This is an optimization exercise on Yosys and OpenROAD, whose aim is small area and a short achievable clock period, not a production implementation.
Only simulation tests tie the RTL to the original design; equivalence was not proved.
Some runs may be left out. An edit can pass the tests and still lose a function that they never use.

===== flow/constraint.sdc =====
create_clock -name core_clock -period 19.0 [get_ports {clk}]
set_input_delay 3.8000 -clock core_clock [delete_from_list [all_inputs] [get_ports {clk}]]
set_output_delay 3.8000 -clock core_clock [all_outputs]
set_load 0.01 [all_outputs]

===== flow/run.sh =====
#!/bin/bash
# synth_recipe.tcl (not shown) runs the flow's synth.tcl, then flattens the netlist and writes it again
# the make line also repeats each setting of config.mk as NAME=value (left out here)
make -C /OpenROAD-flow-scripts/flow DESIGN_CONFIG=/design/flow/config.mk WORK_HOME=/design/flow/orfs CLKGATE_MAP_FILE= SYNTH_SCRIPT=/design/flow/synth_recipe.tcl finish

===== flow/design.v =====
module resampler_q15 #(
    parameter TAP_COUNT = 9,
    parameter DATA_WIDTH = 16
)(
    input  logic                  clk,
    input  logic                  rst_n,
    input  logic signed [31:0]    ppm_in,        
    input  logic [TAP_COUNT*DATA_WIDTH-1:0] coeffs,  
    input  logic [DATA_WIDTH-1:0] data_in,
    input  logic                  data_in_valid,
    output logic                  data_in_ready,
    output logic [DATA_WIDTH-1:0] data_out,
    output logic                  data_out_valid
);
    logic signed [31:0] ppm_accum;
    logic overflow;
    logic signed [DATA_WIDTH-1:0] shift_reg [TAP_COUNT];
    logic signed [2*DATA_WIDTH-1:0] products [TAP_COUNT];
    logic signed [31:0] acc_sum;
    assign data_in_ready = 1'b1;  
    always_ff @(posedge clk or negedge rst_n) begin
        if (!rst_n) begin
            ppm_accum <= 32'sd0;
        end else begin
            ppm_accum <= ppm_accum + ppm_in;
        end
    end
    assign overflow = (ppm_accum[31] == 1'b0 && ppm_accum[30] == 1'b1) ||
                      (ppm_accum[31] == 1'b1 && ppm_accum[30] == 1'b0);
    always_ff @(posedge clk or negedge rst_n) begin
        if (!rst_n) begin
            for (int i = 0; i < TAP_COUNT; i++) begin
                shift_reg[i] <= '0;
            end
        end else if (overflow && data_in_valid) begin
            shift_reg[0] <= data_in;
            for (int i = 1; i < TAP_COUNT; i++) begin
                shift_reg[i] <= shift_reg[i-1];
            end
        end
    end
    always_comb begin
        for (int i = 0; i < TAP_COUNT; i++) begin
            products[i] = $signed(shift_reg[i]) * $signed(coeffs[i*DATA_WIDTH +: DATA_WIDTH]);
        end
    end
    always_comb begin
        acc_sum = 0;
        for (int i = 0; i < TAP_COUNT; i++) begin
            acc_sum += $signed(products[i]) >>> 15;  
        end
    end
    assign data_out       = $signed(acc_sum[DATA_WIDTH-1:0]);
    assign data_out_valid = overflow;
endmodule

===== flow/config.mk =====
export PLATFORM = sky130hd
export DESIGN_NAME = resampler_q15
export DESIGN_NICKNAME = resampler_q15
export VERILOG_FILES = /design/flow/design.v
export SDC_FILE = /design/flow/constraint.sdc
export NUM_CORES = 4
export LEC_CHECK = 0
export CAP_MARGIN = 20
export CORE_MARGIN = 2
export CORE_UTILIZATION = 40
export SLEW_MARGIN = 20

run_1/port_nets.png
Scale: 1 px per µm.
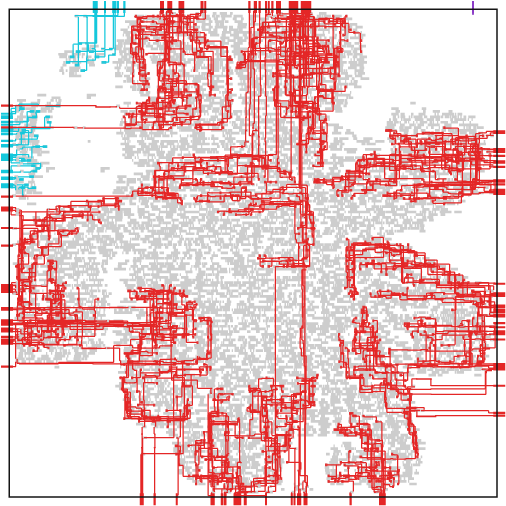
[`coeffs`] red | bits: 144 | direction: input | end cells: 2263 | buffers: 302 | wire: 41.6 mm
[`data_in_ready`] purple | bits: 1 | direction: output | end cells: 1 | buffers: 0 | wire: 3.40 µm
[`ppm_in`] cyan | bits: 32 | direction: input | end cells: 33 | buffers: 32 | wire: 1300 µm

run_1/met1.png
Scale: 1 px per µm.
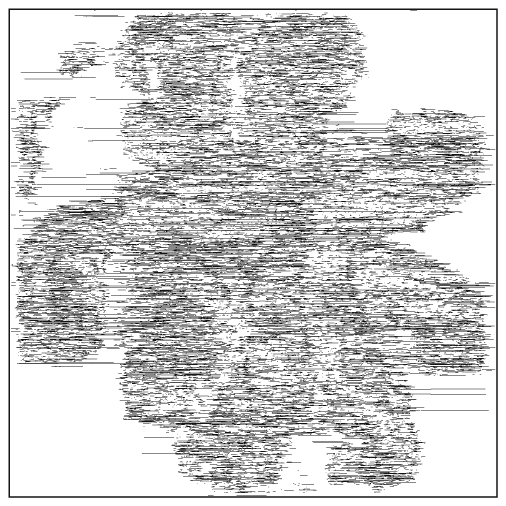
main direction: horizontal
share of all routed wire: 44%
nets with wire on the layer: 12216
longest straight run: 130 µm
number of vias in the routed layout: 64000
met1 Usage GRT: 29.7%
total routed wirelength: 244 mm

run_1/clock_map.png
Scale: 1.5 px per µm.
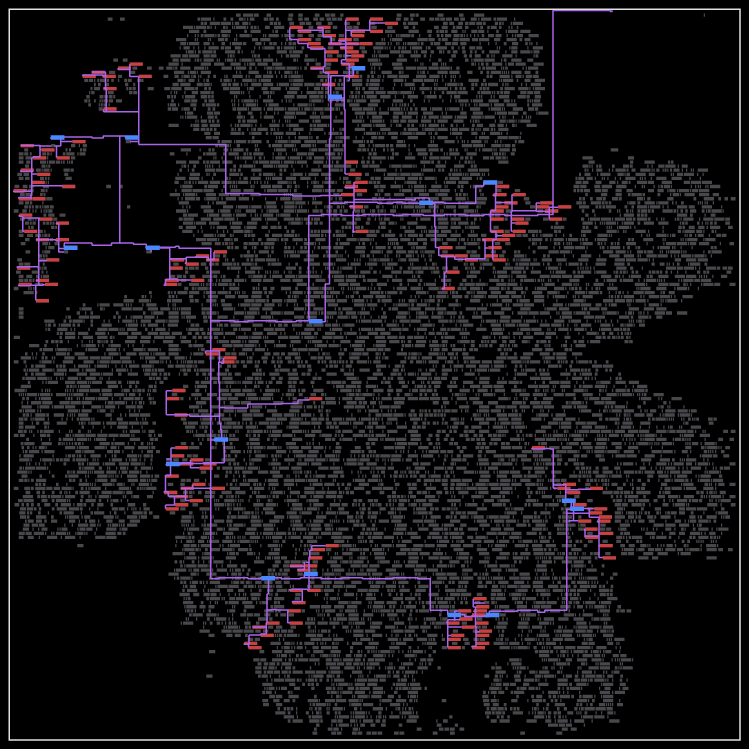
[flip-flops] red | count: 176
[clock wires] purple | length: 3970 µm
[cells driving clock nets] blue | count: 17
routed clock nets: 18

[run 1: kinds of logic after synthesis]
family / after synthesis / synth area share [%]
AOI/OAI and AO/OA: 363 / 2.68
xor gates and xnor gates: 294 / 2.80
adders and majority gates: 3137 / 61.5
buffers and inverters: 3126 / 12.6
DFF: 176 / 4.73
muxes: 144 / 1.74
other: 1 / 0.00403
and+or+nand+nor: 2603 / 13.9
[run 1: per-stage QoR]
step,utilization [%],std cells,TNS (ns)
2_1_floorplan,-,9844,0
3_3_place_gp,42.9,13000,-0.0255
3_5_place_dp,42.9,13000,-0.0576
4_1_cts,43.2,13000,0
5_1_grt,43.3,13100,-0.0427
6_report,43.4,13100,0
[run 1: metal layers]
metal / routed length (µm) / global-route usage (%)
met5: 168 / 0
met4: 7070 / 6.09
met3: 10900 / 2.51
met2: 119000 / 36.6
met1: 106000 / 29.7
[run 1: area by class of cell]
cell class / instances / share of cell area [%]
multi-input combinational: 6542 / 76.7
inverter: 2807 / 10.5
sequential: 176 / 4.38
timing repair buffer: 456 / 4.08
tap: 3043 / 3.79
clock buffer: 18 / 0.427
clock inverter: 14 / 0.157
antenna: 5 / 0.0124
==> flow_summary.toml, run 1 <==
[clock_tree]
cts_setup_buffers = 0
cts_root_buf = "clkbuf_16"
clkTransAtPathRegs_ns = 0.08
clock_latency_ns = 0.59
clkSinkCount = 176
ctsHoldBuffers = 0
clockBufferDepth = 2
cts_made_buffers = 17
cts_tree = "yes"

[global_route]
antenna_found_initial = 23
grt_start_max_net_pins = 73
grt-ovfl-total = 0
grt_pass1_wl_mm = 402

[setup_path]
reg2reg_depth = 14
path_delay_family = "adder cells"
cp-endpoint = "data_out[15]"
crit_type = "in2out"
crit_path_start_kind = "input port"
r2r-end = "ppm_accum[31]"
regToRegSetupSlack_ns = 15.31
cp-startpoint = "coeffs[53]"
crit_fanout = 11
crit_top_cell = "fa_1"
critPathRequiredTime_ns = 15.20
r2r_start = "ppm_accum[8]"
crit_path_end_kind = "output port"

[sta]
max_slew_margin_pct = 31.4
rsz0062_at_grt = "true"
setup_slack_ns = 0.334
hold-worst-slack_ns = 0.474
period_share_pct = 98.2
clock.fmax_mhz = 53.6
worst_slew_pin_slew_ns = 1.02
skew_ns = 0.0239
setup_viol = 0
hold_viol = 0
period_minus_slack_ns = 18.67

[routing]
drt_iter0_drc = 3471
dr.pass1.iters = 7
ant_nets = 0
drcViolationCount = 0
wl_per_cell_um = 18.7

[final_layout]
largest_register_ffs = 144
fin_nets = 13300
drive_gt1_share_pct = 5.02
fill_cells = 22400
final_area_mm2 = 0.101
ff_latch_area_mm2 = 0.00440
layout_common_cells = "2805 x inv_1, 2393 x fa_1, 1182 x nand2_1, 1014 x and2_1, 740 x ha_1"
area_growth_pct = 8.06
multi_input_area_mm2 = 0.0771

[placement]
port_buffers = 211
place_hpwl_mm = 207
placed_area_mm2 = 0.0995
globalplace.congestion = 0.907

[run]
drv_cap = 0

[synth]
synth_largest_area_cell = "fa_1"
async_flop_share_pct = 100
yosys_register_bits = 176
synth_top_area_share_pct = 51.6
ys_seq_area_share_pct = 4.73
synth_edf_count = 0
synth_top_flop_cell = "dfrtp_1"
yosysWarnings = 3
yosysUniqueCellTypes = 74
yosysMostFrequentCell = "inv_1"
synthCells = 9844

[floorplan]
initial_core_util_pct = 40.1
dieWidth_um = 486
coreArea_mm2 = 0.232
die_area_mm2 = 0.236
io_pins = 213
fp.dieH_um = 486

[outcome]
status = "no timing/DRC/antenna violations"

[worst_hold_path]
min_path_type = "reg2reg"
hold_depth = 1
## Run 2: large edit since run 1, in outline
flow/design.v: 55 -> 8408 lines; modules unchanged: 0
  resampler_q15: edited, 55 -> 8404 lines
  fa_cell: new, 4 lines
==> module fa_cell as of run 2 <==
module fa_cell (input logic a, b, c, output logic s, co);
    assign s = a ^ b ^ c;
    assign co = (a & b) | (c & (a ^ b));
endmodule
--- a/flow/config.mk
+++ b/flow/config.mk
@@ -6,6 +6,9 @@
 export NUM_CORES = 4
 export LEC_CHECK = 0
+export ABC_AREA = 1
 export CAP_MARGIN = 20
 export CORE_MARGIN = 2
-export CORE_UTILIZATION = 40
+export CORE_UTILIZATION = 55
 export SLEW_MARGIN = 20
+export SYNTH_HIERARCHICAL = 1
+export SYNTH_MINIMUM_KEEP_SIZE = 0
run_2/port_nets.png
Scale: 1.5 px per µm.
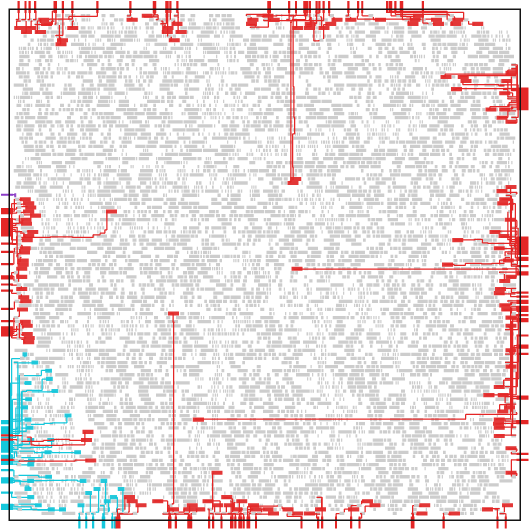
[`data_in_ready`] purple | bits: 1 | direction: output | end cells: 1 | buffers: 0 | wire: 2.70 µm
[`coeffs`] red | bits: 144 | direction: input | end cells: 144 | buffers: 144 | wire: 4210 µm
[`ppm_in`] cyan | bits: 32 | direction: input | end cells: 33 | buffers: 32 | wire: 980 µm

run_2/registers.png
Scale: 1.5 px per µm. Other sequential cells in the stronger gray, the rest of the logic in the fainter gray.
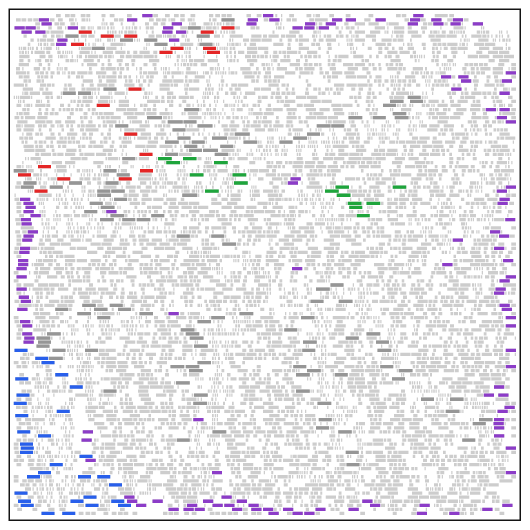
[`w1`] green | sequential cells: 16
[`ppm_accum`] blue | sequential cells: 32 | where: south-west
[`creg`] purple | sequential cells: 144 | where: all over the die
[`yb`] red | sequential cells: 20 | where: north-west
not colored: 133

==> run 2 against run 1 <==
Final cell count decreased by 34%. Largest cell class unchanged. Critical endpoint is now yb[7]. Via count decreased by 16%. Setup slack improved by 10 ns. Sequential share of layout area is 7.7 points higher. Register-to-register slack worse by 4.7 ns. Cell area fell by 34%. Still clean. Critical path type is now reg2reg. Wire length decreased by 15%. Synthesized cell count down 26%.
==> flow_summary.toml, run 2 <==
[outcome]
status = "no timing/DRC/antenna violations"

[synth]
ys_seq_area_share_pct = 12.9
synth_largest_area_cell = "fa_1"
yosys.area_share.adder_pct = 35.4
synth_top_family_by_area = "adder cells"
yosys_register_bits = 345
yosysUniqueCellTypes = 46
synth_top_flop_cell = "dfxtp_1"
muxShareOfSynthArea_pct = 0
synth_compound_area_share_pct = 15.8
async_flop_share_pct = 58.3
yosysMostFrequentCell = "xor2_1"
synth-xor-area-share_pct = 16.8

[final_layout]
final_cells = 8591
drive_gt1_share_pct = 4.82
fill_cells = 10000
fin_nets = 8474
post-route-util_pct = 59.1
layout_common_cells = "1167 x xor2_1, 1064 x o22ai_1, 1036 x nand2_1, 879 x fa_1, 488 x inv_1"
n_antenna_cell = 0
largest_register_ffs = 144

[sta]
max_slew_margin_pct = 32.3
hold-worst-slack_ns = 0.471
period_share_pct = 44.3
setup_slack_ns = 10.58
setup_viol = 0
rsz0062_at_grt = "false"
clock.fmax_mhz = 119
hold_viol = 0

[setup_path]
crit_fanout = 41
crit_path_end_kind = "register"
cp-startpoint = "x[7]"
critPathRequiredTime_ns = 19.53
r2r_start = "x[7]"
crit_top_cell = "fa_1"
crit_path_start_kind = "register"
crit_type = "reg2reg"

[placement]
dp_cells = 8499
globalplace.congestion = 0.912

[worst_hold_path]
min_path_type = "reg2reg"

[clock_tree]
cts_setup_buffers = 0
cts_made_buffers = 50
clockBufferDepth = 3
clock_latency_ns = 0.67
cts_root_buf = "clkbuf_16"
clkTransAtPathRegs_ns = 0.07

[global_route]
antenna_found_initial = 2
grt_start_max_net_pins = 106
grt_use_met3_pct = 7.21

[routing]
wl_per_cell_um = 24.0
drt_iter0_drc = 4960
drcViolationCount = 0
vias = 53700
drt-total-wl_mm = 206
dr.max_layer_used = "met4"
wl_met1_mm = 88.2
wl_met3_mm = 19.3
dr.pass1.iters = 7

[floorplan]
dieWidth_um = 340
initial_core_util_pct = 55.3
io_pins = 213
fp.dieH_um = 340
run_2/met1.png
Scale: 1.5 px per µm.
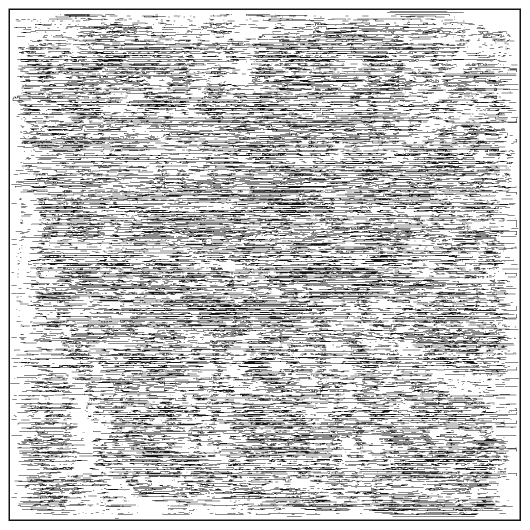
longest straight run: 130 µm
main direction: horizontal
share of all routed wire: 43%
nets with wire on the layer: 7817
wire length on this layer: 88.2 mm

-- run 2: changes by cell type after synthesis, sizes merged, moves of 115 or more --
cell,delta
inv,-2312
and2,-1014
fa,-1518
o22ai,+1061
mux2,-144
nand2b,-115
buf,+215
xnor2,-210
xor2,+1105
ha,-391
nor2,+217
dfxtp,+144
nand3,+267
-- run 2: cell type report --
cell class,instances,area (µm²),area share (%)
Timing Repair Buffer,303,2870,4.34
Multi-Input combinational cell,5834,49800,75.2
Inverter,517,1950,2.94
Sequential cell,345,8030,12.1
Tap cell,1500,1880,2.83
Clock buffer,66,1430,2.16
Clock inverter,26,300,0.453
-- run 2: per-module statistics from Yosys (local to each module, per instance) --
module	area, µm²	copies in the design
fa_cell	20.0	870
resampler_q15	44600	1
-- run 2: worst paths after layout --
kind,slack [ns],depth (start not counted),to
worst max-delay path,10.58,24,yb[7]
worst min-delay path,0.47,2,w3[13]
worst max register to register,10.58,24,yb[7]
max in group asynchronous,14.40,2,ya[3]
worst min register to register,0.47,2,w3[13]
min in group asynchronous,3.09,1,w6[0]
==> run 2 -> run 3 <==
==> flow/flow/run.sh (new file) <==
#!/bin/bash
# The standard layout (standard.sh, ORFS synthesis to final), with the
# resizer's setup repair aimed below the clock period so that it buffers and
# sizes the design's long paths. The SDC and every other setting are the standard flow's.
set -euo pipefail
bash standard.sh SETUP_SLACK_MARGIN=11.5 finish > standard_make.log 2>&1
==> flow/standard.sh (new file) <==
#!/bin/bash
# synth_recipe.tcl (not shown) runs the flow's synth.tcl, then flattens the netlist and writes it again
# the make line also repeats each setting of config.mk as NAME=value (left out here)
make -C /OpenROAD-flow-scripts/flow DESIGN_CONFIG=/design/flow/config.mk WORK_HOME=/design/flow/orfs CLKGATE_MAP_FILE= SYNTH_SCRIPT=/design/flow/synth_recipe.tcl "${@:-finish}"
removed: flow/run.sh
run_3/clock_map.png
Scale: 2 px per µm.
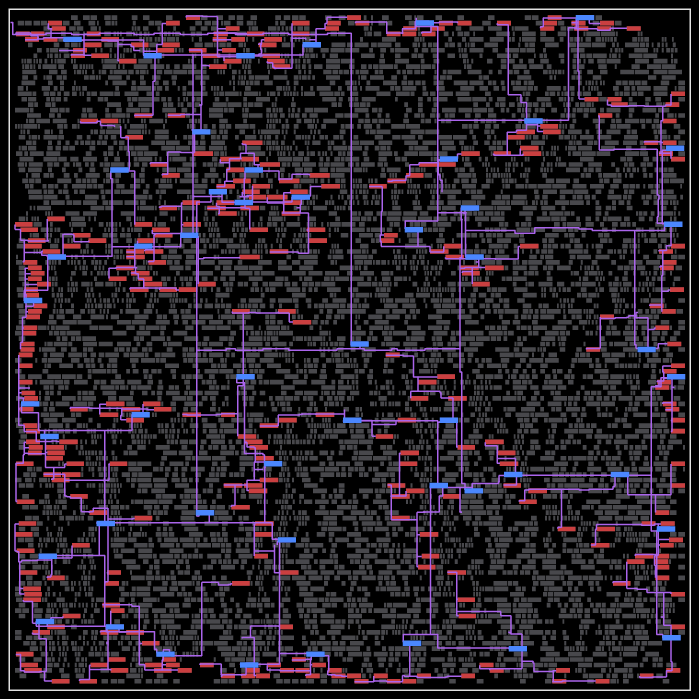
[cells driving clock nets] blue | count: 50
[flip-flops] red | count: 345
[clock wires] purple | length: 7140 µm
flops lie: all over the die
routed clock nets: 51

run_3/registers.png
Scale: 1.5 px per µm. Other sequential cells in the stronger gray, the rest of the logic in the fainter gray.
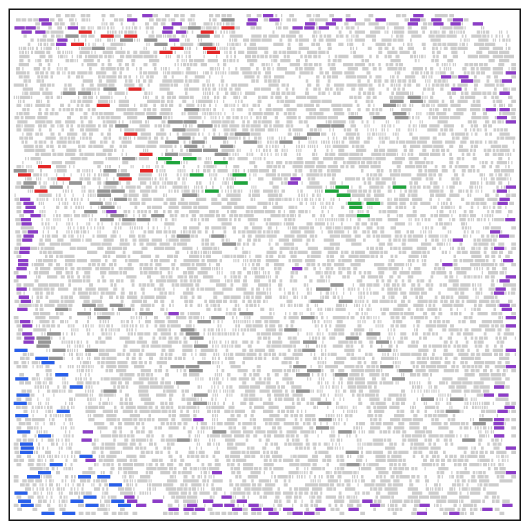
[`yb`] red | sequential cells: 20 | where: north-west
[`ppm_accum`] blue | sequential cells: 32 | where: south-west
[`creg`] purple | sequential cells: 144 | where: all over the die
[`w1`] green | sequential cells: 16
not colored: 133

==> run 3 against run 2 <==
Via count rose by 0.99%. Global-route usage increased by 0.30 points. Non-clock buffer count increased by 47. Utilization up 0.59 points. Cell area is 0.99% higher. Critical path type unchanged. Synthesized cell count is the same. Synthesized area is the same. Die area is the same.
==> flow_summary.toml, run 3 <==
[outcome]
status = "no timing/DRC/antenna violations"

[floorplan]
rows = 123
coreArea_mm2 = 0.112
io_pins = 213
dieWidth_um = 340
fp.dieH_um = 340
initial_core_util_pct = 55.3

[final_layout]
fin_nets = 8521
largest_register_ffs = 144
n_antenna_cell = 0
layout_common_cells = "1166 x xor2_1, 1063 x o22ai_1, 1028 x nand2_1, 879 x fa_1, 480 x inv_1"
drive_gt1_share_pct = 5.77
fill_cells = 9963
final_area_mm2 = 0.0669
post-route-util_pct = 59.6
final_cells = 8638

[synth]
yosys_register_bits = 345
synthTopCellsByCount = "1167 x xor2_1, 1064 x o22ai_1, 1045 x nand2_1"
async_flop_share_pct = 58.3
avgSynthCellArea_um2 = 8.53
yosysMostFrequentCell = "xor2_1"
synth_top_flop_cell = "dfxtp_1"
yosysUniqueCellTypes = 46
synth_largest_area_cell = "fa_1"
ys_seq_area_share_pct = 12.9

[global_route]
grt_use_met3_pct = 7.47
grt_use_total_pct = 36.2
antenna_found_initial = 2
grt_start_max_net_pins = 106
top_usage_layer = "met2"
grt-ovfl-total = 0

[setup_path]
r2r-end = "yb[10]"
path_cells = "inv_4 > buf_6 > o22ai_1 > xor2_1 > fa_1 > fa_1 > fa_1 > fa_1 > ha_1 > inv_1 > o21bai_1 > a21oi_1 > a21o_1 > nand2_1 > fa_1 > fa_1 > fa_1 > fa_1 > nand2_1 > nand2_1"
reg2reg_depth = 20
crit_fanout = 26
cp-endpoint = "yb[10]"
crit_type = "reg2reg"
r2r_start = "x[15]"
cp-startpoint = "x[15]"
regToRegSetupSlack_ns = 11.73
crit_path_end_kind = "register"
crit_path_start_kind = "register"
critPathRequiredTime_ns = 19.53
worstPathArrival_ns = 7.80
crit_top_cell = "fa_1"
max_stage_delay_ns = 0.71

[sta]
skew_ns = 0.0346
setup_slack_ns = 11.73
tns_ns = 0
hold_viol = 0
rsz0062_at_grt = "true"
drv_slew = 0
period_share_pct = 38.3
hold-worst-slack_ns = 0.471
setup_viol = 0
worst_slew_pin_slew_ns = 1.02
clock.fmax_mhz = 138
max_slew_margin_pct = 32.0

[placement]
dp_cells = 8499
place_hpwl_mm = 140
port_buffers = 211
globalplace.congestion = 0.912

[routing]
drt_iter0_drc = 5186
wl_per_cell_um = 24.2
wl_met2_mm = 92.6
wl_met1_mm = 88.3
drcViolationCount = 0
wl_met3_mm = 20.6
ant_nets = 0
dr.max_layer_used = "met5"
dr.pass1.iters = 7

[worst_hold_path]
min_delay_worst_endpoint = "w3[13]"
min_path_type = "reg2reg"
hold_depth = 2

[clock_tree]
clockBufferDepth = 3
clkTransAtPathRegs_ns = 0.06
cts_tree = "yes"
cts_made_buffers = 50
cts_root_buf = "clkbuf_16"
clock_latency_ns = 0.67
htree_levels = 2
run_3/met1.png
Scale: 1.5 px per µm.
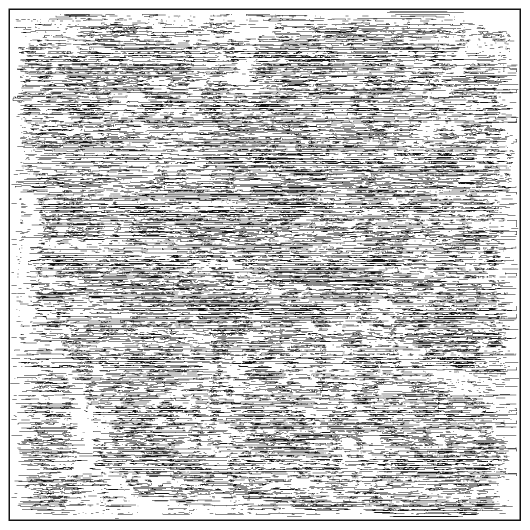
nets with wire on the layer: 7858
main direction: horizontal
longest straight run: 102 µm
share of all routed wire: 42%
total routed wirelength: 209 mm
number of vias in the routed layout: 54200
met1 Usage GRT: 50.7%

-- run 3: cells by family after synthesis --
group                      count (synthesis)  share of synthesized area (%)
AOI/OAI and AO/OA                       1596                           15.8
xor gates and xnor gates                1187                           16.8
adders and majority gates               1229                           35.4
buffers and inverters                   1086                           7.00
DFF                                      345                           12.9
other                                      1                        0.00605
and+or+nand+nor                         1821                           12.1
-- run 3: critical path, delay by kind of cell (launching register included) --
| family | cells | cell delay [ns] |
|---|---|---|
| DFF | 1 | 0.71 |
| xor gates and xnor gates | 1 | 0.18 |
| and+or+nand+nor | 3 | 0.35 |
| buffers and inverters | 3 | 0.82 |
| AOI/OAI and AO/OA | 4 | 0.88 |
| adders and majority gates | 9 | 4.19 |
-- run 3: area by class of cell --
type,instances,area [µm²],area share (%)
multi-input cells,5834,49900,74.5
flip-flops and latches,345,8030,12.0
repair buffers,350,3440,5.14
inverters,517,1980,2.96
well taps,1500,1880,2.80
clock buffers,66,1430,2.14
clock inverters,26,300,0.449
-- run 3: what timing repair did --
action	4_1_cts	5_1_grt
buffers inserted	8	39
endpoints found under the setup margin	116	83
hold buffers	0	0
hold endpoints to repair	0	0
resized for setup	14	44
pin swaps	0	3
==> run 3 -> run 4 <==
--- a/flow/flow/run.sh
+++ b/flow/flow/run.sh
@@ -5,2 +5,2 @@
 set -euo pipefail
-bash standard.sh SETUP_SLACK_MARGIN=11.5 finish > standard_make.log 2>&1
+bash standard.sh SETUP_SLACK_MARGIN=12.5 finish > standard_make.log 2>&1
run_4/clock_map.png
Scale: 2 px per µm.
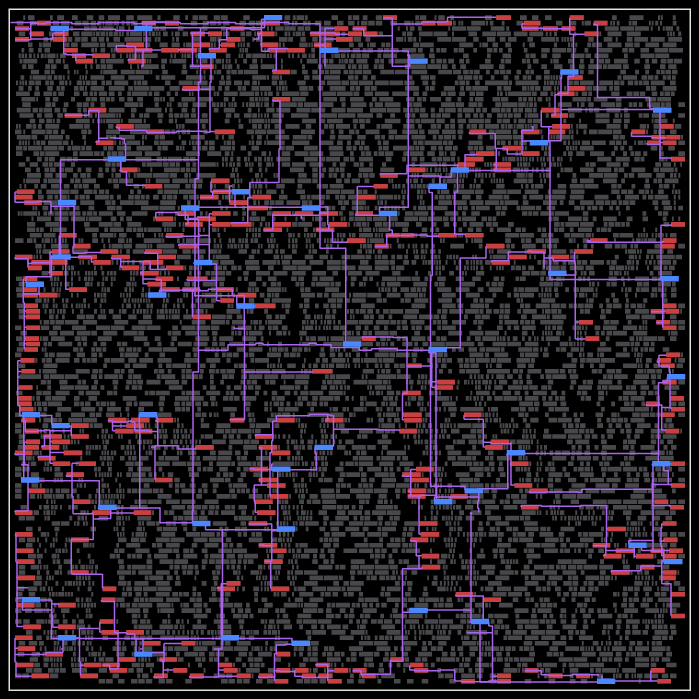
[flip-flops] red | count: 345
[clock wires] purple | length: 7310 µm
[cells driving clock nets] blue | count: 50
routed clock nets: 51
flops lie: all over the die

run_4/met1.png
Scale: 1.5 px per µm.
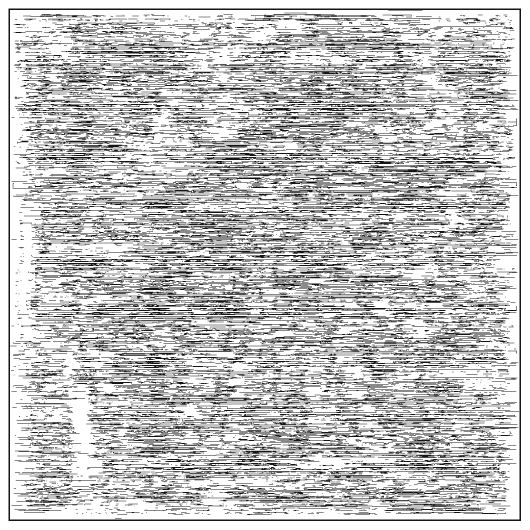
longest straight run: 81.9 µm
share of all routed wire: 41%

==> run 4 against run 3 <==
Fmax up 10%. Flip-flop and latch count unchanged. Worst hold slack about the same. Critical endpoint is now data_out[11]. Highest routed layer is now met4.
==> flow_summary.toml, run 4 <==
[clock_tree]
cts_tree = "yes"
cts_root_buf = "clkbuf_16"
cts_setup_buffers = 92
clock_latency_ns = 0.66
clkTransAtPathRegs_ns = 0.06
cts_resized = 233

[setup_path]
path_delay_family = "simple AND/OR/NAND/NOR gates"
critPathRequiredTime_ns = 15.20
r2r_start = "creg[21]"
worstPathArrival_ns = 2.78
max_stage_delay_ns = 0.41
crit_path_start_kind = "register"

[final_layout]
final_cells = 8793
seq_share_pct = 11.5
clock_buffers = 67
largest_register_ffs = 144
post-route-util_pct = 62.5
multi_input_area_mm2 = 0.0512
inverters = 521
drive_gt1_share_pct = 11.2
multi_input_area_share_pct = 73.0
buffers = 493
fin_nets = 8674
fill_cells = 9691
nMultiInputCombCells = 5840
final-clk-cell-share_pct = 2.54

[sta]
tns_ns = 0
worst_slew_pin_slew_ns = 1.03

[floorplan]
dieWidth_um = 340
rows = 123
initial_core_util_pct = 55.3
coreArea_mm2 = 0.112
fp.dieH_um = 340

[worst_hold_path]
min_delay_worst_endpoint = "w1[7]"
hold_depth = 2

[routing]
dr.pass1.iters = 8
drt-total-wl_mm = 221

[synth]
synthTopCellsByCount = "1167 x xor2_1, 1064 x o22ai_1, 1045 x nand2_1"
avgSynthCellArea_um2 = 8.53
yosysUniqueCellTypes = 46

[outcome]
status = "no timing/DRC/antenna violations"

[placement]
dp_cells = 8490
place_hpwl_mm = 141

[global_route]
antenna_found_initial = 0
grt-ovfl-total = 0
run_4/port_nets.png
Scale: 1.5 px per µm.
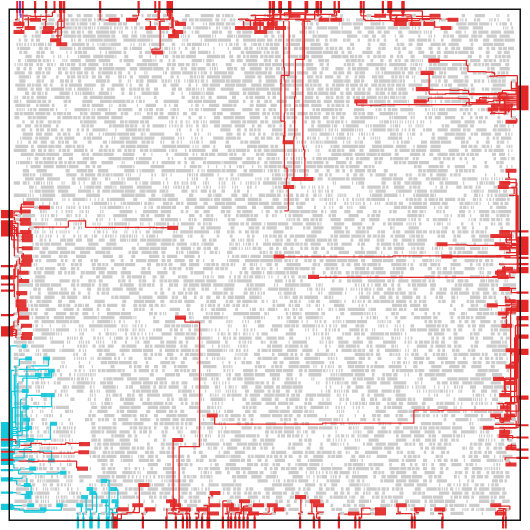
[`data_in_ready`] purple | bits: 1 | direction: output | end cells: 1 | buffers: 0 | wire: 3.40 µm
[`ppm_in`] cyan | bits: 32 | direction: input | end cells: 33 | buffers: 32 | wire: 1030 µm
[`coeffs`] red | bits: 144 | direction: input | end cells: 144 | buffers: 144 | wire: 4980 µm
input/output buffers: 211
# IOs: 213

## run 4: worst max-delay path by stage
| stage | slack, ns | to | depth (start not counted) | start |
|---|---|---|---|---|
| detailed placement | 10.87 | yb[7] | 25 | creg[27] |
| finish | 12.42 | data_out[11] | 12 | yb[3] |
| CTS | 12.31 | data_out[7] | 14 | ya[3] |
| global route | 12.25 | yb[6] | 28 | creg[17] |
| global placement | 11.00 | yb[7] | 25 | creg[27] |
| floorplan | 12.45 | yb[7] | 27 | creg[25] |
## run 4: per-layer routing
layer	vias up	global-route usage (%)	wire [µm]	share of wire, %
met5	-	0	0	0
met1	27400	52.4	91500	41
li1	24400	-	-	-
met4	0	12.2	7620	3.5
met3	455	8.74	24600	11
met2	3116	56.9	96900	44
## run 4: logic make-up (layout without fill, tap and decap cells)
group	after synthesis	in the layout	synth area share, %
adder cells (fa/ha/maj)	1229	1229	35.4
AND/OR/NAND/NOR	1821	1826	12.1
AO/OA/AOI/OAI	1596	1597	15.8
flip-flops	345	345	12.9
other	1	2	0.00605
XOR/XNOR	1187	1187	16.8
buffers and inverters	1086	1107	7.00
==> run 4 -> run 5 <==
==> flow/flow/run.sh (replaced) <==
#!/bin/bash
# The standard layout (standard.sh, ORFS synthesis to final), with the
# resizer's setup repair aimed below the clock period so that it buffers and
# sizes the design's long paths, and with the synthesis buffers removed at
# floorplan so that the resizer buffers those nets itself. The SDC and every
# other setting are the standard flow's.
set -euo pipefail
bash standard.sh SETUP_SLACK_MARGIN=12.5 REMOVE_ABC_BUFFERS=1 finish > standard_make.log 2>&1
--- a/flow/config.mk
+++ b/flow/config.mk
@@ -10,3 +10,3 @@
 export CORE_MARGIN = 2
-export CORE_UTILIZATION = 55
+export CORE_UTILIZATION = 65
 export SLEW_MARGIN = 20
run_5/clock_map.png
Scale: 2 px per µm.
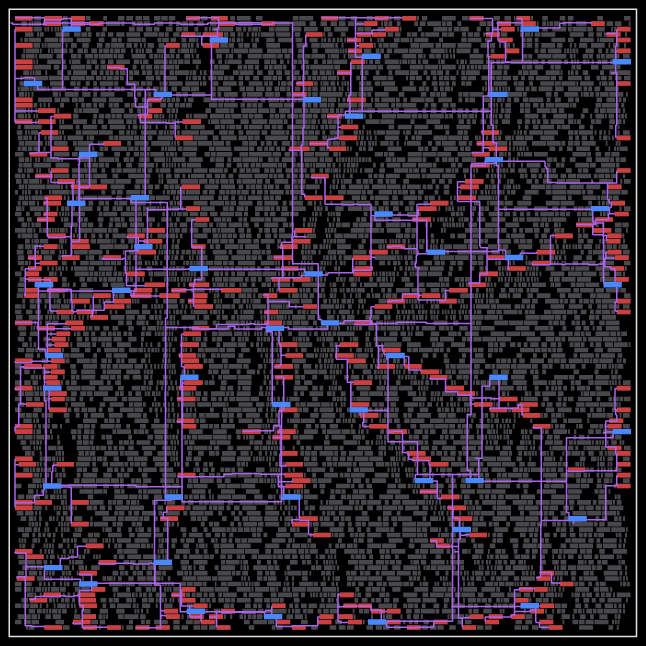
[clock wires] purple | length: 6920 µm
[cells driving clock nets] blue | count: 48
[flip-flops] red | count: 345
routed clock nets: 49

run_5/registers.png
Scale: 1.5 px per µm. Other sequential cells in the stronger gray, the rest of the logic in the fainter gray.
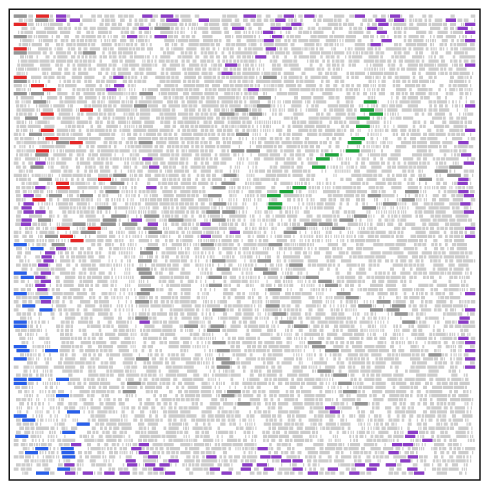
[`w1`] green | sequential cells: 16
[`creg`] purple | sequential cells: 144 | where: all over the die
[`yb`] red | sequential cells: 20
[`ppm_accum`] blue | sequential cells: 32 | where: south-west
not colored: 133

==> run 5 against run 4 <==
Still clean. Wire length decreased by 7.9%. Flip-flop and latch count did not move. Critical path depth rose by 14. Critical path type is now reg2reg.
==> flow_summary.toml, run 5 <==
[routing]
vias = 55800
drt-total-wl_mm = 203
dr.pass1.iters = 8

[placement]
dp_cells = 8266
place_hpwl_mm = 127
placed_area_mm2 = 0.0642
port_buffers = 211

[final_layout]
final_common_cell = "xor2_1"
buffers = 457
inverters = 518
n_antenna_cell = 0
design.seq.count = 345
fill_cells = 7353
fin_nets = 8632
multi_input_area_mm2 = 0.0508
drive_gt1_share_pct = 9.91
seq_share_pct = 11.7
layout_common_cells = "1160 x xor2_1, 1042 x o22ai_1, 1004 x nand2_1, 849 x fa_1, 468 x inv_1"
final_cells = 8513
clock_buffers = 65
largest_register_ffs = 144
largest_cell_class = "multi-input combinational cells"
nMultiInputCombCells = 5839
final-clk-cell-share_pct = 2.62
multi_input_area_share_pct = 73.6
post-route-util_pct = 72.8
final_area_mm2 = 0.0690

[floorplan]
fp.dieH_um = 313
io_pins = 213
rows = 113
initial_core_util_pct = 65.4
dieWidth_um = 313
die_area_mm2 = 0.0979
coreArea_mm2 = 0.0947
tap_cells = 1265

[setup_path]
regToRegSetupSlack_ns = 12.31
critPathRequiredTime_ns = 19.61
max_stage_delay_ns = 0.57
r2r_start = "x[9]"
worstPathArrival_ns = 7.30
crit_path_start_kind = "register"
critical_path_cell_count = 26
cp-startpoint = "x[9]"
path_delay_family = "adder cells"
r2r-end = "yb[6]"
cp-endpoint = "yb[6]"

[clock_tree]
cts_setup_buffers = 87
clock_latency_ns = 0.67
clockBufferDepth = 3
clkTransAtPathRegs_ns = 0.06
cts_tree = "yes"
cts_root_buf = "clkbuf_16"
cts_resized = 252

[synth]
async_flop_share_pct = 58.3
yosys.area_share.adder_pct = 35.4
ys_seq_area_share_pct = 12.9
synth_top_family_by_area = "adder cells"
synthTopCellsByCount = "1167 x xor2_1, 1064 x o22ai_1, 1045 x nand2_1"
synthesis.area_mm2 = 0.0620
yosysUniqueCellTypes = 46
muxShareOfSynthArea_pct = 0
avgSynthCellArea_um2 = 8.53
synth_compound_area_share_pct = 15.8
synth-xor-area-share_pct = 16.8
synthSimpleGateAreaFrac_pct = 12.1
yosysMostFrequentCell = "xor2_1"
synthCells = 7265

[worst_hold_path]
min_delay_worst_endpoint = "w4[7]"
hold_depth = 2
min_path_type = "reg2reg"

[global_route]
antenna_found_initial = 1
grt_use_total_pct = 40.6
grt-ovfl-total = 0
grt_start_max_net_pins = 97

[outcome]
status = "no timing/DRC/antenna violations"

[sta]
period_minus_slack_ns = 6.69
tns_ns = 0
worst_slew_pin_slew_ns = 0.995
skew_ns = 0.0189
run_5/met1.png
Scale: 1.5 px per µm.
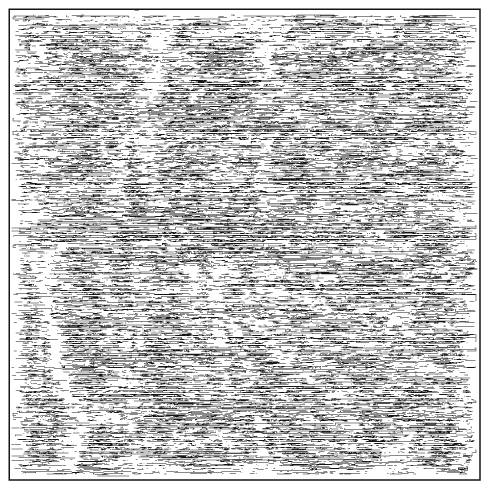
share of all routed wire: 38%
wire length on this layer: 76.4 mm

==> run 5: cell types whose count changed in the layout (fill, tap and decap cells not counted), moves of 10 or more <==
cell,delta
fa_2,-12
fa_1,+12
clkinv_4,-10
buf_8,+10
buf_4,-37
buf_12,-10
==> run 5: layer usage <==
| metal | global-route usage (%) | vias up | part of all wire (%) | wire length [µm] |
|---|---|---|---|---|
| li1 | - | 24300 | - | - |
| met1 | 53.0 | 27200 | 38 | 76400 |
| met2 | 64.2 | 3593 | 46 | 92400 |
| met3 | 10.3 | 682 | 12 | 24300 |
| met4 | 18.2 | 2 | 4.9 | 9940 |
| met5 | 0 | - | 0.0064 | 13 |
==> run 5: worst min-delay path, delay by kind of cell (launching register included) <==
| kind | cells | cell delay [ns] |
|---|---|---|
| and+or+nand+nor | 2 | 0.10 |
| DFF | 1 | 0.37 |
==> run 5 -> run 6 <==
--- a/flow/design.v
+++ b/flow/design.v
@@ -15,2 +15,3 @@
     logic signed [31:0] ppm_accum;
+    logic [31:0] acc_next;       
     logic overflow, shift;
@@ -27,3 +28,3 @@
         if (!rst_n) ppm_accum <= '0;
-        else ppm_accum <= ppm_accum + ppm_in;
+        else ppm_accum <= acc_next;
     always_ff @(posedge clk)
@@ -4178,2 +4179,211 @@
     logic o4124;
+    logic g4125;
+    logic g4126;
+    logic g4127;
+    logic g4128;
+    logic g4129;
+    logic g4130;
+    logic g4131;
+    logic g4132;
+    logic g4133;
+    logic g4134;
+    logic g4135;
+    logic g4136;
+    logic g4137;
+    logic g4138;
+    logic g4139;
+    logic g4140;
+    logic g4141;
+    logic g4142;
+    logic g4143;
+    logic g4144;
+    logic g4145;
+    logic g4146;
+    logic g4147;
+    logic g4148;
+    logic g4149;
+    logic g4150;
+    logic g4151;
+    logic g4152;
+    logic g4153;
+    logic g4154;
+    logic g4155;
+    logic g4156;
+    logic x4157;
+    logic x4158;
+    logic x4159;
+    logic x4160;
+    logic x4161;
+    logic x4162;
+    logic x4163;
+    logic x4164;
+    logic x4165;
+    logic x4166;
+    logic x4167;
+    logic x4168;
+    logic x4169;
+    logic x4170;
+    logic x4171;
+    logic x4172;
+    logic x4173;
+    logic x4174;
+    logic x4175;
+    logic x4176;
+    logic x4177;
+    logic x4178;
+    logic x4179;
+    logic x4180;
+    logic x4181;
+    logic x4182;
+    logic x4183;
+    logic x4184;
+    logic x4185;
+    logic x4186;
+    logic x4187;
+    logic x4188;
+    logic g4189;
+    logic t4190;
+    logic g4191;
+    logic t4192;
+    logic g4193;
+    logic t4194;
+    logic g4195;
+    logic t4196;
+    logic g4197;
+    logic t4198;
+    logic g4199;
+    logic t4200;
+    logic g4201;
+    logic t4202;
+    logic g4203;
+    logic t4204;
+    logic g4205;
+    logic t4206;
+    logic g4207;
+    logic t4208;
+    logic g4209;
+    logic t4210;
+    logic g4211;
+    logic t4212;
+    logic g4213;
+    logic t4214;
+    logic g4215;
+    logic t4216;
+    logic g4217;
+    logic t4218;
+    logic g4219;
+    logic t4220;
+    logic g4221;
+    logic t4222;
+    logic g4223;
+    logic t4224;
+    logic g4225;
+    logic t4226;
+    logic g4227;
+    logic t4228;
+    logic g4229;
+    logic t4230;
+    logic g4231;
+    logic t4232;
+    logic g4233;
+    logic t4234;
+    logic g4235;
+    logic t4236;
+    logic g4237;
+    logic t4238;
+    logic g4239;
+    logic t4240;
+    logic g4241;
+    logic t4242;
+    logic g4243;
+    logic t4244;
+    logic g4245;
+    logic t4246;
+    logic g4247;
+    logic t4248;
+    logic g4249;
+    logic t4250;
+    logic g4251;
+    logic t4252;
+    logic g4253;
+    logic t4254;
+    logic g4255;
+    logic t4256;
+    logic g4257;
+    logic t4258;
+    logic g4259;
+    logic t4260;
+    logic g4261;
+    logic t4262;
+    logic g4263;
+    logic t4264;
+    logic g4265;
+    logic t4266;
+    logic g4267;
+    logic t4268;
+    logic g4269;
+    logic t4270;
+    logic g4271;
+    logic t4272;
+    logic g4273;
+    logic t4274;
+    logic g4275;
+    logic t4276;
+    logic g4277;
+    logic t4278;
+    logic g4279;
+    logic t4280;
+    logic g4281;
+    logic t4282;
+    logic g4283;
+    logic t4284;
+    logic g4285;
+    logic t4286;
+    logic g4287;
+    logic t4288;
+    logic g4289;
+    logic t4290;
+    logic g4291;
+    logic t4292;
+    logic g4293;
+    logic t4294;
+    logic g4295;
+    logic t4296;
+    logic g4297;
+    logic t4298;
+    logic g4299;
+    logic t4300;
+    logic g4301;
+    logic t4302;
+    logic o4303;
+    logic o4304;
+    logic o4305;
+    logic o4306;
+    logic o4307;
+    logic o4308;
+    logic o4309;
+    logic o4310;
+    logic o4311;
+    logic o4312;
+    logic o4313;
+    logic o4314;
+    logic o4315;
+    logic o4316;
+    logic o4317;
+    logic o4318;
+    logic o4319;
+    logic o4320;
+    logic o4321;
+    logic o4322;
+    logic o4323;
+    logic o4324;
+    logic o4325;
+    logic o4326;
+    logic o4327;
+    logic o4328;
+    logic o4329;
+    logic o4330;
+    logic o4331;
+    logic o4332;
+    logic o4333;
     assign bxo0 = x[0] ^ 1'b0;
@@ -8374,3 +8584,213 @@
     assign o4124 = x4012 ^ k4123;
+    assign g4125 = ppm_accum[0] & ppm_in[0];
+    assign g4126 = ppm_accum[1] & ppm_in[1];
+    assign g4127 = ppm_accum[2] & ppm_in[2];
+    assign g4128 = ppm_accum[3] & ppm_in[3];
+    assign g4129 = ppm_accum[4] & ppm_in[4];
+    assign g4130 = ppm_accum[5] & ppm_in[5];
+    assign g4131 = ppm_accum[6] & ppm_in[6];
+    assign g4132 = ppm_accum[7] & ppm_in[7];
+    assign g4133 = ppm_accum[8] & ppm_in[8];
+    assign g4134 = ppm_accum[9] & ppm_in[9];
+    assign g4135 = ppm_accum[10] & ppm_in[10];
+    assign g4136 = ppm_accum[11] & ppm_in[11];
+    assign g4137 = ppm_accum[12] & ppm_in[12];
+    assign g4138 = ppm_accum[13] & ppm_in[13];
+    assign g4139 = ppm_accum[14] & ppm_in[14];
+    assign g4140 = ppm_accum[15] & ppm_in[15];
+    assign g4141 = ppm_accum[16] & ppm_in[16];
+    assign g4142 = ppm_accum[17] & ppm_in[17];
+    assign g4143 = ppm_accum[18] & ppm_in[18];
+    assign g4144 = ppm_accum[19] & ppm_in[19];
+    assign g4145 = ppm_accum[20] & ppm_in[20];
+    assign g4146 = ppm_accum[21] & ppm_in[21];
+    assign g4147 = ppm_accum[22] & ppm_in[22];
+    assign g4148 = ppm_accum[23] & ppm_in[23];
+    assign g4149 = ppm_accum[24] & ppm_in[24];
+    assign g4150 = ppm_accum[25] & ppm_in[25];
+    assign g4151 = ppm_accum[26] & ppm_in[26];
+    assign g4152 = ppm_accum[27] & ppm_in[27];
+    assign g4153 = ppm_accum[28] & ppm_in[28];
+    assign g4154 = ppm_accum[29] & ppm_in[29];
+    assign g4155 = ppm_accum[30] & ppm_in[30];
+    assign g4156 = ppm_accum[31] & ppm_in[31];
+    assign x4157 = ppm_accum[0] ^ ppm_in[0];
+    assign x4158 = ppm_accum[1] ^ ppm_in[1];
+    assign x4159 = ppm_accum[2] ^ ppm_in[2];
+    assign x4160 = ppm_accum[3] ^ ppm_in[3];
+    assign x4161 = ppm_accum[4] ^ ppm_in[4];
+    assign x4162 = ppm_accum[5] ^ ppm_in[5];
+    assign x4163 = ppm_accum[6] ^ ppm_in[6];
+    assign x4164 = ppm_accum[7] ^ ppm_in[7];
+    assign x4165 = ppm_accum[8] ^ ppm_in[8];
+    assign x4166 = ppm_accum[9] ^ ppm_in[9];
+    assign x4167 = ppm_accum[10] ^ ppm_in[10];
+    assign x4168 = ppm_accum[11] ^ ppm_in[11];
+    assign x4169 = ppm_accum[12] ^ ppm_in[12];
+    assign x4170 = ppm_accum[13] ^ ppm_in[13];
+    assign x4171 = ppm_accum[14] ^ ppm_in[14];
+    assign x4172 = ppm_accum[15] ^ ppm_in[15];
+    assign x4173 = ppm_accum[16] ^ ppm_in[16];
+    assign x4174 = ppm_accum[17] ^ ppm_in[17];
+    assign x4175 = ppm_accum[18] ^ ppm_in[18];
+    assign x4176 = ppm_accum[19] ^ ppm_in[19];
+    assign x4177 = ppm_accum[20] ^ ppm_in[20];
+    assign x4178 = ppm_accum[21] ^ ppm_in[21];
+    assign x4179 = ppm_accum[22] ^ ppm_in[22];
+    assign x4180 = ppm_accum[23] ^ ppm_in[23];
+    assign x4181 = ppm_accum[24] ^ ppm_in[24];
+    assign x4182 = ppm_accum[25] ^ ppm_in[25];
+    assign x4183 = ppm_accum[26] ^ ppm_in[26];
+    assign x4184 = ppm_accum[27] ^ ppm_in[27];
+    assign x4185 = ppm_accum[28] ^ ppm_in[28];
+    assign x4186 = ppm_accum[29] ^ ppm_in[29];
+    assign x4187 = ppm_accum[30] ^ ppm_in[30];
+    assign x4188 = ppm_accum[31] ^ ppm_in[31];
+    assign g4189 = g4126 | (x4158 & g4125);
+    assign t4190 = x4158 & x4157;
+    assign g4191 = g4128 | (x4160 & g4127);
+    assign t4192 = x4160 & x4159;
+    assign g4193 = g4130 | (x4162 & g4129);
+    assign t4194 = x4162 & x4161;
+    assign g4195 = g4132 | (x4164 & g4131);
+    assign t4196 = x4164 & x4163;
+    assign g4197 = g4134 | (x4166 & g4133);
+    assign t4198 = x4166 & x4165;
+    assign g4199 = g4136 | (x4168 & g4135);
+    assign t4200 = x4168 & x4167;
+    assign g4201 = g4138 | (x4170 & g4137);
+    assign t4202 = x4170 & x4169;
+    assign g4203 = g4140 | (x4172 & g4139);
+    assign t4204 = x4172 & x4171;
+    assign g4205 = g4142 | (x4174 & g4141);
+    assign t4206 = x4174 & x4173;
+    assign g4207 = g4144 | (x4176 & g4143);
+    assign t4208 = x4176 & x4175;
+    assign g4209 = g4146 | (x4178 & g4145);
+    assign t4210 = x4178 & x4177;
+    assign g4211 = g4148 | (x4180 & g4147);
+    assign t4212 = x4180 & x4179;
+    assign g4213 = g4150 | (x4182 & g4149);
+    assign t4214 = x4182 & x4181;
+    assign g4215 = g4152 | (x4184 & g4151);
+    assign t4216 = x4184 & x4183;
+    assign g4217 = g4154 | (x4186 & g4153);
+    assign t4218 = x4186 & x4185;
+    assign g4219 = g4156 | (x4188 & g4155);
+    assign t4220 = x4188 & x4187;
+    assign g4221 = g4191 | (t4192 & g4189);
+    assign t4222 = t4192 & t4190;
+    assign g4223 = g4195 | (t4196 & g4193);
+    assign t4224 = t4196 & t4194;
+    assign g4225 = g4199 | (t4200 & g4197);
+    assign t4226 = t4200 & t4198;
+    assign g4227 = g4203 | (t4204 & g4201);
+    assign t4228 = t4204 & t4202;
+    assign g4229 = g4207 | (t4208 & g4205);
+    assign t4230 = t4208 & t4206;
+    assign g4231 = g4211 | (t4212 & g4209);
+    assign t4232 = t4212 & t4210;
+    assign g4233 = g4215 | (t4216 & g4213);
+    assign t4234 = t4216 & t4214;
+    assign g4235 = g4219 | (t4220 & g4217);
+    assign t4236 = t4220 & t4218;
+    assign g4237 = g4223 | (t4224 & g4221);
+    assign t4238 = t4224 & t4222;
+    assign g4239 = g4227 | (t4228 & g4225);
+    assign t4240 = t4228 & t4226;
+    assign g4241 = g4231 | (t4232 & g4229);
+    assign t4242 = t4232 & t4230;
+    assign g4243 = g4235 | (t4236 & g4233);
+    assign t4244 = t4236 & t4234;
+    assign g4245 = g4239 | (t4240 & g4237);
+    assign t4246 = t4240 & t4238;
+    assign g4247 = g4243 | (t4244 & g4241);
+    assign t4248 = t4244 & t4242;
+    assign g4249 = g4247 | (t4248 & g4245);
+    assign t4250 = t4248 & t4246;
+    assign g4251 = g4241 | (t4242 & g4245);
+    assign t4252 = t4242 & t4246;
+    assign g4253 = g4225 | (t4226 & g4237);
+    assign t4254 = t4226 & t4238;
+    assign g4255 = g4229 | (t4230 & g4245);
+    assign t4256 = t4230 & t4246;
+    assign g4257 = g4233 | (t4234 & g4251);
+    assign t4258 = t4234 & t4252;
+    assign g4259 = g4193 | (t4194 & g4221);
+    assign t4260 = t4194 & t4222;
+    assign g4261 = g4197 | (t4198 & g4237);
+    assign t4262 = t4198 & t4238;
+    assign g4263 = g4201 | (t4202 & g4253);
+    assign t4264 = t4202 & t4254;
+    assign g4265 = g4205 | (t4206 & g4245);
+    assign t4266 = t4206 & t4246;
+    assign g4267 = g4209 | (t4210 & g4255);
+    assign t4268 = t4210 & t4256;
+    assign g4269 = g4213 | (t4214 & g4251);
+    assign t4270 = t4214 & t4252;
+    assign g4271 = g4217 | (t4218 & g4257);
+    assign t4272 = t4218 & t4258;
+    assign g4273 = g4127 | (x4159 & g4189);
+    assign t4274 = x4159 & t4190;
+    assign g4275 = g4129 | (x4161 & g4221);
+    assign t4276 = x4161 & t4222;
+    assign g4277 = g4131 | (x4163 & g4259);
+    assign t4278 = x4163 & t4260;
+    assign g4279 = g4133 | (x4165 & g4237);
+    assign t4280 = x4165 & t4238;
+    assign g4281 = g4135 | (x4167 & g4261);
+    assign t4282 = x4167 & t4262;
+    assign g4283 = g4137 | (x4169 & g4253);
+    assign t4284 = x4169 & t4254;
+    assign g4285 = g4139 | (x4171 & g4263);
+    assign t4286 = x4171 & t4264;
+    assign g4287 = g4141 | (x4173 & g4245);
+    assign t4288 = x4173 & t4246;
+    assign g4289 = g4143 | (x4175 & g4265);
+    assign t4290 = x4175 & t4266;
+    assign g4291 = g4145 | (x4177 & g4255);
+    assign t4292 = x4177 & t4256;
+    assign g4293 = g4147 | (x4179 & g4267);
+    assign t4294 = x4179 & t4268;
+    assign g4295 = g4149 | (x4181 & g4251);
+    assign t4296 = x4181 & t4252;
+    assign g4297 = g4151 | (x4183 & g4269);
+    assign t4298 = x4183 & t4270;
+    assign g4299 = g4153 | (x4185 & g4257);
+    assign t4300 = x4185 & t4258;
+    assign g4301 = g4155 | (x4187 & g4271);
+    assign t4302 = x4187 & t4272;
+    assign o4303 = x4158 ^ g4125;
+    assign o4304 = x4159 ^ g4189;
+    assign o4305 = x4160 ^ g4273;
+    assign o4306 = x4161 ^ g4221;
+    assign o4307 = x4162 ^ g4275;
+    assign o4308 = x4163 ^ g4259;
+    assign o4309 = x4164 ^ g4277;
+    assign o4310 = x4165 ^ g4237;
+    assign o4311 = x4166 ^ g4279;
+    assign o4312 = x4167 ^ g4261;
+    assign o4313 = x4168 ^ g4281;
+    assign o4314 = x4169 ^ g4253;
+    assign o4315 = x4170 ^ g4283;
+    assign o4316 = x4171 ^ g4263;
+    assign o4317 = x4172 ^ g4285;
+    assign o4318 = x4173 ^ g4245;
+    assign o4319 = x4174 ^ g4287;
+    assign o4320 = x4175 ^ g4265;
+    assign o4321 = x4176 ^ g4289;
+    assign o4322 = x4177 ^ g4255;
+    assign o4323 = x4178 ^ g4291;
+    assign o4324 = x4179 ^ g4267;
+    assign o4325 = x4180 ^ g4293;
+    assign o4326 = x4181 ^ g4251;
+    assign o4327 = x4182 ^ g4295;
+    assign o4328 = x4183 ^ g4269;
+    assign o4329 = x4184 ^ g4297;
+    assign o4330 = x4185 ^ g4257;
+    assign o4331 = x4186 ^ g4299;
+    assign o4332 = x4187 ^ g4271;
+    assign o4333 = x4188 ^ g4301;
     assign q = {o459, o457, o455, o453, o451, o449, o447, o445, o443, o441, o439, o437, o435, o433, o431, o429};
+    assign acc_next = {o4333, o4332, o4331, o4330, o4329, o4328, o4327, o4326, o4325, o4324, o4323, o4322, o4321, o4320, o4319, o4318, o4317, o4316, o4315, o4314, o4313, o4312, o4311, o4310, o4309, o4308, o4307, o4306, o4305, o4304, o4303, x4157};
     always_ff @(posedge clk or negedge rst_n)
==> flow/flow/run.sh (replaced) <==
#!/bin/bash
# The standard layout (standard.sh, ORFS synthesis to final), with:
# - the resizer's setup repair aimed below the clock period, so that it buffers
#   and sizes the design's long paths;
# - the synthesis buffers removed at floorplan, so that the resizer buffers
#   those nets itself;
# - the port buffers made as sky130_fd_sc_hd__buf_1 (the resizer sizes them up
#   where a path needs it).
# The SDC and every other setting are the standard flow's.
set -euo pipefail
bash standard.sh SETUP_SLACK_MARGIN=12.5 REMOVE_ABC_BUFFERS=1 \
  "BUFFER_PORTS_ARGS=-buffer_cell sky130_fd_sc_hd__buf_1" finish > standard_make.log 2>&1
run_6/met1.png
Scale: 1.5 px per µm.
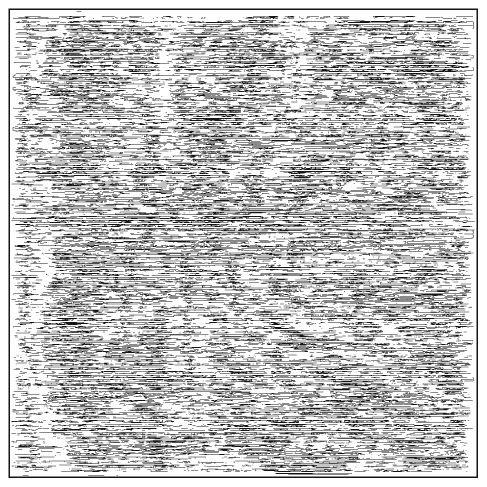
share of all routed wire: 39%
longest straight run: 77.7 µm
nets with wire on the layer: 7824
wire length on this layer: 77.3 mm

run_6/clock_map.png
Scale: 2 px per µm.
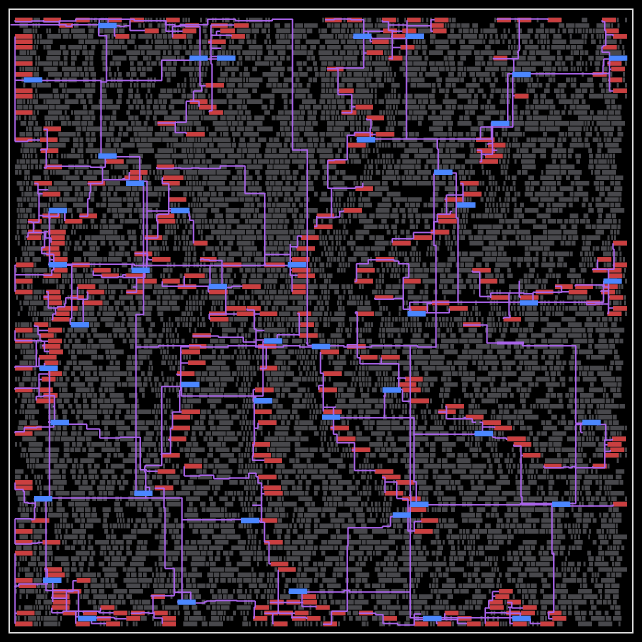
[flip-flops] red | count: 345
[cells driving clock nets] blue | count: 46
[clock wires] purple | length: 6710 µm
flops lie: all over the die
Clk Latency, worst-skew pair: 0.66 ns
Clock Skews: 0.0217 ns

==> run 6 against run 5 <==
Still clean. Cell area shrank 2.8%. Synthesized area is 1.2% lower. Wire length decreased by 1.3%. Die area fell by 1.2%. Clock-buffer cell count is 9 lower. Via count down 1.9%. Utilization is 1.0 points lower.
==> flow_summary.toml, run 6 <==
[sta]
tns_ns = 0
worst_slew_pin_slew_ns = 1.03
period_minus_slack_ns = 6.60

[floorplan]
fp.dieH_um = 311
io_pins = 213
rows = 112
initial_core_util_pct = 65.6
dieWidth_um = 311
coreArea_mm2 = 0.0933
tap_cells = 1254

[clock_tree]
cts_root_buf = "clkbuf_16"
cts_resized = 166
cts_setup_buffers = 74
clkSinkCount = 345
clockBufferDepth = 3
clkTransAtPathRegs_ns = 0.07
cts_tree = "yes"

[placement]
place_hpwl_mm = 126
dp_cells = 8094
port_buffers = 211
placed_area_mm2 = 0.0622

[final_layout]
final-clk-cell-share_pct = 2.49
design.seq.count = 345
buffers = 457
final_common_cell = "xor2_1"
inverters = 507
n_antenna_cell = 0
largest_register_ffs = 144
layout_common_cells = "1151 x xor2_1, 1050 x o22ai_1, 992 x nand2_1, 859 x fa_1, 452 x inv_1"
final_cells = 8331
drive_gt1_share_pct = 9.57
multi_input_area_share_pct = 74.7
nMultiInputCombCells = 5682
fin_nets = 8475
largest_cell_class = "multi-input combinational cells"
multi_input_area_mm2 = 0.0501

[routing]
wl_met1_mm = 77.3
drt-total-wl_mm = 200
dr.pass1.iters = 8
dr.max_layer_used = "met5"
wl_met3_mm = 24.0

[global_route]
grt_use_total_pct = 40.7
antenna_found_initial = 2
grt_use_met3_pct = 9.78
grt-ovfl-total = 0
gr-usage-met2_pct = 63.3
grt_start_max_net_pins = 92
grtUsageMet1_pct = 54.3

[synth]
synthesis.area_mm2 = 0.0613
synth_top_family_by_area = "adder cells"
yosysUniqueCellTypes = 46
yosysMostFrequentCell = "xor2_1"
synthCells = 7099
synthTopCellsByCount = "1158 x xor2_1, 1066 x o22ai_1, 1030 x nand2_1"
yosys.area_share.adder_pct = 36.3
avgSynthCellArea_um2 = 8.63
synthSimpleGateAreaFrac_pct = 11.3
ys_seq_area_share_pct = 13.0
muxShareOfSynthArea_pct = 0
synth-xor-area-share_pct = 16.8

[outcome]
status = "no timing/DRC/antenna violations"

[setup_path]
crit_path_start_kind = "register"
cp-startpoint = "x[3]"
regToRegSetupSlack_ns = 12.40
cp-endpoint = "yb[7]"
worstPathArrival_ns = 7.21

[worst_hold_path]
min_delay_worst_endpoint = "w6[13]"
min_path_type = "reg2reg"
hold_depth = 2
run_6/registers.png
Scale: 1.5 px per µm. Other sequential cells in the stronger gray, the rest of the logic in the fainter gray.
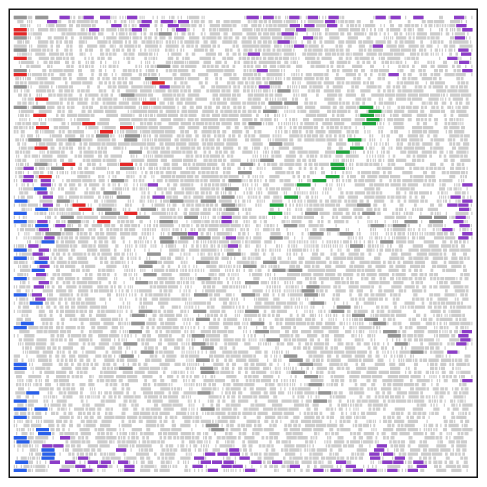
[`w1`] green | sequential cells: 16
[`creg`] purple | sequential cells: 144 | where: all over the die
[`ppm_accum`] blue | sequential cells: 32
[`yb`] red | sequential cells: 20
not colored: 133

==> run 6: per-stage QoR <==
| step | hold WS, ns | utilization, % | setup slack, ns |
|---|---|---|---|
| final | 0.469 | 71.8 | 12.40 |
| after floorplan | 0.443 | - | 5.08 |
| after global routing | 0.488 | 71.8 | 12.16 |
| after CTS | 0.471 | 70.1 | 12.46 |
| after global placement | 0.453 | 66.6 | 11.06 |
| after detailed placement | 0.461 | 66.6 | 11.01 |
==> run 6: worst max-delay path, cell delays in order (launching register included) <==
cell and delay [ns]:
dfrtp_4 0.52, clkinvlp_4 0.15, buf_12 0.20, o22ai_1 0.13, xor2_1 0.16, ha_1 0.32, fa_1 0.52, fa_1 0.43
fa_1 0.51, inv_2 0.05, nand2_2 0.07, o21a_1 0.15, o21ai_1 0.07, inv_1 0.08, nand2_2 0.07, nor2_1 0.09
nand2_1 0.10, nand2_4 0.11, inv_2 0.04, fa_2 0.37, xor2_4 0.17, inv_2 0.06, fa_2 0.39, fa_2 0.59
fa_2 0.45, fa_2 0.53, nand2_1 0.06, nand2_1 0.11
==> run 6 -> run 7 <==
--- a/flow/config.mk
+++ b/flow/config.mk
@@ -10,3 +10,4 @@
 export CORE_MARGIN = 2
-export CORE_UTILIZATION = 65
+export CORE_UTILIZATION = 68
+export CTS_BUF_LIST = sky130_fd_sc_hd__clkbuf_4 sky130_fd_sc_hd__clkbuf_8
 export SLEW_MARGIN = 20
run_7/clock_map.png
Scale: 2 px per µm.
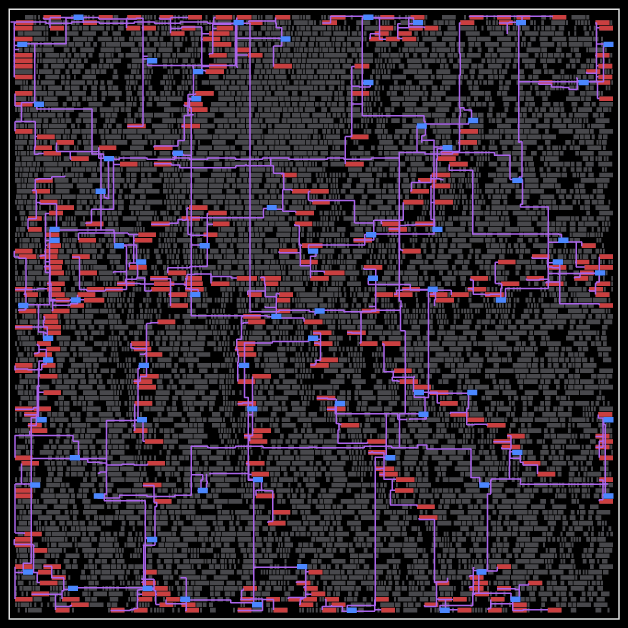
[cells driving clock nets] blue | count: 74
[clock wires] purple | length: 7330 µm
[flip-flops] red | count: 345
flops lie: all over the die
routed clock nets: 75

run_7/registers.png
Scale: 1.5 px per µm. Other sequential cells in the stronger gray, the rest of the logic in the fainter gray.
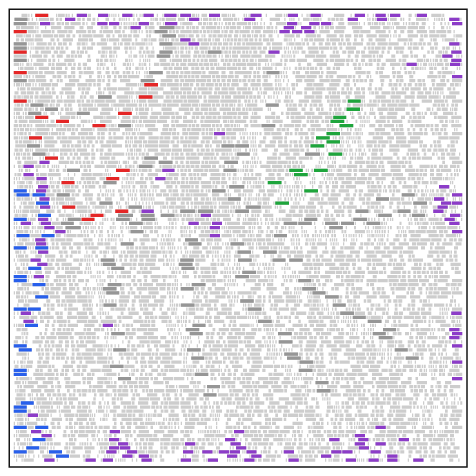
[`ppm_accum`] blue | sequential cells: 32
[`yb`] red | sequential cells: 20
[`creg`] purple | sequential cells: 144 | where: all over the die
[`w1`] green | sequential cells: 16
Util after Layout: 75.4%
Seq/total area: 11.9%
Sequential cell area: 0.00807 mm²

==> run 7 against run 6 <==
Wire length rose by 2.1%. Fmax decreased by 1.8%. Final cell count about the same. First-iteration DRC count grew 12%. Die area shrank 4.4%. Worst hold slack improved by 0.0035 ns. Critical path depth is 2 higher. Still clean. Largest cell class unchanged.
==> flow_summary.toml, run 7 <==
[synth]
avgSynthCellArea_um2 = 8.63
synth_largest_area_cell = "fa_1"
yosys_register_bits = 345
synth_top_flop_cell = "dfxtp_1"
synth_compound_area_share_pct = 15.5
synthSimpleGateAreaFrac_pct = 11.3
synth_top_area_share_pct = 29.2
synthesis.area_mm2 = 0.0613
synthTopCellsByCount = "1158 x xor2_1, 1066 x o22ai_1, 1030 x nand2_1"
yosysWarnings = 7
synth-xor-area-share_pct = 16.8
muxShareOfSynthArea_pct = 0
synth_top_family_by_area = "adder cells"
yosysUniqueCellTypes = 46
yosys.area_share.adder_pct = 36.3
synthCells = 7099
ys_seq_area_share_pct = 13.0
yosysMostFrequentCell = "xor2_1"

[clock_tree]
cts_root_buf = "clkbuf_8"
cts_setup_buffers = 93
clkTransAtPathRegs_ns = 0.06
clock_latency_ns = 0.79
ctsHoldBuffers = 0
cts_resized = 223
cts_tree = "yes"
clkSinkCount = 345
clockBufferDepth = 3

[sta]
hold-worst-slack_ns = 0.472
worst_slew_pin_slew_ns = 1.07
clock.fmax_mhz = 149
tns_ns = 0
setup_slack_ns = 12.28
drv_slew = 0
period_minus_slack_ns = 6.72
skew_ns = 0.0431

[final_layout]
layout_common_cells = "1146 x xor2_1, 1040 x o22ai_1, 980 x nand2_1, 855 x fa_1, 451 x inv_1"
largest_register_ffs = 144
largest_cell_class = "multi-input combinational cells"
inverters = 507
final_cells = 8334
n_antenna_cell = 6
multi_input_area_mm2 = 0.0505
nMultiInputCombCells = 5684
final-clk-cell-share_pct = 2.51
drive_gt1_share_pct = 11.3
design.seq.count = 345
buffers = 479
multi_input_area_share_pct = 74.8
clock_buffers = 111
fin_nets = 8527
final_common_cell = "xor2_1"

[setup_path]
worstPathArrival_ns = 7.44
crit_top_cell = "fa_2"
timing.critical_path.slowest_stage_cell = "fa_2"
max_stage_delay_ns = 0.54
cp-startpoint = "creg[19]"
crit_path_start_kind = "register"

[global_route]
grt_use_total_pct = 42.4
grt-ovfl-total = 0
antenna_found_initial = 6
grt_start_max_net_pins = 107

[placement]
place_ws_ns = 11.14
placed_area_mm2 = 0.0621
place_hpwl_mm = 123
port_buffers = 211
dp_cells = 8011

[outcome]
status = "no timing/DRC/antenna violations"

[floorplan]
coreArea_mm2 = 0.0896
io_pins = 213
dieWidth_um = 304
fp.dieH_um = 304
tap_cells = 1176
rows = 110
initial_core_util_pct = 68.4

[routing]
ant_nets = 0
drt-total-wl_mm = 205
wl_per_cell_um = 24.5
dr.pass1.iters = 7

[worst_hold_path]
min_path_type = "reg2reg"
run_7/port_nets.png
Scale: 1.5 px per µm.
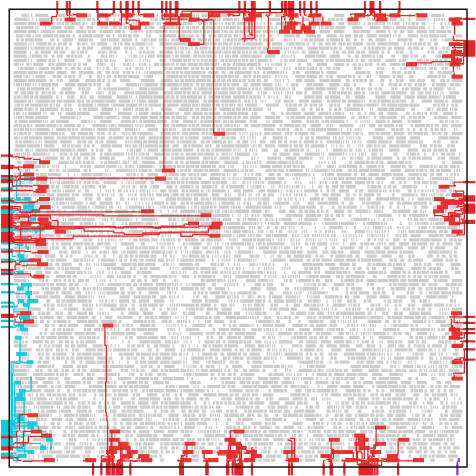
[`coeffs`] red | bits: 144 | direction: input | end cells: 144 | buffers: 144 | wire: 3750 µm
[`ppm_in`] cyan | bits: 32 | direction: input | end cells: 46 | buffers: 32 | wire: 739 µm
[`data_in_ready`] purple | bits: 1 | direction: output | end cells: 1 | buffers: 0 | wire: 3.40 µm

-- run 7: worst max-delay path: cells and delay by family, from the launching register on --
| family | cells | cell delay (ns) |
|---|---|---|
| AO/OA/AOI/OAI | 5 | 0.54 |
| XOR/XNOR | 1 | 0.22 |
| adder cells (fa/ha/maj) | 9 | 4.30 |
| buffers and inverters | 6 | 0.50 |
| flip-flops | 1 | 0.37 |
| AND/OR/NAND/NOR | 8 | 0.68 |
-- run 7: final timing paths --
kind | endpoint | slack, ns | cells past startpoint
max | yb[5] | 12.28 | 29
min | ppm_accum[0] | 0.47 | 1
max reg2reg | yb[5] | 12.28 | 29
min reg2reg | ppm_accum[0] | 0.47 | 1
max in group asynchronous | x[9] | 13.98 | 3
min in group asynchronous | ya[8] | 3.08 | 1
-- run 7: metal layers --
metal / vias up / track usage, % / routed length, µm
li1: 23900 / - / -
met1: 27200 / 55.1 / 75400
met2: 4025 / 66.4 / 91900
met3: 877 / 11.0 / 25500
met4: 2 / 20.6 / 11700
met5: - / 0 / 18
==> run 7 -> run 8 <==
--- a/flow/config.mk
+++ b/flow/config.mk
@@ -10,4 +10,5 @@
 export CORE_MARGIN = 2
-export CORE_UTILIZATION = 68
-export CTS_BUF_LIST = sky130_fd_sc_hd__clkbuf_4 sky130_fd_sc_hd__clkbuf_8
+export CORE_UTILIZATION = 65
+export CTS_CLUSTER_DIAMETER = 100
+export CTS_CLUSTER_SIZE = 24
 export SLEW_MARGIN = 20
run_8/registers.png
Scale: 1.5 px per µm. Other sequential cells in the stronger gray, the rest of the logic in the fainter gray.
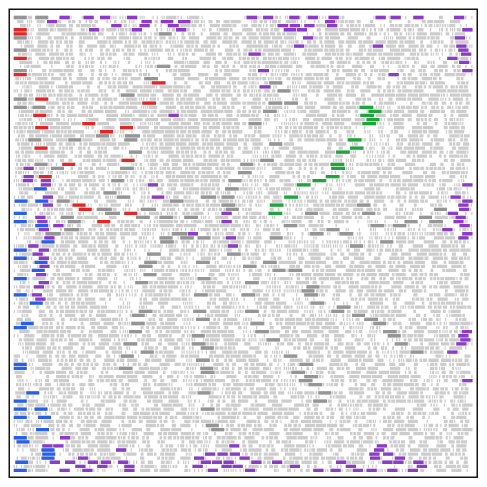
[`creg`] purple | sequential cells: 144 | where: all over the die
[`ppm_accum`] blue | sequential cells: 32
[`yb`] red | sequential cells: 20
[`w1`] green | sequential cells: 16
not colored: 133
Util after Layout: 71.1%
Seq/total area: 12.1%
Sequential cell area: 0.00806 mm²

run_8/clock_map.png
Scale: 2 px per µm.
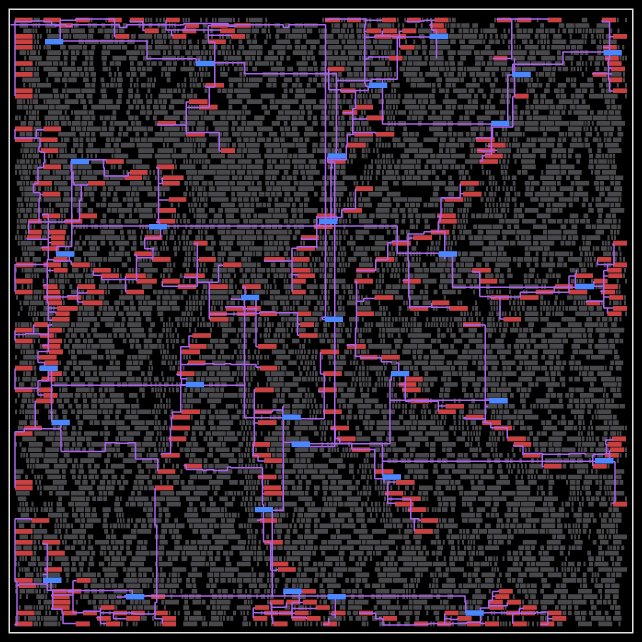
[clock wires] purple | length: 5850 µm
[flip-flops] red | count: 345
[cells driving clock nets] blue | count: 31
flops lie: all over the die

==> run 8 against run 7 <==
Still clean on timing, DRC and antenna. Critical path depth down 18. Sequential share of layout area up 0.21 points. Final cell count down 0.58%. Worst hold slack better by 0.0015 ns. Synthesized cell count unchanged. Fmax up 2.4%. Global-route usage down 2.1 points. Die area up 4.6%. Critical path type is now in2reg.
==> flow_summary.toml, run 8 <==
[final_layout]
n_antenna_cell = 0
drive_gt1_share_pct = 9.31
final_common_cell = "xor2_1"
final_cells = 8286

[placement]
port_buffers = 211
placed_area_mm2 = 0.0622

[sta]
tns_ns = 0
clock.fmax_mhz = 152
worst_slew_pin_slew_ns = 0.999
skew_ns = 0.0257
setup_slack_ns = 12.44

[synth]
yosysWarnings = 7
synthesis.area_mm2 = 0.0613
avgSynthCellArea_um2 = 8.63
yosysMostFrequentCell = "xor2_1"
yosysUniqueCellTypes = 46
synthCells = 7099
ys_seq_area_share_pct = 13.0

[routing]
dr.max_layer_used = "met4"
wl_met1_mm = 76.8
wl_met2_mm = 89.4
wl_met3_mm = 23.7
dr.pass1.iters = 8
wl_per_cell_um = 24.0
ant_nets = 0

[floorplan]
dieWidth_um = 311
io_pins = 213
coreArea_mm2 = 0.0933
rows = 112

[setup_path]
cp-startpoint = "data_in[15]"
cp-endpoint = "yb[7]"
critical_path_cell_count = 11
r2r-end = "yb[7]"
worstPathArrival_ns = 7.15
crit_path_start_kind = "input port"
regToRegSetupSlack_ns = 12.45

[clock_tree]
clock_latency_ns = 0.69
clkTransAtPathRegs_ns = 0.09
cts_root_buf = "clkbuf_16"
clkSinkCount = 345

[global_route]
grt_start_max_net_pins = 92

[worst_hold_path]
hold_depth = 2
min_path_type = "reg2reg"

[outcome]
status = "no timing/DRC/antenna violations"
run_8/met1.png
Scale: 1.5 px per µm.
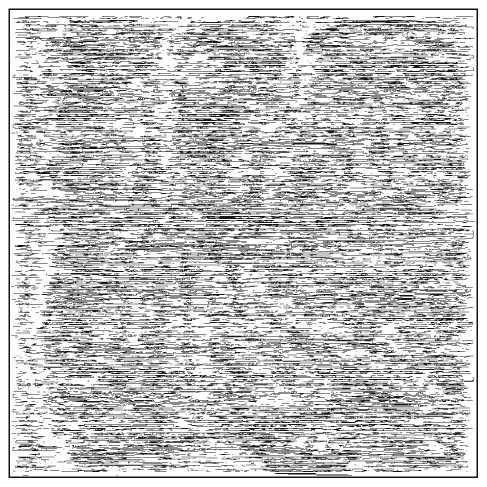
longest straight run: 66.2 µm
share of all routed wire: 39%
total routed wirelength: 199 mm
met1 Usage GRT: 54.2%

## run 8: cell families after synthesis
| group | Yosys count | share of synthesized area, % |
|---|---|---|
| and+or+nand+nor | 1715 | 11.3 |
| buffers and inverters | 1074 | 6.99 |
| other | 1 | 0.00612 |
| DFF | 345 | 13.0 |
| AOI/OAI and AO/OA | 1544 | 15.5 |
| adders and majority gates | 1244 | 36.3 |
| xor gates and xnor gates | 1176 | 16.8 |
## run 8: timing repair
| item | CTS | global route |
|---|---|---|
| endpoints found under the setup margin | 153 | 116 |
| cloned | 8 | 7 |
| pin swaps | 27 | 82 |
| setup buffers | 69 | 50 |
| resized for setup | 168 | 267 |
## run 8: area by class of cell
class | instances | area [µm²]
Multi-Input combinational cell | 5682 | 50200
Sequential cell | 345 | 8060
Timing Repair inverter | 1 | 7.51
Inverter | 506 | 1990
Tap cell | 1254 | 1570
Clock buffer | 34 | 840
Clock inverter | 24 | 314
Fill cell | 7446 | 26900
Timing Repair Buffer | 440 | 3390
## run 8: modules after synthesis, one instance, submodules excluded
module | copies in the design | flops+latches
fa_cell | 870 | 0
resampler_q15 | 1 | 345
==> run 8 -> run 9 <==
--- a/flow/flow/run.sh
+++ b/flow/flow/run.sh
@@ -10,3 +10,3 @@
 set -euo pipefail
-bash standard.sh SETUP_SLACK_MARGIN=12.5 REMOVE_ABC_BUFFERS=1 \
+bash standard.sh SETUP_SLACK_MARGIN=12.8 REMOVE_ABC_BUFFERS=1 \
   "BUFFER_PORTS_ARGS=-buffer_cell sky130_fd_sc_hd__buf_1" finish > standard_make.log 2>&1
--- a/flow/config.mk
+++ b/flow/config.mk
@@ -11,4 +11,2 @@
 export CORE_UTILIZATION = 65
-export CTS_CLUSTER_DIAMETER = 100
-export CTS_CLUSTER_SIZE = 24
 export SLEW_MARGIN = 20
run_9/registers.png
Scale: 1.5 px per µm. Other sequential cells in the stronger gray, the rest of the logic in the fainter gray.
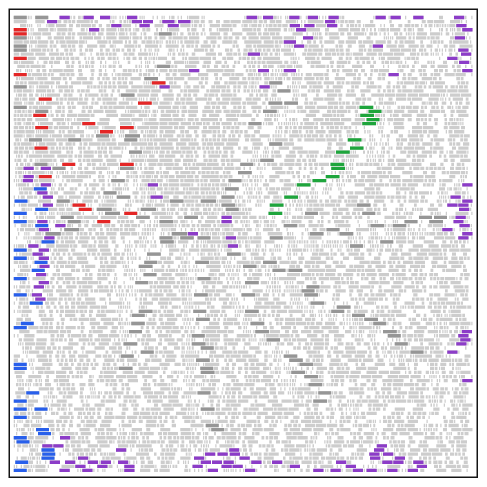
[`creg`] purple | sequential cells: 144 | where: all over the die
[`w1`] green | sequential cells: 16
[`yb`] red | sequential cells: 20
[`ppm_accum`] blue | sequential cells: 32
not colored: 133
Sequential cell area: 0.00807 mm²
Seq/total area: 11.8%
Util after Layout: 73.5%

run_9/clock_map.png
Scale: 2 px per µm.
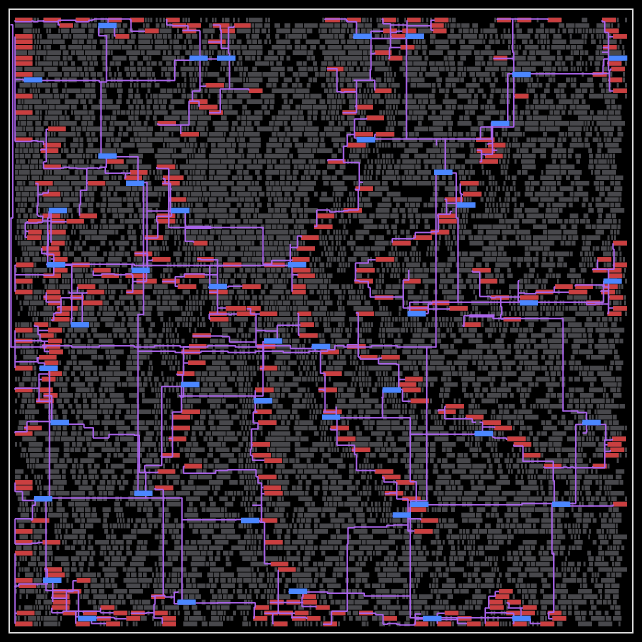
[flip-flops] red | count: 345
[cells driving clock nets] blue | count: 46
[clock wires] purple | length: 6730 µm
flops lie: all over the die
routed clock nets: 47

==> run 9 against run 8 <==
Synthesized area unchanged. Still clean on timing, DRC and antenna. Critical path type is now reg2reg. Fmax up 0.55%. Non-clock buffer count up 70. Highest routed layer is now met5. Final cell count up 1.3%.
==> flow_summary.toml, run 9 <==
[outcome]
status = "no timing/DRC/antenna violations"

[synth]
synth_edf_count = 0
synth_top_area_share_pct = 29.2
yosysWarnings = 7
synth_top_cells_by_area = "fa_1 29%, xor2_1 17%, o22ai_1 11%"
synthesis.area_mm2 = 0.0613
muxShareOfSynthArea_pct = 0
yosysMostFrequentCell = "xor2_1"
synthCells = 7099
synthSimpleGateAreaFrac_pct = 11.3
synth_compound_area_share_pct = 15.5
yosysUniqueCellTypes = 46
synth_largest_area_cell = "fa_1"
synth_top_flop_cell = "dfxtp_1"
synth-xor-area-share_pct = 16.8
ys_seq_area_share_pct = 13.0
yosys_register_bits = 345
avgSynthCellArea_um2 = 8.63
yosys.area_share.adder_pct = 36.3
synth_top_family_by_area = "adder cells"

[final_layout]
inverters = 509
n_antenna_cell = 5
nMultiInputCombCells = 5686
buffer_area_share_pct = 6.37
layout_common_cells = "1148 x xor2_1, 1041 x o22ai_1, 973 x nand2_1, 837 x fa_1, 453 x inv_1"
multi_input_area_mm2 = 0.0508
fill_cells = 7078
design.seq.count = 345
final-clk-cell-share_pct = 2.44
drive_gt1_share_pct = 11.7
fin_nets = 8534
area_growth_pct = 11.9
largest_register_ffs = 144
multi_input_area_share_pct = 74.1
clock_buffers = 56
largest_cell_class = "multi-input combinational cells"
buffers = 510
final_common_cell = "xor2_1"

[sta]
rsz0062_at_grt = "true"
skew_ns = 0.0239
period_minus_slack_ns = 6.53
drv_slew = 0
period_share_pct = 34.4
tns_ns = 0
clock.fmax_mhz = 153
worst_slew_pin_slew_ns = 1.05

[global_route]
grt_pass1_wl_mm = 316
gr-usage-met2_pct = 63.7
grt_start_max_net_pins = 92
grt-ovfl-total = 0
antenna_found_initial = 4
grt_use_met3_pct = 10.9
grt_use_total_pct = 41.2
grtUsageMet1_pct = 54.2

[setup_path]
cp-startpoint = "x[12]"
max_stage_delay_ns = 0.54
timing.critical_path.slowest_stage_cell = "fa_2"
r2r_start = "x[12]"
critPathRequiredTime_ns = 19.54
crit_path_start_kind = "register"
crit_type = "reg2reg"
worstPathArrival_ns = 7.07
crit_fanout = 12
path_delay_family = "adder cells"

[placement]
port_buffers = 211
globalplace.congestion = 0.902
place_hpwl_mm = 126

[routing]
wl_met2_mm = 93.0
wl_per_cell_um = 24.9
avgViaCountPerCell = 6.64
wl_met1_mm = 78.7
drt-total-wl_mm = 209
dr.pass1.iters = 8
wl_met3_mm = 26.3
vias = 55800
dr.max_layer_used = "met5"
drt_iter0_drc = 6123
ant_nets = 0

[floorplan]
coreArea_mm2 = 0.0933
die_area_mm2 = 0.0967
tap_cells = 1254
dieWidth_um = 311
fp.dieH_um = 311
rows = 112
io_pins = 213

[clock_tree]
cts_made_buffers = 46
ctsHoldBuffers = 0
cts_setup_buffers = 105
cts_root_buf = "clkbuf_16"
cts_resized = 325
clock_latency_ns = 0.67
clkSinkCount = 345
cts_tree = "yes"
clockBufferDepth = 3
clkTransAtPathRegs_ns = 0.06

[worst_hold_path]
min_from = "w4[7]"
min_path_type = "reg2reg"
run_9/met1.png
Scale: 1.5 px per µm.
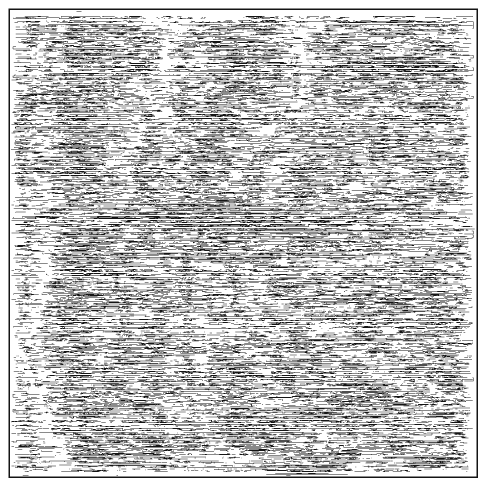
nets with wire on the layer: 7873
share of all routed wire: 38%
longest straight run: 81.4 µm
main direction: horizontal
wire length on this layer: 78.7 mm

## run 9: cell count changes in the layout (fill, tap and decap cells not counted), sizes merged, moves of 5 or more
cell	previous run	this run
clkinv	14	23
buf	425	487
diode	0	5
inv	498	486
bufinv	0	12
clkbuf	41	70
## run 9: stage by stage
stage	setup slack [ns]	cells	instance area, µm²	utilization (%)	hold slack [ns]
finish	12.47	8395	68600	73.5	0.471
global route	12.26	8390	68600	73.5	0.488
CTS	12.57	8297	66300	71.1	0.471
detailed placement	11.01	8094	62200	66.6	0.461
global placement	11.06	8094	62200	66.6	0.453
floorplan	5.08	6531	58900	-	0.443
## run 9: final timing paths
path,end,slack (ns),cells after the start
min in group asynchronous,ppm_accum[16],3.06,1
max,yb[10],12.47,22
min reg2reg,w4[7],0.47,2
max reg2reg,yb[10],12.47,22
min,w4[7],0.47,2
max in group asynchronous,x[13],13.89,3
==> run 9 -> run 10 <==
--- a/flow/design.v
+++ b/flow/design.v
@@ -16,3 +16,3 @@
     logic [31:0] acc_next;       
-    logic overflow, shift;
+    logic overflow, shift, clr;
     logic [TAP_COUNT*DATA_WIDTH-1:0] creg;
@@ -8796,3 +8796,6 @@
     always_ff @(posedge clk or negedge rst_n)
-        if (!rst_n) begin
+        if (!rst_n) clr <= 1'b1;
+        else clr <= 1'b0;
+    always_ff @(posedge clk)
+        if (clr) begin
             x <= '0;
@@ -8805,5 +8808,2 @@
             w6 <= 16'haaaa;
-            ya <= '0;
-            yb <= '0;
-            yc <= 1'b0;
         end else if (shift) begin
@@ -8817,2 +8817,9 @@
             w6 <= {o3656, o3654, o3652, o3650, o3648, o3646, o3644, o3642, o3640, o3638, o3636, o3634, o3632, o3630, o3628, o3626};
+        end
+    always_ff @(posedge clk or negedge rst_n)
+        if (!rst_n) begin
+            ya <= '0;
+            yb <= '0;
+            yc <= 1'b0;
+        end else if (shift) begin
             ya <= {c3930, c3929, c3928, c3927, c3926, c3925, c3924, c3923, c3922, c3921, c3920, c3919, c3918, c3917, c3916, c3915, c3914, c3913, c3912, c3911};
--- a/flow/flow/run.sh
+++ b/flow/flow/run.sh
@@ -10,3 +10,3 @@
 set -euo pipefail
-bash standard.sh SETUP_SLACK_MARGIN=12.8 REMOVE_ABC_BUFFERS=1 \
+bash standard.sh SETUP_SLACK_MARGIN=12.5 REMOVE_ABC_BUFFERS=1 \
   "BUFFER_PORTS_ARGS=-buffer_cell sky130_fd_sc_hd__buf_1" finish > standard_make.log 2>&1
--- a/flow/config.mk
+++ b/flow/config.mk
@@ -11,2 +11,4 @@
 export CORE_UTILIZATION = 65
+export CTS_CLUSTER_DIAMETER = 100
+export CTS_CLUSTER_SIZE = 24
 export SLEW_MARGIN = 20
run_10/port_nets.png
Scale: 1.5 px per µm.
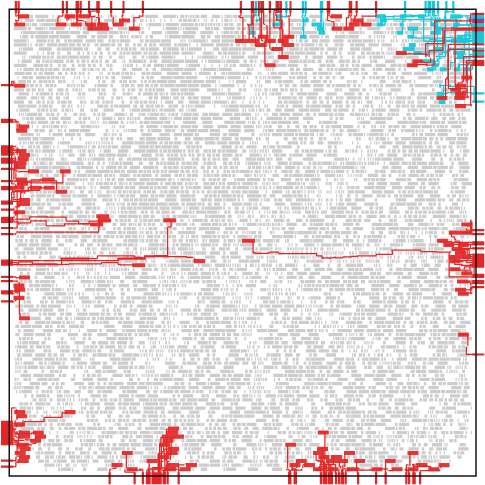
[`ppm_in`] cyan | bits: 32 | direction: input | end cells: 46 | buffers: 32 | wire: 875 µm
[`data_in_ready`] purple | bits: 1 | direction: output | end cells: 1 | buffers: 0 | wire: 3.60 µm
[`coeffs`] red | bits: 144 | direction: input | end cells: 144 | buffers: 144 | wire: 3490 µm

run_10/registers.png
Scale: 1.5 px per µm. Other sequential cells in the stronger gray, the rest of the logic in the fainter gray.
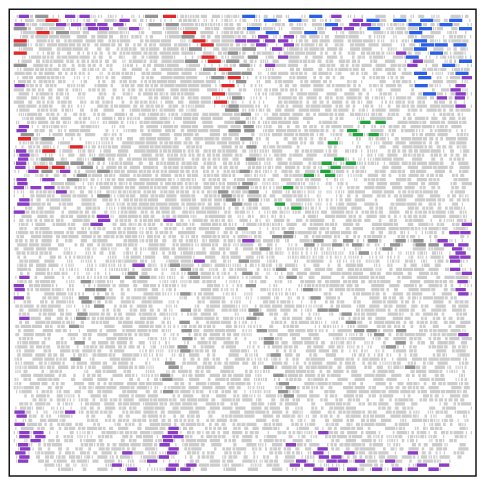
[`yb`] red | sequential cells: 20
[`w1`] green | sequential cells: 16
[`ppm_accum`] blue | sequential cells: 32
[`creg`] purple | sequential cells: 144 | where: all over the die
Sequential cell area: 0.00737 mm²
Util after Layout: 70.9%

==> run 10 against run 9 <==
Still clean. Utilization fell by 2.6 points. Cell area fell by 3.6%. Synthesized cell count rose by 0.17%. Flip-flop and latch count rose by 1. Global-route usage rose by 0.14 points. Highest routed layer unchanged.
==> flow_summary.toml, run 10 <==
[outcome]
status = "no timing/DRC/antenna violations"

[final_layout]
final_cells = 8293
fill_cells = 7491
area_growth_pct = 8.42
largest_register_ffs = 144
drive_gt1_share_pct = 8.38
multi_input_area_mm2 = 0.0505
final_area_mm2 = 0.0661
fin_nets = 8451
final_common_cell = "xor2_1"

[global_route]
grt_use_met3_pct = 10.6
grtUsageMet1_pct = 55.8
grt-ovfl-total = 0
grt_use_total_pct = 41.4
grt_pass1_wl_mm = 310
grt_start_max_net_pins = 106
antenna_found_initial = 3

[sta]
period_share_pct = 35.2
clock.fmax_mhz = 149
period_minus_slack_ns = 6.69
tns_ns = 0
setup_slack_ns = 12.31
hold-worst-slack_ns = 0.489
worst_slew_pin_slew_ns = 1.03

[placement]
dp_cells = 8078
place_ws_ns = 10.70
globalplace.congestion = 0.944
port_buffers = 211
placed_area_mm2 = 0.0617

[floorplan]
rows = 112

[synth]
synthSimpleGateAreaFrac_pct = 10.2
synth_edf_count = 0
synth_top_family_by_area = "adder cells"
synth_compound_area_share_pct = 17.2
synth_largest_area_cell = "fa_1"
muxShareOfSynthArea_pct = 0
avgSynthCellArea_um2 = 8.57
yosysUniqueCellTypes = 49
yosysWarnings = 7

[worst_hold_path]
min_path_type = "reg2reg"

[routing]
wl_met3_mm = 25.4
drt_iter0_drc = 6261
wl_met2_mm = 91.6
ant_nets = 0
drt-total-wl_mm = 206
wl_per_cell_um = 24.8
vias = 55100

[clock_tree]
ctsHoldBuffers = 0
cts_root_buf = "clkbuf_16"
cts_tree = "yes"
cts_resized = 202
clkTransAtPathRegs_ns = 0.10
clkSinkCount = 346

[setup_path]
path_delay_family = "simple AND/OR/NAND/NOR gates"
run_10/clock_map.png
Scale: 2 px per µm.
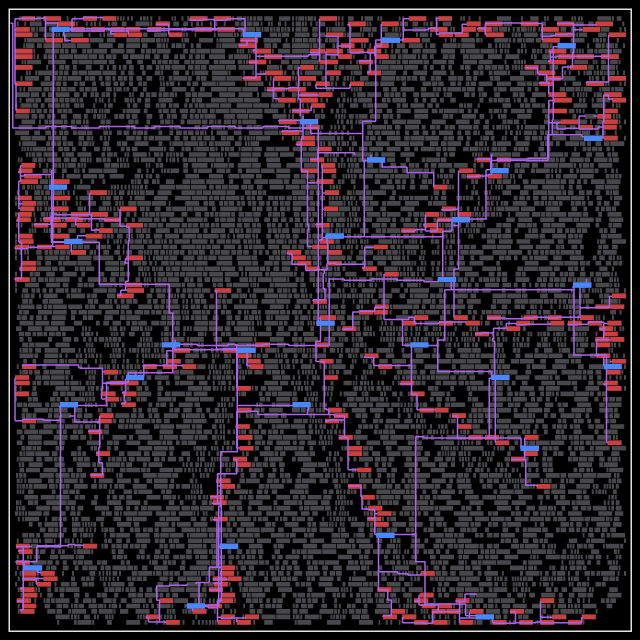
[flip-flops] red | count: 346
[clock wires] purple | length: 5720 µm
[cells driving clock nets] blue | count: 29
flops lie: all over the die
routed clock nets: 30
Clk Latency, worst-skew pair: 0.70 ns
Clock Skews: 0.0359 ns

run 10: cell count changes after synthesis, sizes merged, moves of 51 or more:
cell and change:
dfxtp +128, a21oi +109, nand2 -170, dfstp -65
nand3 -51, dfrtp -62
run 10: worst register-to-register path: cells and delay by family, from the launching register on:
family	cells	cell delay [ns]
AOI/OAI and AO/OA	2	0.41
xor gates and xnor gates	2	0.52
adders and majority gates	9	3.99
buffers and inverters	4	0.47
DFF	1	0.45
and+or+nand+nor	9	0.69
run 10: path summary, 6_finish.rpt:
kind / from / endpoint / slack (ns) / cells past startpoint
setup / recovery: yb[11] / data_out[14] / 12.31 / 13
hold / removal: w3[13] / w3[13] / 0.49 / 2
setup reg to reg: x[12] / yb[6] / 12.37 / 26
hold reg to reg: w3[13] / w3[13] / 0.49 / 2
max in group asynchronous: rst_n / ya[19] / 14.90 / 2
min in group asynchronous: rst_n / ppm_accum[16] / 2.99 / 1
run 10: layout make-up:
type	instances	area share (%)
repair inverters	2	0.0189
repair buffers	449	5.19
multi-input cells	5668	76.4
clock inverters	24	0.617
inverters	519	3.10
clock buffers	30	1.10
flip-flops and latches	346	11.2
diodes	1	0.00379
well taps	1254	2.37
## Run 11: large edit since run 10, in outline
flow/design.v: 8835 -> 8442 lines; modules unchanged: 1
  resampler_q15: edited, 8831 -> 8438 lines
==> flow/flow/run.sh (replaced) <==
#!/bin/bash
# The standard layout (standard.sh, ORFS synthesis to final), with the
# resizer's setup repair aimed below the clock period so that it buffers and
# sizes the design's long paths. The SDC and every other setting are the standard flow's.
set -euo pipefail
bash standard.sh SETUP_SLACK_MARGIN=11.5 finish > standard_make.log 2>&1
--- a/flow/config.mk
+++ b/flow/config.mk
@@ -9,7 +9,5 @@
 export CAP_MARGIN = 20
 export CORE_MARGIN = 2
-export CORE_UTILIZATION = 65
-export CTS_CLUSTER_DIAMETER = 100
-export CTS_CLUSTER_SIZE = 24
+export CORE_UTILIZATION = 55
 export SLEW_MARGIN = 20
 export SYNTH_HIERARCHICAL = 1
run_11/met1.png
Scale: 1.5 px per µm.
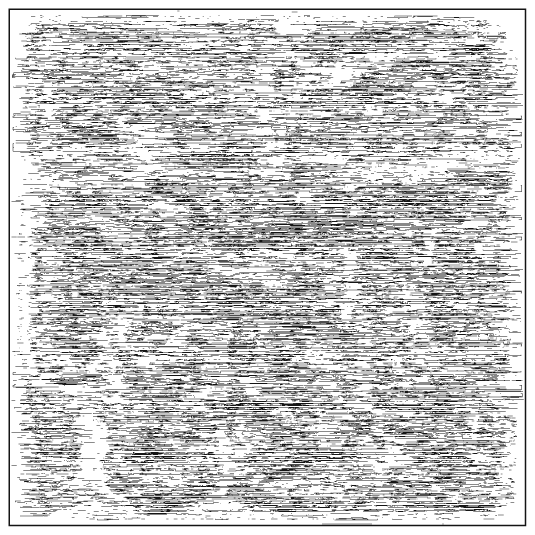
share of all routed wire: 42%
longest straight run: 72.0 µm

run_11/port_nets.png
Scale: 1.5 px per µm.
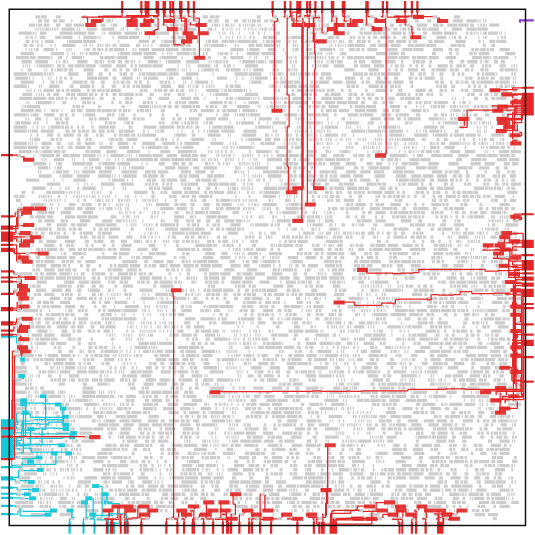
[`data_in_ready`] purple | bits: 1 | direction: output | end cells: 1 | buffers: 0 | wire: 3.20 µm
[`coeffs`] red | bits: 144 | direction: input | end cells: 144 | buffers: 144 | wire: 4590 µm
[`ppm_in`] cyan | bits: 32 | direction: input | end cells: 33 | buffers: 32 | wire: 977 µm

==> run 11 against run 10 <==
Via count shrank 0.19%. Register-to-register slack got worse by 0.52 ns. Utilization decreased by 11 points. Critical path type unchanged.
==> flow_summary.toml, run 11 <==
[final_layout]
inverters = 530
drive_gt1_share_pct = 5.01
final_cells = 8795
multi_input_area_share_pct = 73.9
largest_cell_class = "multi-input combinational cells"
nMultiInputCombCells = 5954
buffers = 315
final_common_cell = "nand2_1"
fin_nets = 8662
clock_buffers = 71
final-clk-cell-share_pct = 2.87
n_antenna_cell = 3
final_area_mm2 = 0.0681
layout_common_cells = "1210 x nand2_1, 1159 x xor2_1, 1065 x o22ai_1, 879 x fa_1, 498 x inv_1"
buffer_area_share_pct = 4.40
area_growth_pct = 7.60
largest_register_ffs = 144
multi_input_area_mm2 = 0.0504
design.seq.count = 379
fill_cells = 10300

[sta]
skew_ns = 0.0695
hold-worst-slack_ns = 0.470
period_minus_slack_ns = 7.31
clock.fmax_mhz = 137
tns_ns = 0
setup_slack_ns = 11.69
worst_slew_pin_slew_ns = 1.06
hold_viol = 0
period_share_pct = 38.5

[global_route]
grt_pass1_wl_mm = 328
grt_start_max_net_pins = 106
antenna_found_initial = 5
grt-ovfl-total = 0
grt_use_total_pct = 35.8

[floorplan]
coreArea_mm2 = 0.114
rows = 124
io_pins = 213
tap_cells = 1512

[clock_tree]
ctsHoldBuffers = 0
cts_tree = "yes"
cts_root_buf = "clkbuf_16"
clkSinkCount = 379
cts_resized = 35
clkTransAtPathRegs_ns = 0.06
clock_latency_ns = 0.72
cts_setup_buffers = 0

[setup_path]
r2r_start = "x[1]"
crit_fanout = 4
critPathRequiredTime_ns = 15.20
cp-endpoint = "data_out[12]"
critical_path_cell_count = 11
cp-startpoint = "yr[42]"
regToRegSetupSlack_ns = 11.85
reg2reg_depth = 25
path_delay_family = "adder cells"

[synth]
yosysWarnings = 7
avgSynthCellArea_um2 = 8.51
synth_largest_area_cell = "fa_1"
yosysUniqueCellTypes = 50
synth_edf_count = 0

[routing]
drt-total-wl_mm = 210
drt_iter0_drc = 5400
ant_nets = 0
vias = 55000
wl_per_cell_um = 23.9

[run]
drv_cap = 0

[placement]
place_ws_ns = 11.10
placed_area_mm2 = 0.0658
port_buffers = 211
dp_cells = 8682
globalplace.congestion = 0.897

[worst_hold_path]
min_path_type = "reg2reg"
hold_depth = 1
min_delay_worst_endpoint = "ppm_accum[0]"
min_from = "ppm_accum[0]"

[outcome]
status = "no timing/DRC/antenna violations"
run_11/registers.png
Scale: 1.5 px per µm. Other sequential cells in the stronger gray, the rest of the logic in the fainter gray.
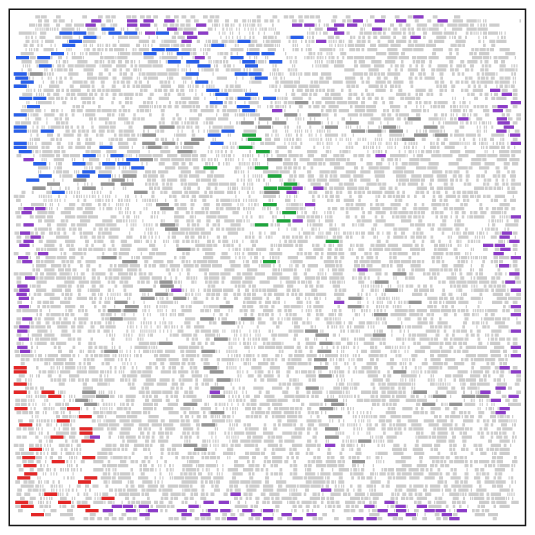
[`creg`] purple | sequential cells: 144 | where: all over the die
[`yr`] blue | sequential cells: 74
[`ppm_accum`] red | sequential cells: 32 | where: south-west
[`w1`] green | sequential cells: 16
not colored: 113
Sequential cell area: 0.00888 mm²
Util after Layout: 59.6%
Seq/total area: 13.0%

==> run 11: changes by cell type in the layout (fill, tap and decap cells not counted), sizes merged, moves of 88 or more <==
cell	delta
a21oi	-88
buf	-329
clkdlybuf4s50	+198
dfrtp	+96
dfxtp	-128
nand2	+374
==> run 11: per-layer routing <==
metal	routed length, µm	GRT usage (%)	share of wire, %	vias up
li1	-	-	-	24500
met1	88300	49.3	42	27300
met2	94500	55.9	45	2747
met3	19500	7.03	9.3	479
met4	7870	13.3	3.7	4
met5	126	0.681	0.060	-
==> run 11: kinds of logic (layout without fill, tap and decap cells) <==
family | after synthesis | count (layout) | synth area share (%)
and+or+nand+nor | 1925 | 1925 | 12.3
AOI/OAI and AO/OA | 1608 | 1609 | 15.5
other | 1 | 4 | 0.00593
xor gates and xnor gates | 1184 | 1184 | 16.4
adders and majority gates | 1235 | 1235 | 34.8
DFF | 379 | 379 | 14.0
buffers and inverters | 1107 | 947 | 6.99
==> run 12: too many edits to list; what changed since run 11 <==
flow/design.v: 8442 -> 8439 lines; modules unchanged: 1
  resampler_q15: edited, 8438 -> 8435 lines
--- a/flow/flow/run.sh
+++ b/flow/flow/run.sh
@@ -4,3 +4,3 @@
 # sizes the design's long paths. The SDC and every other setting are the standard flow's.
 set -euo pipefail
-bash standard.sh SETUP_SLACK_MARGIN=11.5 finish > standard_make.log 2>&1
+bash standard.sh SETUP_SLACK_MARGIN=12.5 finish > standard_make.log 2>&1
run_12/port_nets.png
Scale: 1.5 px per µm.
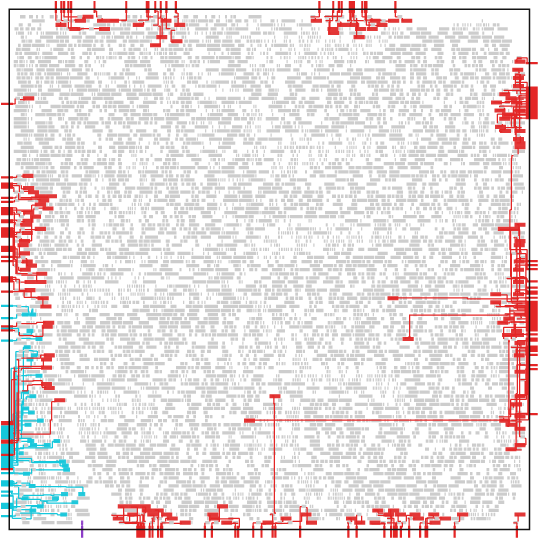
[`ppm_in`] cyan | bits: 32 | direction: input | end cells: 33 | buffers: 32 | wire: 1070 µm
[`data_in_ready`] purple | bits: 1 | direction: output | end cells: 1 | buffers: 0 | wire: 3.40 µm
[`coeffs`] red | bits: 144 | direction: input | end cells: 144 | buffers: 144 | wire: 4100 µm

run_12/registers.png
Scale: 1.5 px per µm. Other sequential cells in the stronger gray, the rest of the logic in the fainter gray.
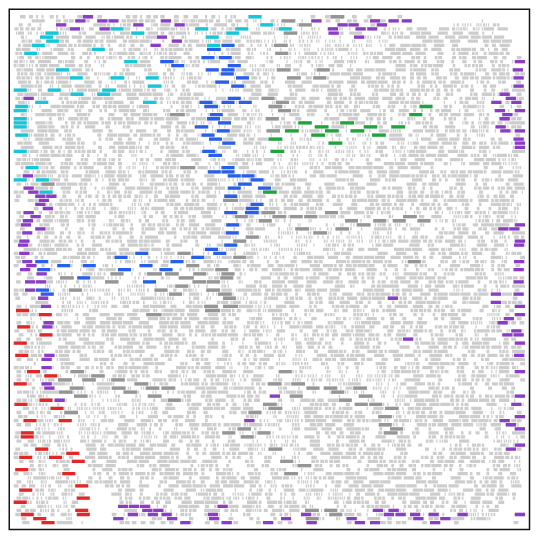
[`ppm_accum`] red | sequential cells: 32 | where: south-west
[`w1`] green | sequential cells: 16
[`creg`] purple | sequential cells: 144 | where: all over the die
[`yr`] cyan | sequential cells: 40
[`p1`] blue | sequential cells: 62

==> run 12 against run 11 <==
Clock skew is 0.018 ns lower. Synthesized cell count rose by 1.3%. Die area increased by 1.5%. Worst hold slack gained 0.0015 ns. Utilization up 1.2 points. Non-clock buffer count is 54 higher. Wire length rose by 2.9%. Final cell count grew 1.7%. Critical endpoint is now data_out[13].
==> flow_summary.toml, run 12 <==
[outcome]
status = "no timing/DRC/antenna violations"

[final_layout]
final-clk-cell-share_pct = 2.81
final_common_cell = "nand2_1"
fill_cells = 10300
ff_latch_area_mm2 = 0.00959
buffer_area_share_pct = 5.80
drive_gt1_share_pct = 6.83
final_cells = 8948
multi_input_area_mm2 = 0.0510
n_antenna_cell = 1
fin_nets = 8809
inverters = 534
clock_buffers = 71
area_growth_pct = 9.86
post-route-util_pct = 60.8
buffers = 369
largest_cell_class = "multi-input combinational cells"
nMultiInputCombCells = 6011
multi_input_area_share_pct = 72.2
layout_common_cells = "1267 x nand2_1, 1166 x xor2_1, 1057 x o22ai_1, 873 x fa_1, 504 x inv_1"
final_area_mm2 = 0.0706
design.seq.count = 407
seq_share_pct = 13.6

[routing]
drt_iter0_drc = 5706
wl_per_cell_um = 24.2
wl_met2_mm = 97.0
avgViaCountPerCell = 6.28
wl_met3_mm = 21.6
ant_nets = 0

[sta]
skew_ns = 0.0511
period_share_pct = 34.3
tns_ns = 0
hold-worst-slack_ns = 0.471
worst_slew_pin_slew_ns = 0.956
hold_viol = 0
clock.fmax_mhz = 154
period_minus_slack_ns = 6.51

[clock_tree]
ctsHoldBuffers = 0
clkTransAtPathRegs_ns = 0.07
clock_latency_ns = 0.72
cts_root_buf = "clkbuf_16"
cts_tree = "yes"
clkSinkCount = 407
clockBufferDepth = 3

[setup_path]
regToRegSetupSlack_ns = 12.73
crit_type = "reg2out"
crit_fanout = 4
path_cells = "ha_4 > a21oi_2 > o21ai_2 > a21oi_2 > nand3_4 > a21o_4 > a21oi_2 > xnor2_1 > buf_2"
cp-startpoint = "yr[18]"
critPathRequiredTime_ns = 15.20
reg2reg_depth = 22
r2r_start = "x[1]"
cp-endpoint = "data_out[13]"

[synth]
synthSimpleGateAreaFrac_pct = 12.3
synth_top_family_by_area = "adder cells"
synth_largest_area_cell = "fa_1"
yosysWarnings = 7
synth_edf_count = 0
synth-xor-area-share_pct = 16.2
yosysUniqueCellTypes = 48
async_flop_share_pct = 64.6
synth_compound_area_share_pct = 15.2
muxShareOfSynthArea_pct = 0

[placement]
place_ws_ns = 11.39
dp_cells = 8792
globalplace.congestion = 0.906
port_buffers = 211

[global_route]
antenna_found_initial = 2
grt_start_max_net_pins = 106
grt-ovfl-total = 0
grt_use_total_pct = 35.5
gr-usage-met2_pct = 55.2
grt_use_met3_pct = 7.01
grt_pass1_wl_mm = 334

[floorplan]
coreArea_mm2 = 0.116
fp.dieH_um = 346
tap_cells = 1524

[worst_hold_path]
min_path_type = "reg2reg"
run_12/met1.png
Scale: 1.5 px per µm.
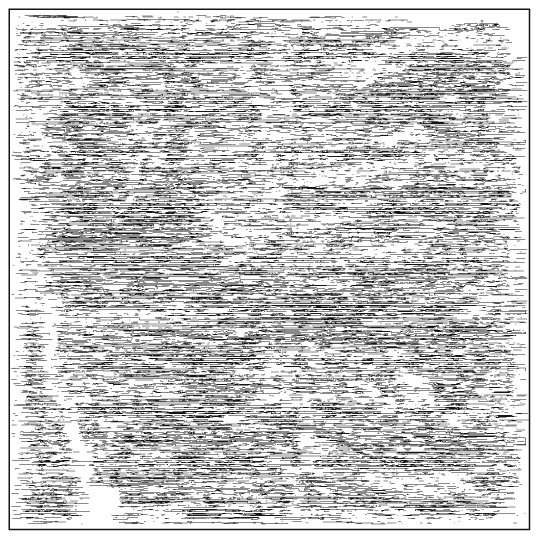
wire length on this layer: 89.4 mm
longest straight run: 100 µm
main direction: horizontal
share of all routed wire: 41%
nets with wire on the layer: 8147
number of vias in the routed layout: 56200
met1 Usage GRT: 49.2%
total routed wirelength: 216 mm

[run 12: worst min-delay path by stage]
| stage | start | cells past startpoint | to |
|---|---|---|---|
| 2_1_floorplan | ppm_accum[0] | 1 | ppm_accum[0] |
| 3_3_place_gp | ppm_accum[0] | 1 | ppm_accum[0] |
| 3_5_place_dp | ppm_accum[0] | 1 | ppm_accum[0] |
| 4_1_cts | w6[13] | 2 | w6[13] |
| 5_1_grt | w0[15] | 2 | w0[15] |
| 6_report | ppm_accum[0] | 1 | ppm_accum[0] |
[run 12: worst max-delay path: cells and delay by family (launching register included)]
family	cells	cell delay [ns]
adders and majority gates	1	0.28
and+or+nand+nor	1	0.12
xor gates and xnor gates	1	0.13
AOI/OAI and AO/OA	5	0.84
DFF	1	0.46
buffers and inverters	1	0.15
[run 12: repair_timing]
item                                    in CTS  in global routing
pin swaps                                   23                 31
buffers inserted                            14                 22
gates resized for setup                    167                133
gates cloned                                 1                 16
endpoints found under the setup margin     146                105
## Run 13: large edit since run 12, in outline
flow/design.v: 8439 -> 8879 lines; modules unchanged: 1
  resampler_q15: edited, 8435 -> 8875 lines
==> flow/flow/run.sh (replaced) <==
#!/bin/bash
# The standard layout (standard.sh, ORFS synthesis to final), with:
# - the resizer's setup repair aimed below the clock period, so that it buffers
#   and sizes the design's long paths;
# - the synthesis buffers removed at floorplan, so that the resizer buffers
#   those nets itself;
# - the port buffers made as sky130_fd_sc_hd__buf_1 (the resizer sizes them up
#   where a path needs it).
# The SDC and every other setting are the standard flow's.
set -euo pipefail
bash standard.sh SETUP_SLACK_MARGIN=12.5 REMOVE_ABC_BUFFERS=1 \
  "BUFFER_PORTS_ARGS=-buffer_cell sky130_fd_sc_hd__buf_1" finish > standard_make.log 2>&1
--- a/flow/config.mk
+++ b/flow/config.mk
@@ -9,5 +9,5 @@
 export CAP_MARGIN = 20
 export CORE_MARGIN = 2
-export CORE_UTILIZATION = 55
+export CORE_UTILIZATION = 65
 export SLEW_MARGIN = 20
 export SYNTH_HIERARCHICAL = 1
run_13/clock_map.png
Scale: 2 px per µm.
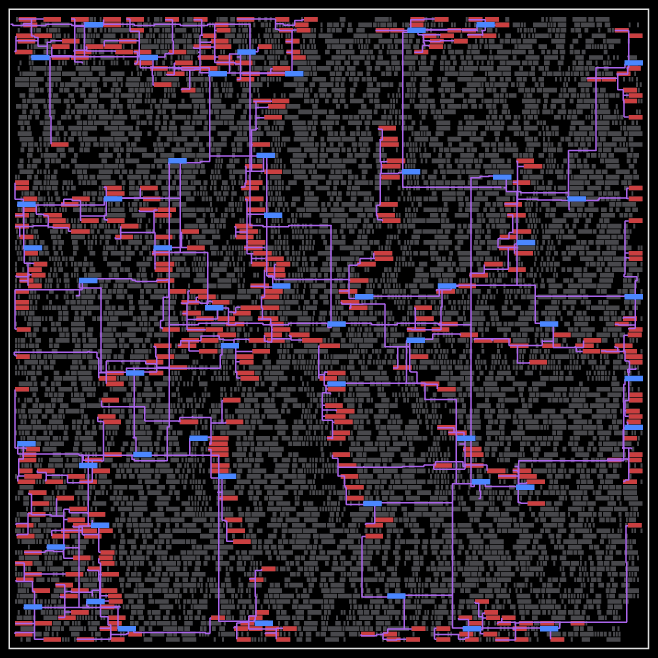
[cells driving clock nets] blue | count: 52
[flip-flops] red | count: 413
[clock wires] purple | length: 7210 µm
routed clock nets: 53
flops lie: all over the die

run_13/port_nets.png
Scale: 1.5 px per µm.
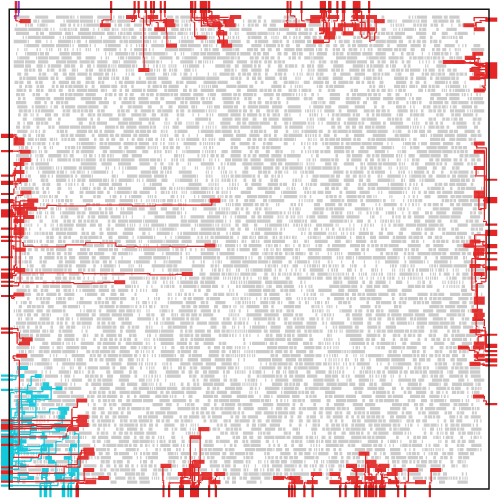
[`ppm_in`] cyan | bits: 32 | direction: input | end cells: 46 | buffers: 32 | wire: 1100 µm
[`data_in_ready`] purple | bits: 1 | direction: output | end cells: 1 | buffers: 0 | wire: 7.00 µm
[`coeffs`] red | bits: 144 | direction: input | end cells: 144 | buffers: 144 | wire: 3550 µm

==> run 13 against run 12 <==
Synthesized cell count shrank 1.1%. Critical path depth grew 3. Utilization grew 8.4 points. Worst hold slack gained 0.0021 ns. Critical path type unchanged. Critical endpoint is now data_out[15].
==> flow_summary.toml, run 13 <==
[routing]
drt_iter0_drc = 5885
wl_met3_mm = 21.3
avgViaCountPerCell = 6.49

[synth]
synth_largest_area_cell = "fa_1"
synth_edf_count = 0
yosysUniqueCellTypes = 51
async_flop_share_pct = 65.1

[placement]
place_ws_ns = 11.33
dp_cells = 8460
port_buffers = 211
globalplace.congestion = 0.918

[global_route]
gr-usage-met2_pct = 61.6
grt_use_met3_pct = 8.19
antenna_found_initial = 3
grt-ovfl-total = 0
grt_start_max_net_pins = 91
grt_pass1_wl_mm = 313

[final_layout]
nMultiInputCombCells = 5929
largest_cell_class = "multi-input combinational cells"
layout_common_cells = "1248 x nand2_1, 1159 x xor2_1, 1062 x o22ai_1, 895 x fa_1, 499 x inv_1"
drive_gt1_share_pct = 6.41
buffers = 340
inverters = 525
final_area_mm2 = 0.0681
post-route-util_pct = 69.3
final-clk-cell-share_pct = 2.58
fill_cells = 8162
multi_input_area_mm2 = 0.0507
fin_nets = 8709
ff_latch_area_mm2 = 0.00974
area_growth_pct = 5.66
seq_share_pct = 14.3
design.seq.count = 413

[outcome]
status = "no timing/DRC/antenna violations"

[sta]
hold_viol = 0
clock.fmax_mhz = 153
period_share_pct = 34.5
period_minus_slack_ns = 6.55
skew_ns = 0.0192

[setup_path]
r2r_start = "x[7]"
critical_path_cell_count = 12
cp-endpoint = "data_out[15]"
crit_fanout = 7
cp_num_buf_inv = 2
path_cells = "ha_4 > nand2_2 > inv_2 > nand2_4 > nor3_4 > nand3_2 > nand3_4 > a21o_4 > nand2_4 > nand2_2 > xor2_1 > buf_2"

[clock_tree]
clkSinkCount = 413
clock_latency_ns = 0.68
ctsHoldBuffers = 0
clockBufferDepth = 3
cts_root_buf = "clkbuf_16"

[worst_hold_path]
hold_depth = 2
min_path_type = "reg2reg"

[floorplan]
tap_cells = 1287
coreArea_mm2 = 0.0983
fp.dieH_um = 319
run_13/met1.png
Scale: 1.5 px per µm.
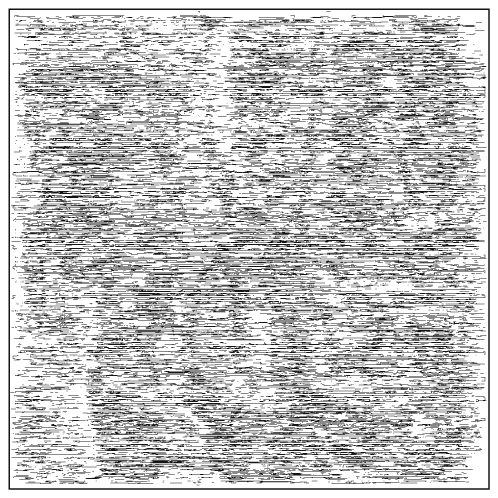
share of all routed wire: 39%
longest straight run: 104 µm
main direction: horizontal
wire length on this layer: 78.7 mm

==> run 13: what timing repair did <==
action / 4_1_cts / 5_1_grt
endpoints found under the hold margin: 0 / 0
gates resized for setup: 43 / 110
pin swaps: 3 / 16
buffers inserted: 8 / 20
endpoints found under the setup margin: 118 / 96
cloned: 1 / 4
==> run 13: cells by family (layout without fill, tap and decap cells) <==
kind of cell             after synthesis  in the layout  share of synthesized area [%]
AO/OA/AOI/OAI                       1555           1555                           14.8
buffers and inverters               1113            962                           6.97
other                                  1              1                        0.00582
XOR/XNOR                            1176           1176                           16.0
adder cells (fa/ha/maj)             1253           1253                           34.8
AND/OR/NAND/NOR                     1943           1944                           12.4
flip-flops                           413            413                           15.1
==> run 13: worst min-delay path by stage <==
stage	endpoint	startpoint
finish	w4[13]	w4[13]
global placement	ppm_accum[0]	ppm_accum[0]
CTS	w4[13]	w4[13]
floorplan	ppm_accum[0]	ppm_accum[0]
detailed placement	w1[13]	w1[13]
global route	w3[13]	w3[13]
==> run 13: modules after synthesis, one instance, submodules excluded <==
module         cells inside  flops+latches
fa_cell                   1              0
resampler_q15          6583            413
==> run 13 -> run 14 <==
--- a/flow/design.v
+++ b/flow/design.v
@@ -16,3 +16,3 @@
     logic [31:0] acc_next;       
-    logic overflow, shift;
+    logic overflow, shift, clr;
     logic [TAP_COUNT*DATA_WIDTH-1:0] creg;
@@ -8847,3 +8847,6 @@
     always_ff @(posedge clk or negedge rst_n)
-        if (!rst_n) begin
+        if (!rst_n) clr <= 1'b1;
+        else clr <= 1'b0;
+    always_ff @(posedge clk)
+        if (clr) begin
             x <= '0;
@@ -8857,4 +8860,2 @@
             p1 <= {62'b01001000001000001000001000001000001000001000000000000000000000};
-            yr <= '0;
-            yc <= 1'b0;
         end else if (shift) begin
@@ -8869,2 +8870,8 @@
             p1 <= {g3470, p1_3333, p1_3332, p1_3331, p1_3316, p1_3330, p1_3315, q3439, p1_3329, h3438, c3437, q3411, s3437, c3436, c3409, s3436, c3435, s3409, s3435, c3434, c3405, s3434, c3433, c3403, s3433, c3432, s3403, s3432, c3431, s3401, s3431, c3430, s3399, s3430, c3429, s3397, s3429, c3428, s3395, s3428, c3427, s3393, s3427, c3426, s3391, s3426, c3425, s3389, s3425, c3424, s3387, s3424, c3423, s3385, s3423, c3422, s3383, s3422, c3421, c3378, s3421, c3420};
+        end
+    always_ff @(posedge clk or negedge rst_n)
+        if (!rst_n) begin
+            yr <= '0;
+            yc <= 1'b0;
+        end else if (shift) begin
             yr <= {h3946, c3945, s3945, c3944, s3944, c3943, s3943, c3942, s3942, c3941, s3941, c3940, s3940, c3939, s3939, c3938, s3938, c3937, s3937, c3936, s3936, c3935, s3935, c3934, s3934, c3933, s3933, c3932, s3932, c3931, s3931, c3930, s3930, c3929, s3929, c3928, s3928, c3927, s3927, c3926, s3926, c3925, s3925, c3924, s3924, c3923};
--- a/flow/config.mk
+++ b/flow/config.mk
@@ -11,2 +11,4 @@
 export CORE_UTILIZATION = 65
+export CTS_CLUSTER_DIAMETER = 100
+export CTS_CLUSTER_SIZE = 24
 export SLEW_MARGIN = 20
run_14/registers.png
Scale: 1.5 px per µm. Other sequential cells in the stronger gray, the rest of the logic in the fainter gray.
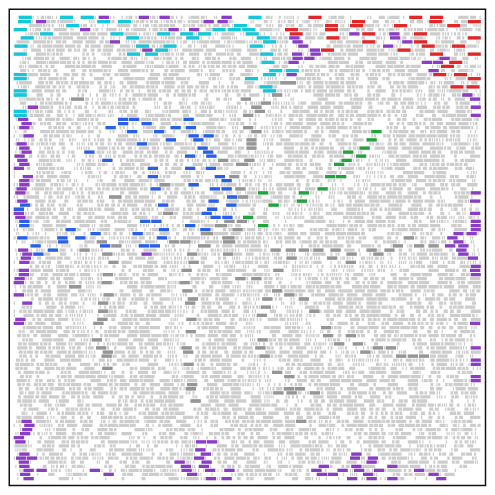
[`creg`] purple | sequential cells: 144 | where: all over the die
[`w1`] green | sequential cells: 16
[`ppm_accum`] red | sequential cells: 32 | where: north-east
[`p1`] blue | sequential cells: 62
[`yr`] cyan | sequential cells: 46
not colored: 114
Sequential cell area: 0.00872 mm²
Util after Layout: 68.8%
Seq/total area: 13.1%

run_14/port_nets.png
Scale: 1.5 px per µm.
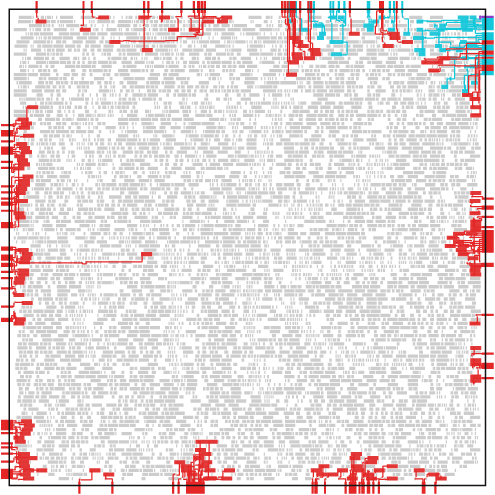
[`data_in_ready`] purple | bits: 1 | direction: output | end cells: 1 | buffers: 0 | wire: 3.20 µm
[`ppm_in`] cyan | bits: 32 | direction: input | end cells: 46 | buffers: 32 | wire: 803 µm
[`coeffs`] red | bits: 144 | direction: input | end cells: 144 | buffers: 144 | wire: 2750 µm

==> run 14 against run 13 <==
Clock skew up 0.025 ns. Flip-flop and latch count is 1 higher. Worst hold slack improved by 0.00095 ns. Critical path type unchanged. Register-to-register slack worse by 0.07 ns. Sequential share of layout area down 1.2 points. Critical endpoint is now data_out[14].
==> flow_summary.toml, run 14 <==
[outcome]
status = "no timing/DRC/antenna violations"

[final_layout]
design.seq.count = 414
final_area_mm2 = 0.0666
final_common_cell = "xor2_1"
multi_input_area_mm2 = 0.0507
largest_cell_class = "multi-input combinational cells"
fill_cells = 8020
nMultiInputCombCells = 5880
fin_nets = 8662
n_antenna_cell = 0
inverters = 523
buffers = 364
final-clk-cell-share_pct = 1.71
area_growth_pct = 4.93

[synth]
synth_compound_area_share_pct = 16.7
async_flop_share_pct = 19.3
yosys.area_share.adder_pct = 35.3
yosysUniqueCellTypes = 54
synthSimpleGateAreaFrac_pct = 10.9
avgSynthCellArea_um2 = 8.55
synth_largest_area_cell = "fa_1"
synth_top_flop_cell = "dfxtp_1"

[global_route]
antenna_found_initial = 3
grt_pass1_wl_mm = 307
gr-usage-met2_pct = 59.8
grt_start_max_net_pins = 203
grt_use_met3_pct = 7.93
grt-ovfl-total = 0

[sta]
period_minus_slack_ns = 6.49
period_share_pct = 34.2
clock.fmax_mhz = 154
hold_viol = 0
setup_slack_ns = 12.51
skew_ns = 0.0447

[clock_tree]
clkTransAtPathRegs_ns = 0.10
cts_root_buf = "clkbuf_16"
clock_latency_ns = 0.71
clkSinkCount = 414
clockBufferDepth = 3

[floorplan]
tap_cells = 1276
fp.dieH_um = 316
coreArea_mm2 = 0.0967

[placement]
port_buffers = 211
globalplace.congestion = 0.883
dp_cells = 8402

[setup_path]
cp_num_buf_inv = 2
crit_path_end_kind = "output port"
path_cells = "ha_4 > nand4_1 > buf_4 > nor2_4 > nand3_2 > nand3_4 > nand2_2 > nand3_2 > xor2_1 > buf_2"
crit_fanout = 7

[worst_hold_path]
min_path_type = "reg2reg"

[routing]
wl_met3_mm = 22.2
avgViaCountPerCell = 6.54
drt_iter0_drc = 6347
run_14/met1.png
Scale: 1.5 px per µm.
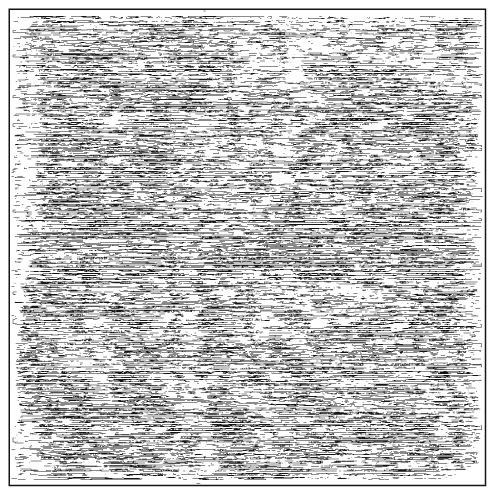
main direction: horizontal
share of all routed wire: 40%
longest straight run: 80.5 µm

==> run 14: cell types whose count changed in the layout (fill, tap and decap cells not counted), sizes merged, moves of 24 or more <==
cell	previous run	this run
nand2	1314	1009
dfxtp	144	334
a21oi	162	342
dfrtp	195	79
dfstp	74	1
nor2	312	354
clkbuf	73	44
o21ai	140	164
==> run 14: worst min-delay path, delay by kind of cell, from the launching register on <==
kind,cells,cell delay [ns]
flip-flops,1,0.32
AND/OR/NAND/NOR,1,0.06
AO/OA/AOI/OAI,1,0.05
==> run 14: what timing repair did <==
action                                  4_1_cts  5_1_grt
endpoints found under the setup margin      133      100
gates cloned                                  2        2
setup buffers                                23       28
gates resized for setup                      68       85
hold buffers                                  0        0
pin swaps                                    15       27
==> run 14: worst paths after layout <==
kind                        start       endpoint  slack [ns]  cells past startpoint
min reg2reg                 p1[0]          p1[0]        0.47                      2
max in group asynchronous   rst_n          yr[2]       14.85                      2
max                        yr[15]   data_out[14]       12.51                     10
min                         p1[0]          p1[0]        0.47                      2
max reg2reg                  x[1]         w5[10]       12.67                     26
min in group asynchronous   rst_n  ppm_accum[14]        3.02                      1

-- separate check: timing with driven ports --
The results above use ideal ports. As a check the final layouts listed here were re-extracted and re-timed, cells and wires unchanged. Step 1 (the two cells are an assumption about what drives the block):
set clk [get_ports {clk}]
set_driving_cell -lib_cell sky130_fd_sc_hd__clkbuf_16 $clk
set_driving_cell -lib_cell sky130_fd_sc_hd__buf_2 [delete_from_list [all_inputs] $clk]
Step 2 also shifts input and output timing later by t, the mid clock arrival at the registers, as if the neighbouring blocks saw the same clock. Slacks: no drivers / after step 1 / after step 2; pairs: no drivers / after step 1.
run	shift t [ns]	setup slack, ns	worst setup path at the end
run 1	0.657	0.334 / 0.310 / 0.310	input to output
run 2	0.730	10.577 / 10.577 / 10.577	register to register
run 3	0.732	11.730 / 11.730 / 11.219	input to register
run 4	0.730	12.420 / 12.339 / 11.811	input to register
run 5	0.743	12.311 / 12.311 / 11.790	input to register
run 6	0.729	12.401 / 12.386 / 11.921	input to register
run 7	0.848	12.280 / 12.280 / 11.716	input to register
run 8	0.760	12.436 / 12.449 / 11.721	input to register
run 9	0.729	12.472 / 12.437 / 12.002	input to register
run 10	0.766	12.305 / 12.226 / 11.695	input to register
run 11	0.759	11.686 / 11.612 / 11.736	input to register
run 12	0.777	12.488 / 12.408 / 11.820	input to register
run 13	0.748	12.454 / 12.378 / 11.878	input to register
run 14	0.764	12.506 / 12.429 / 11.826	input to register
After both steps every run listed still meets setup and hold. The setup slack of run 8, which loses most, moves by +0.013 ns with the drivers and by -0.715 ns with both steps.
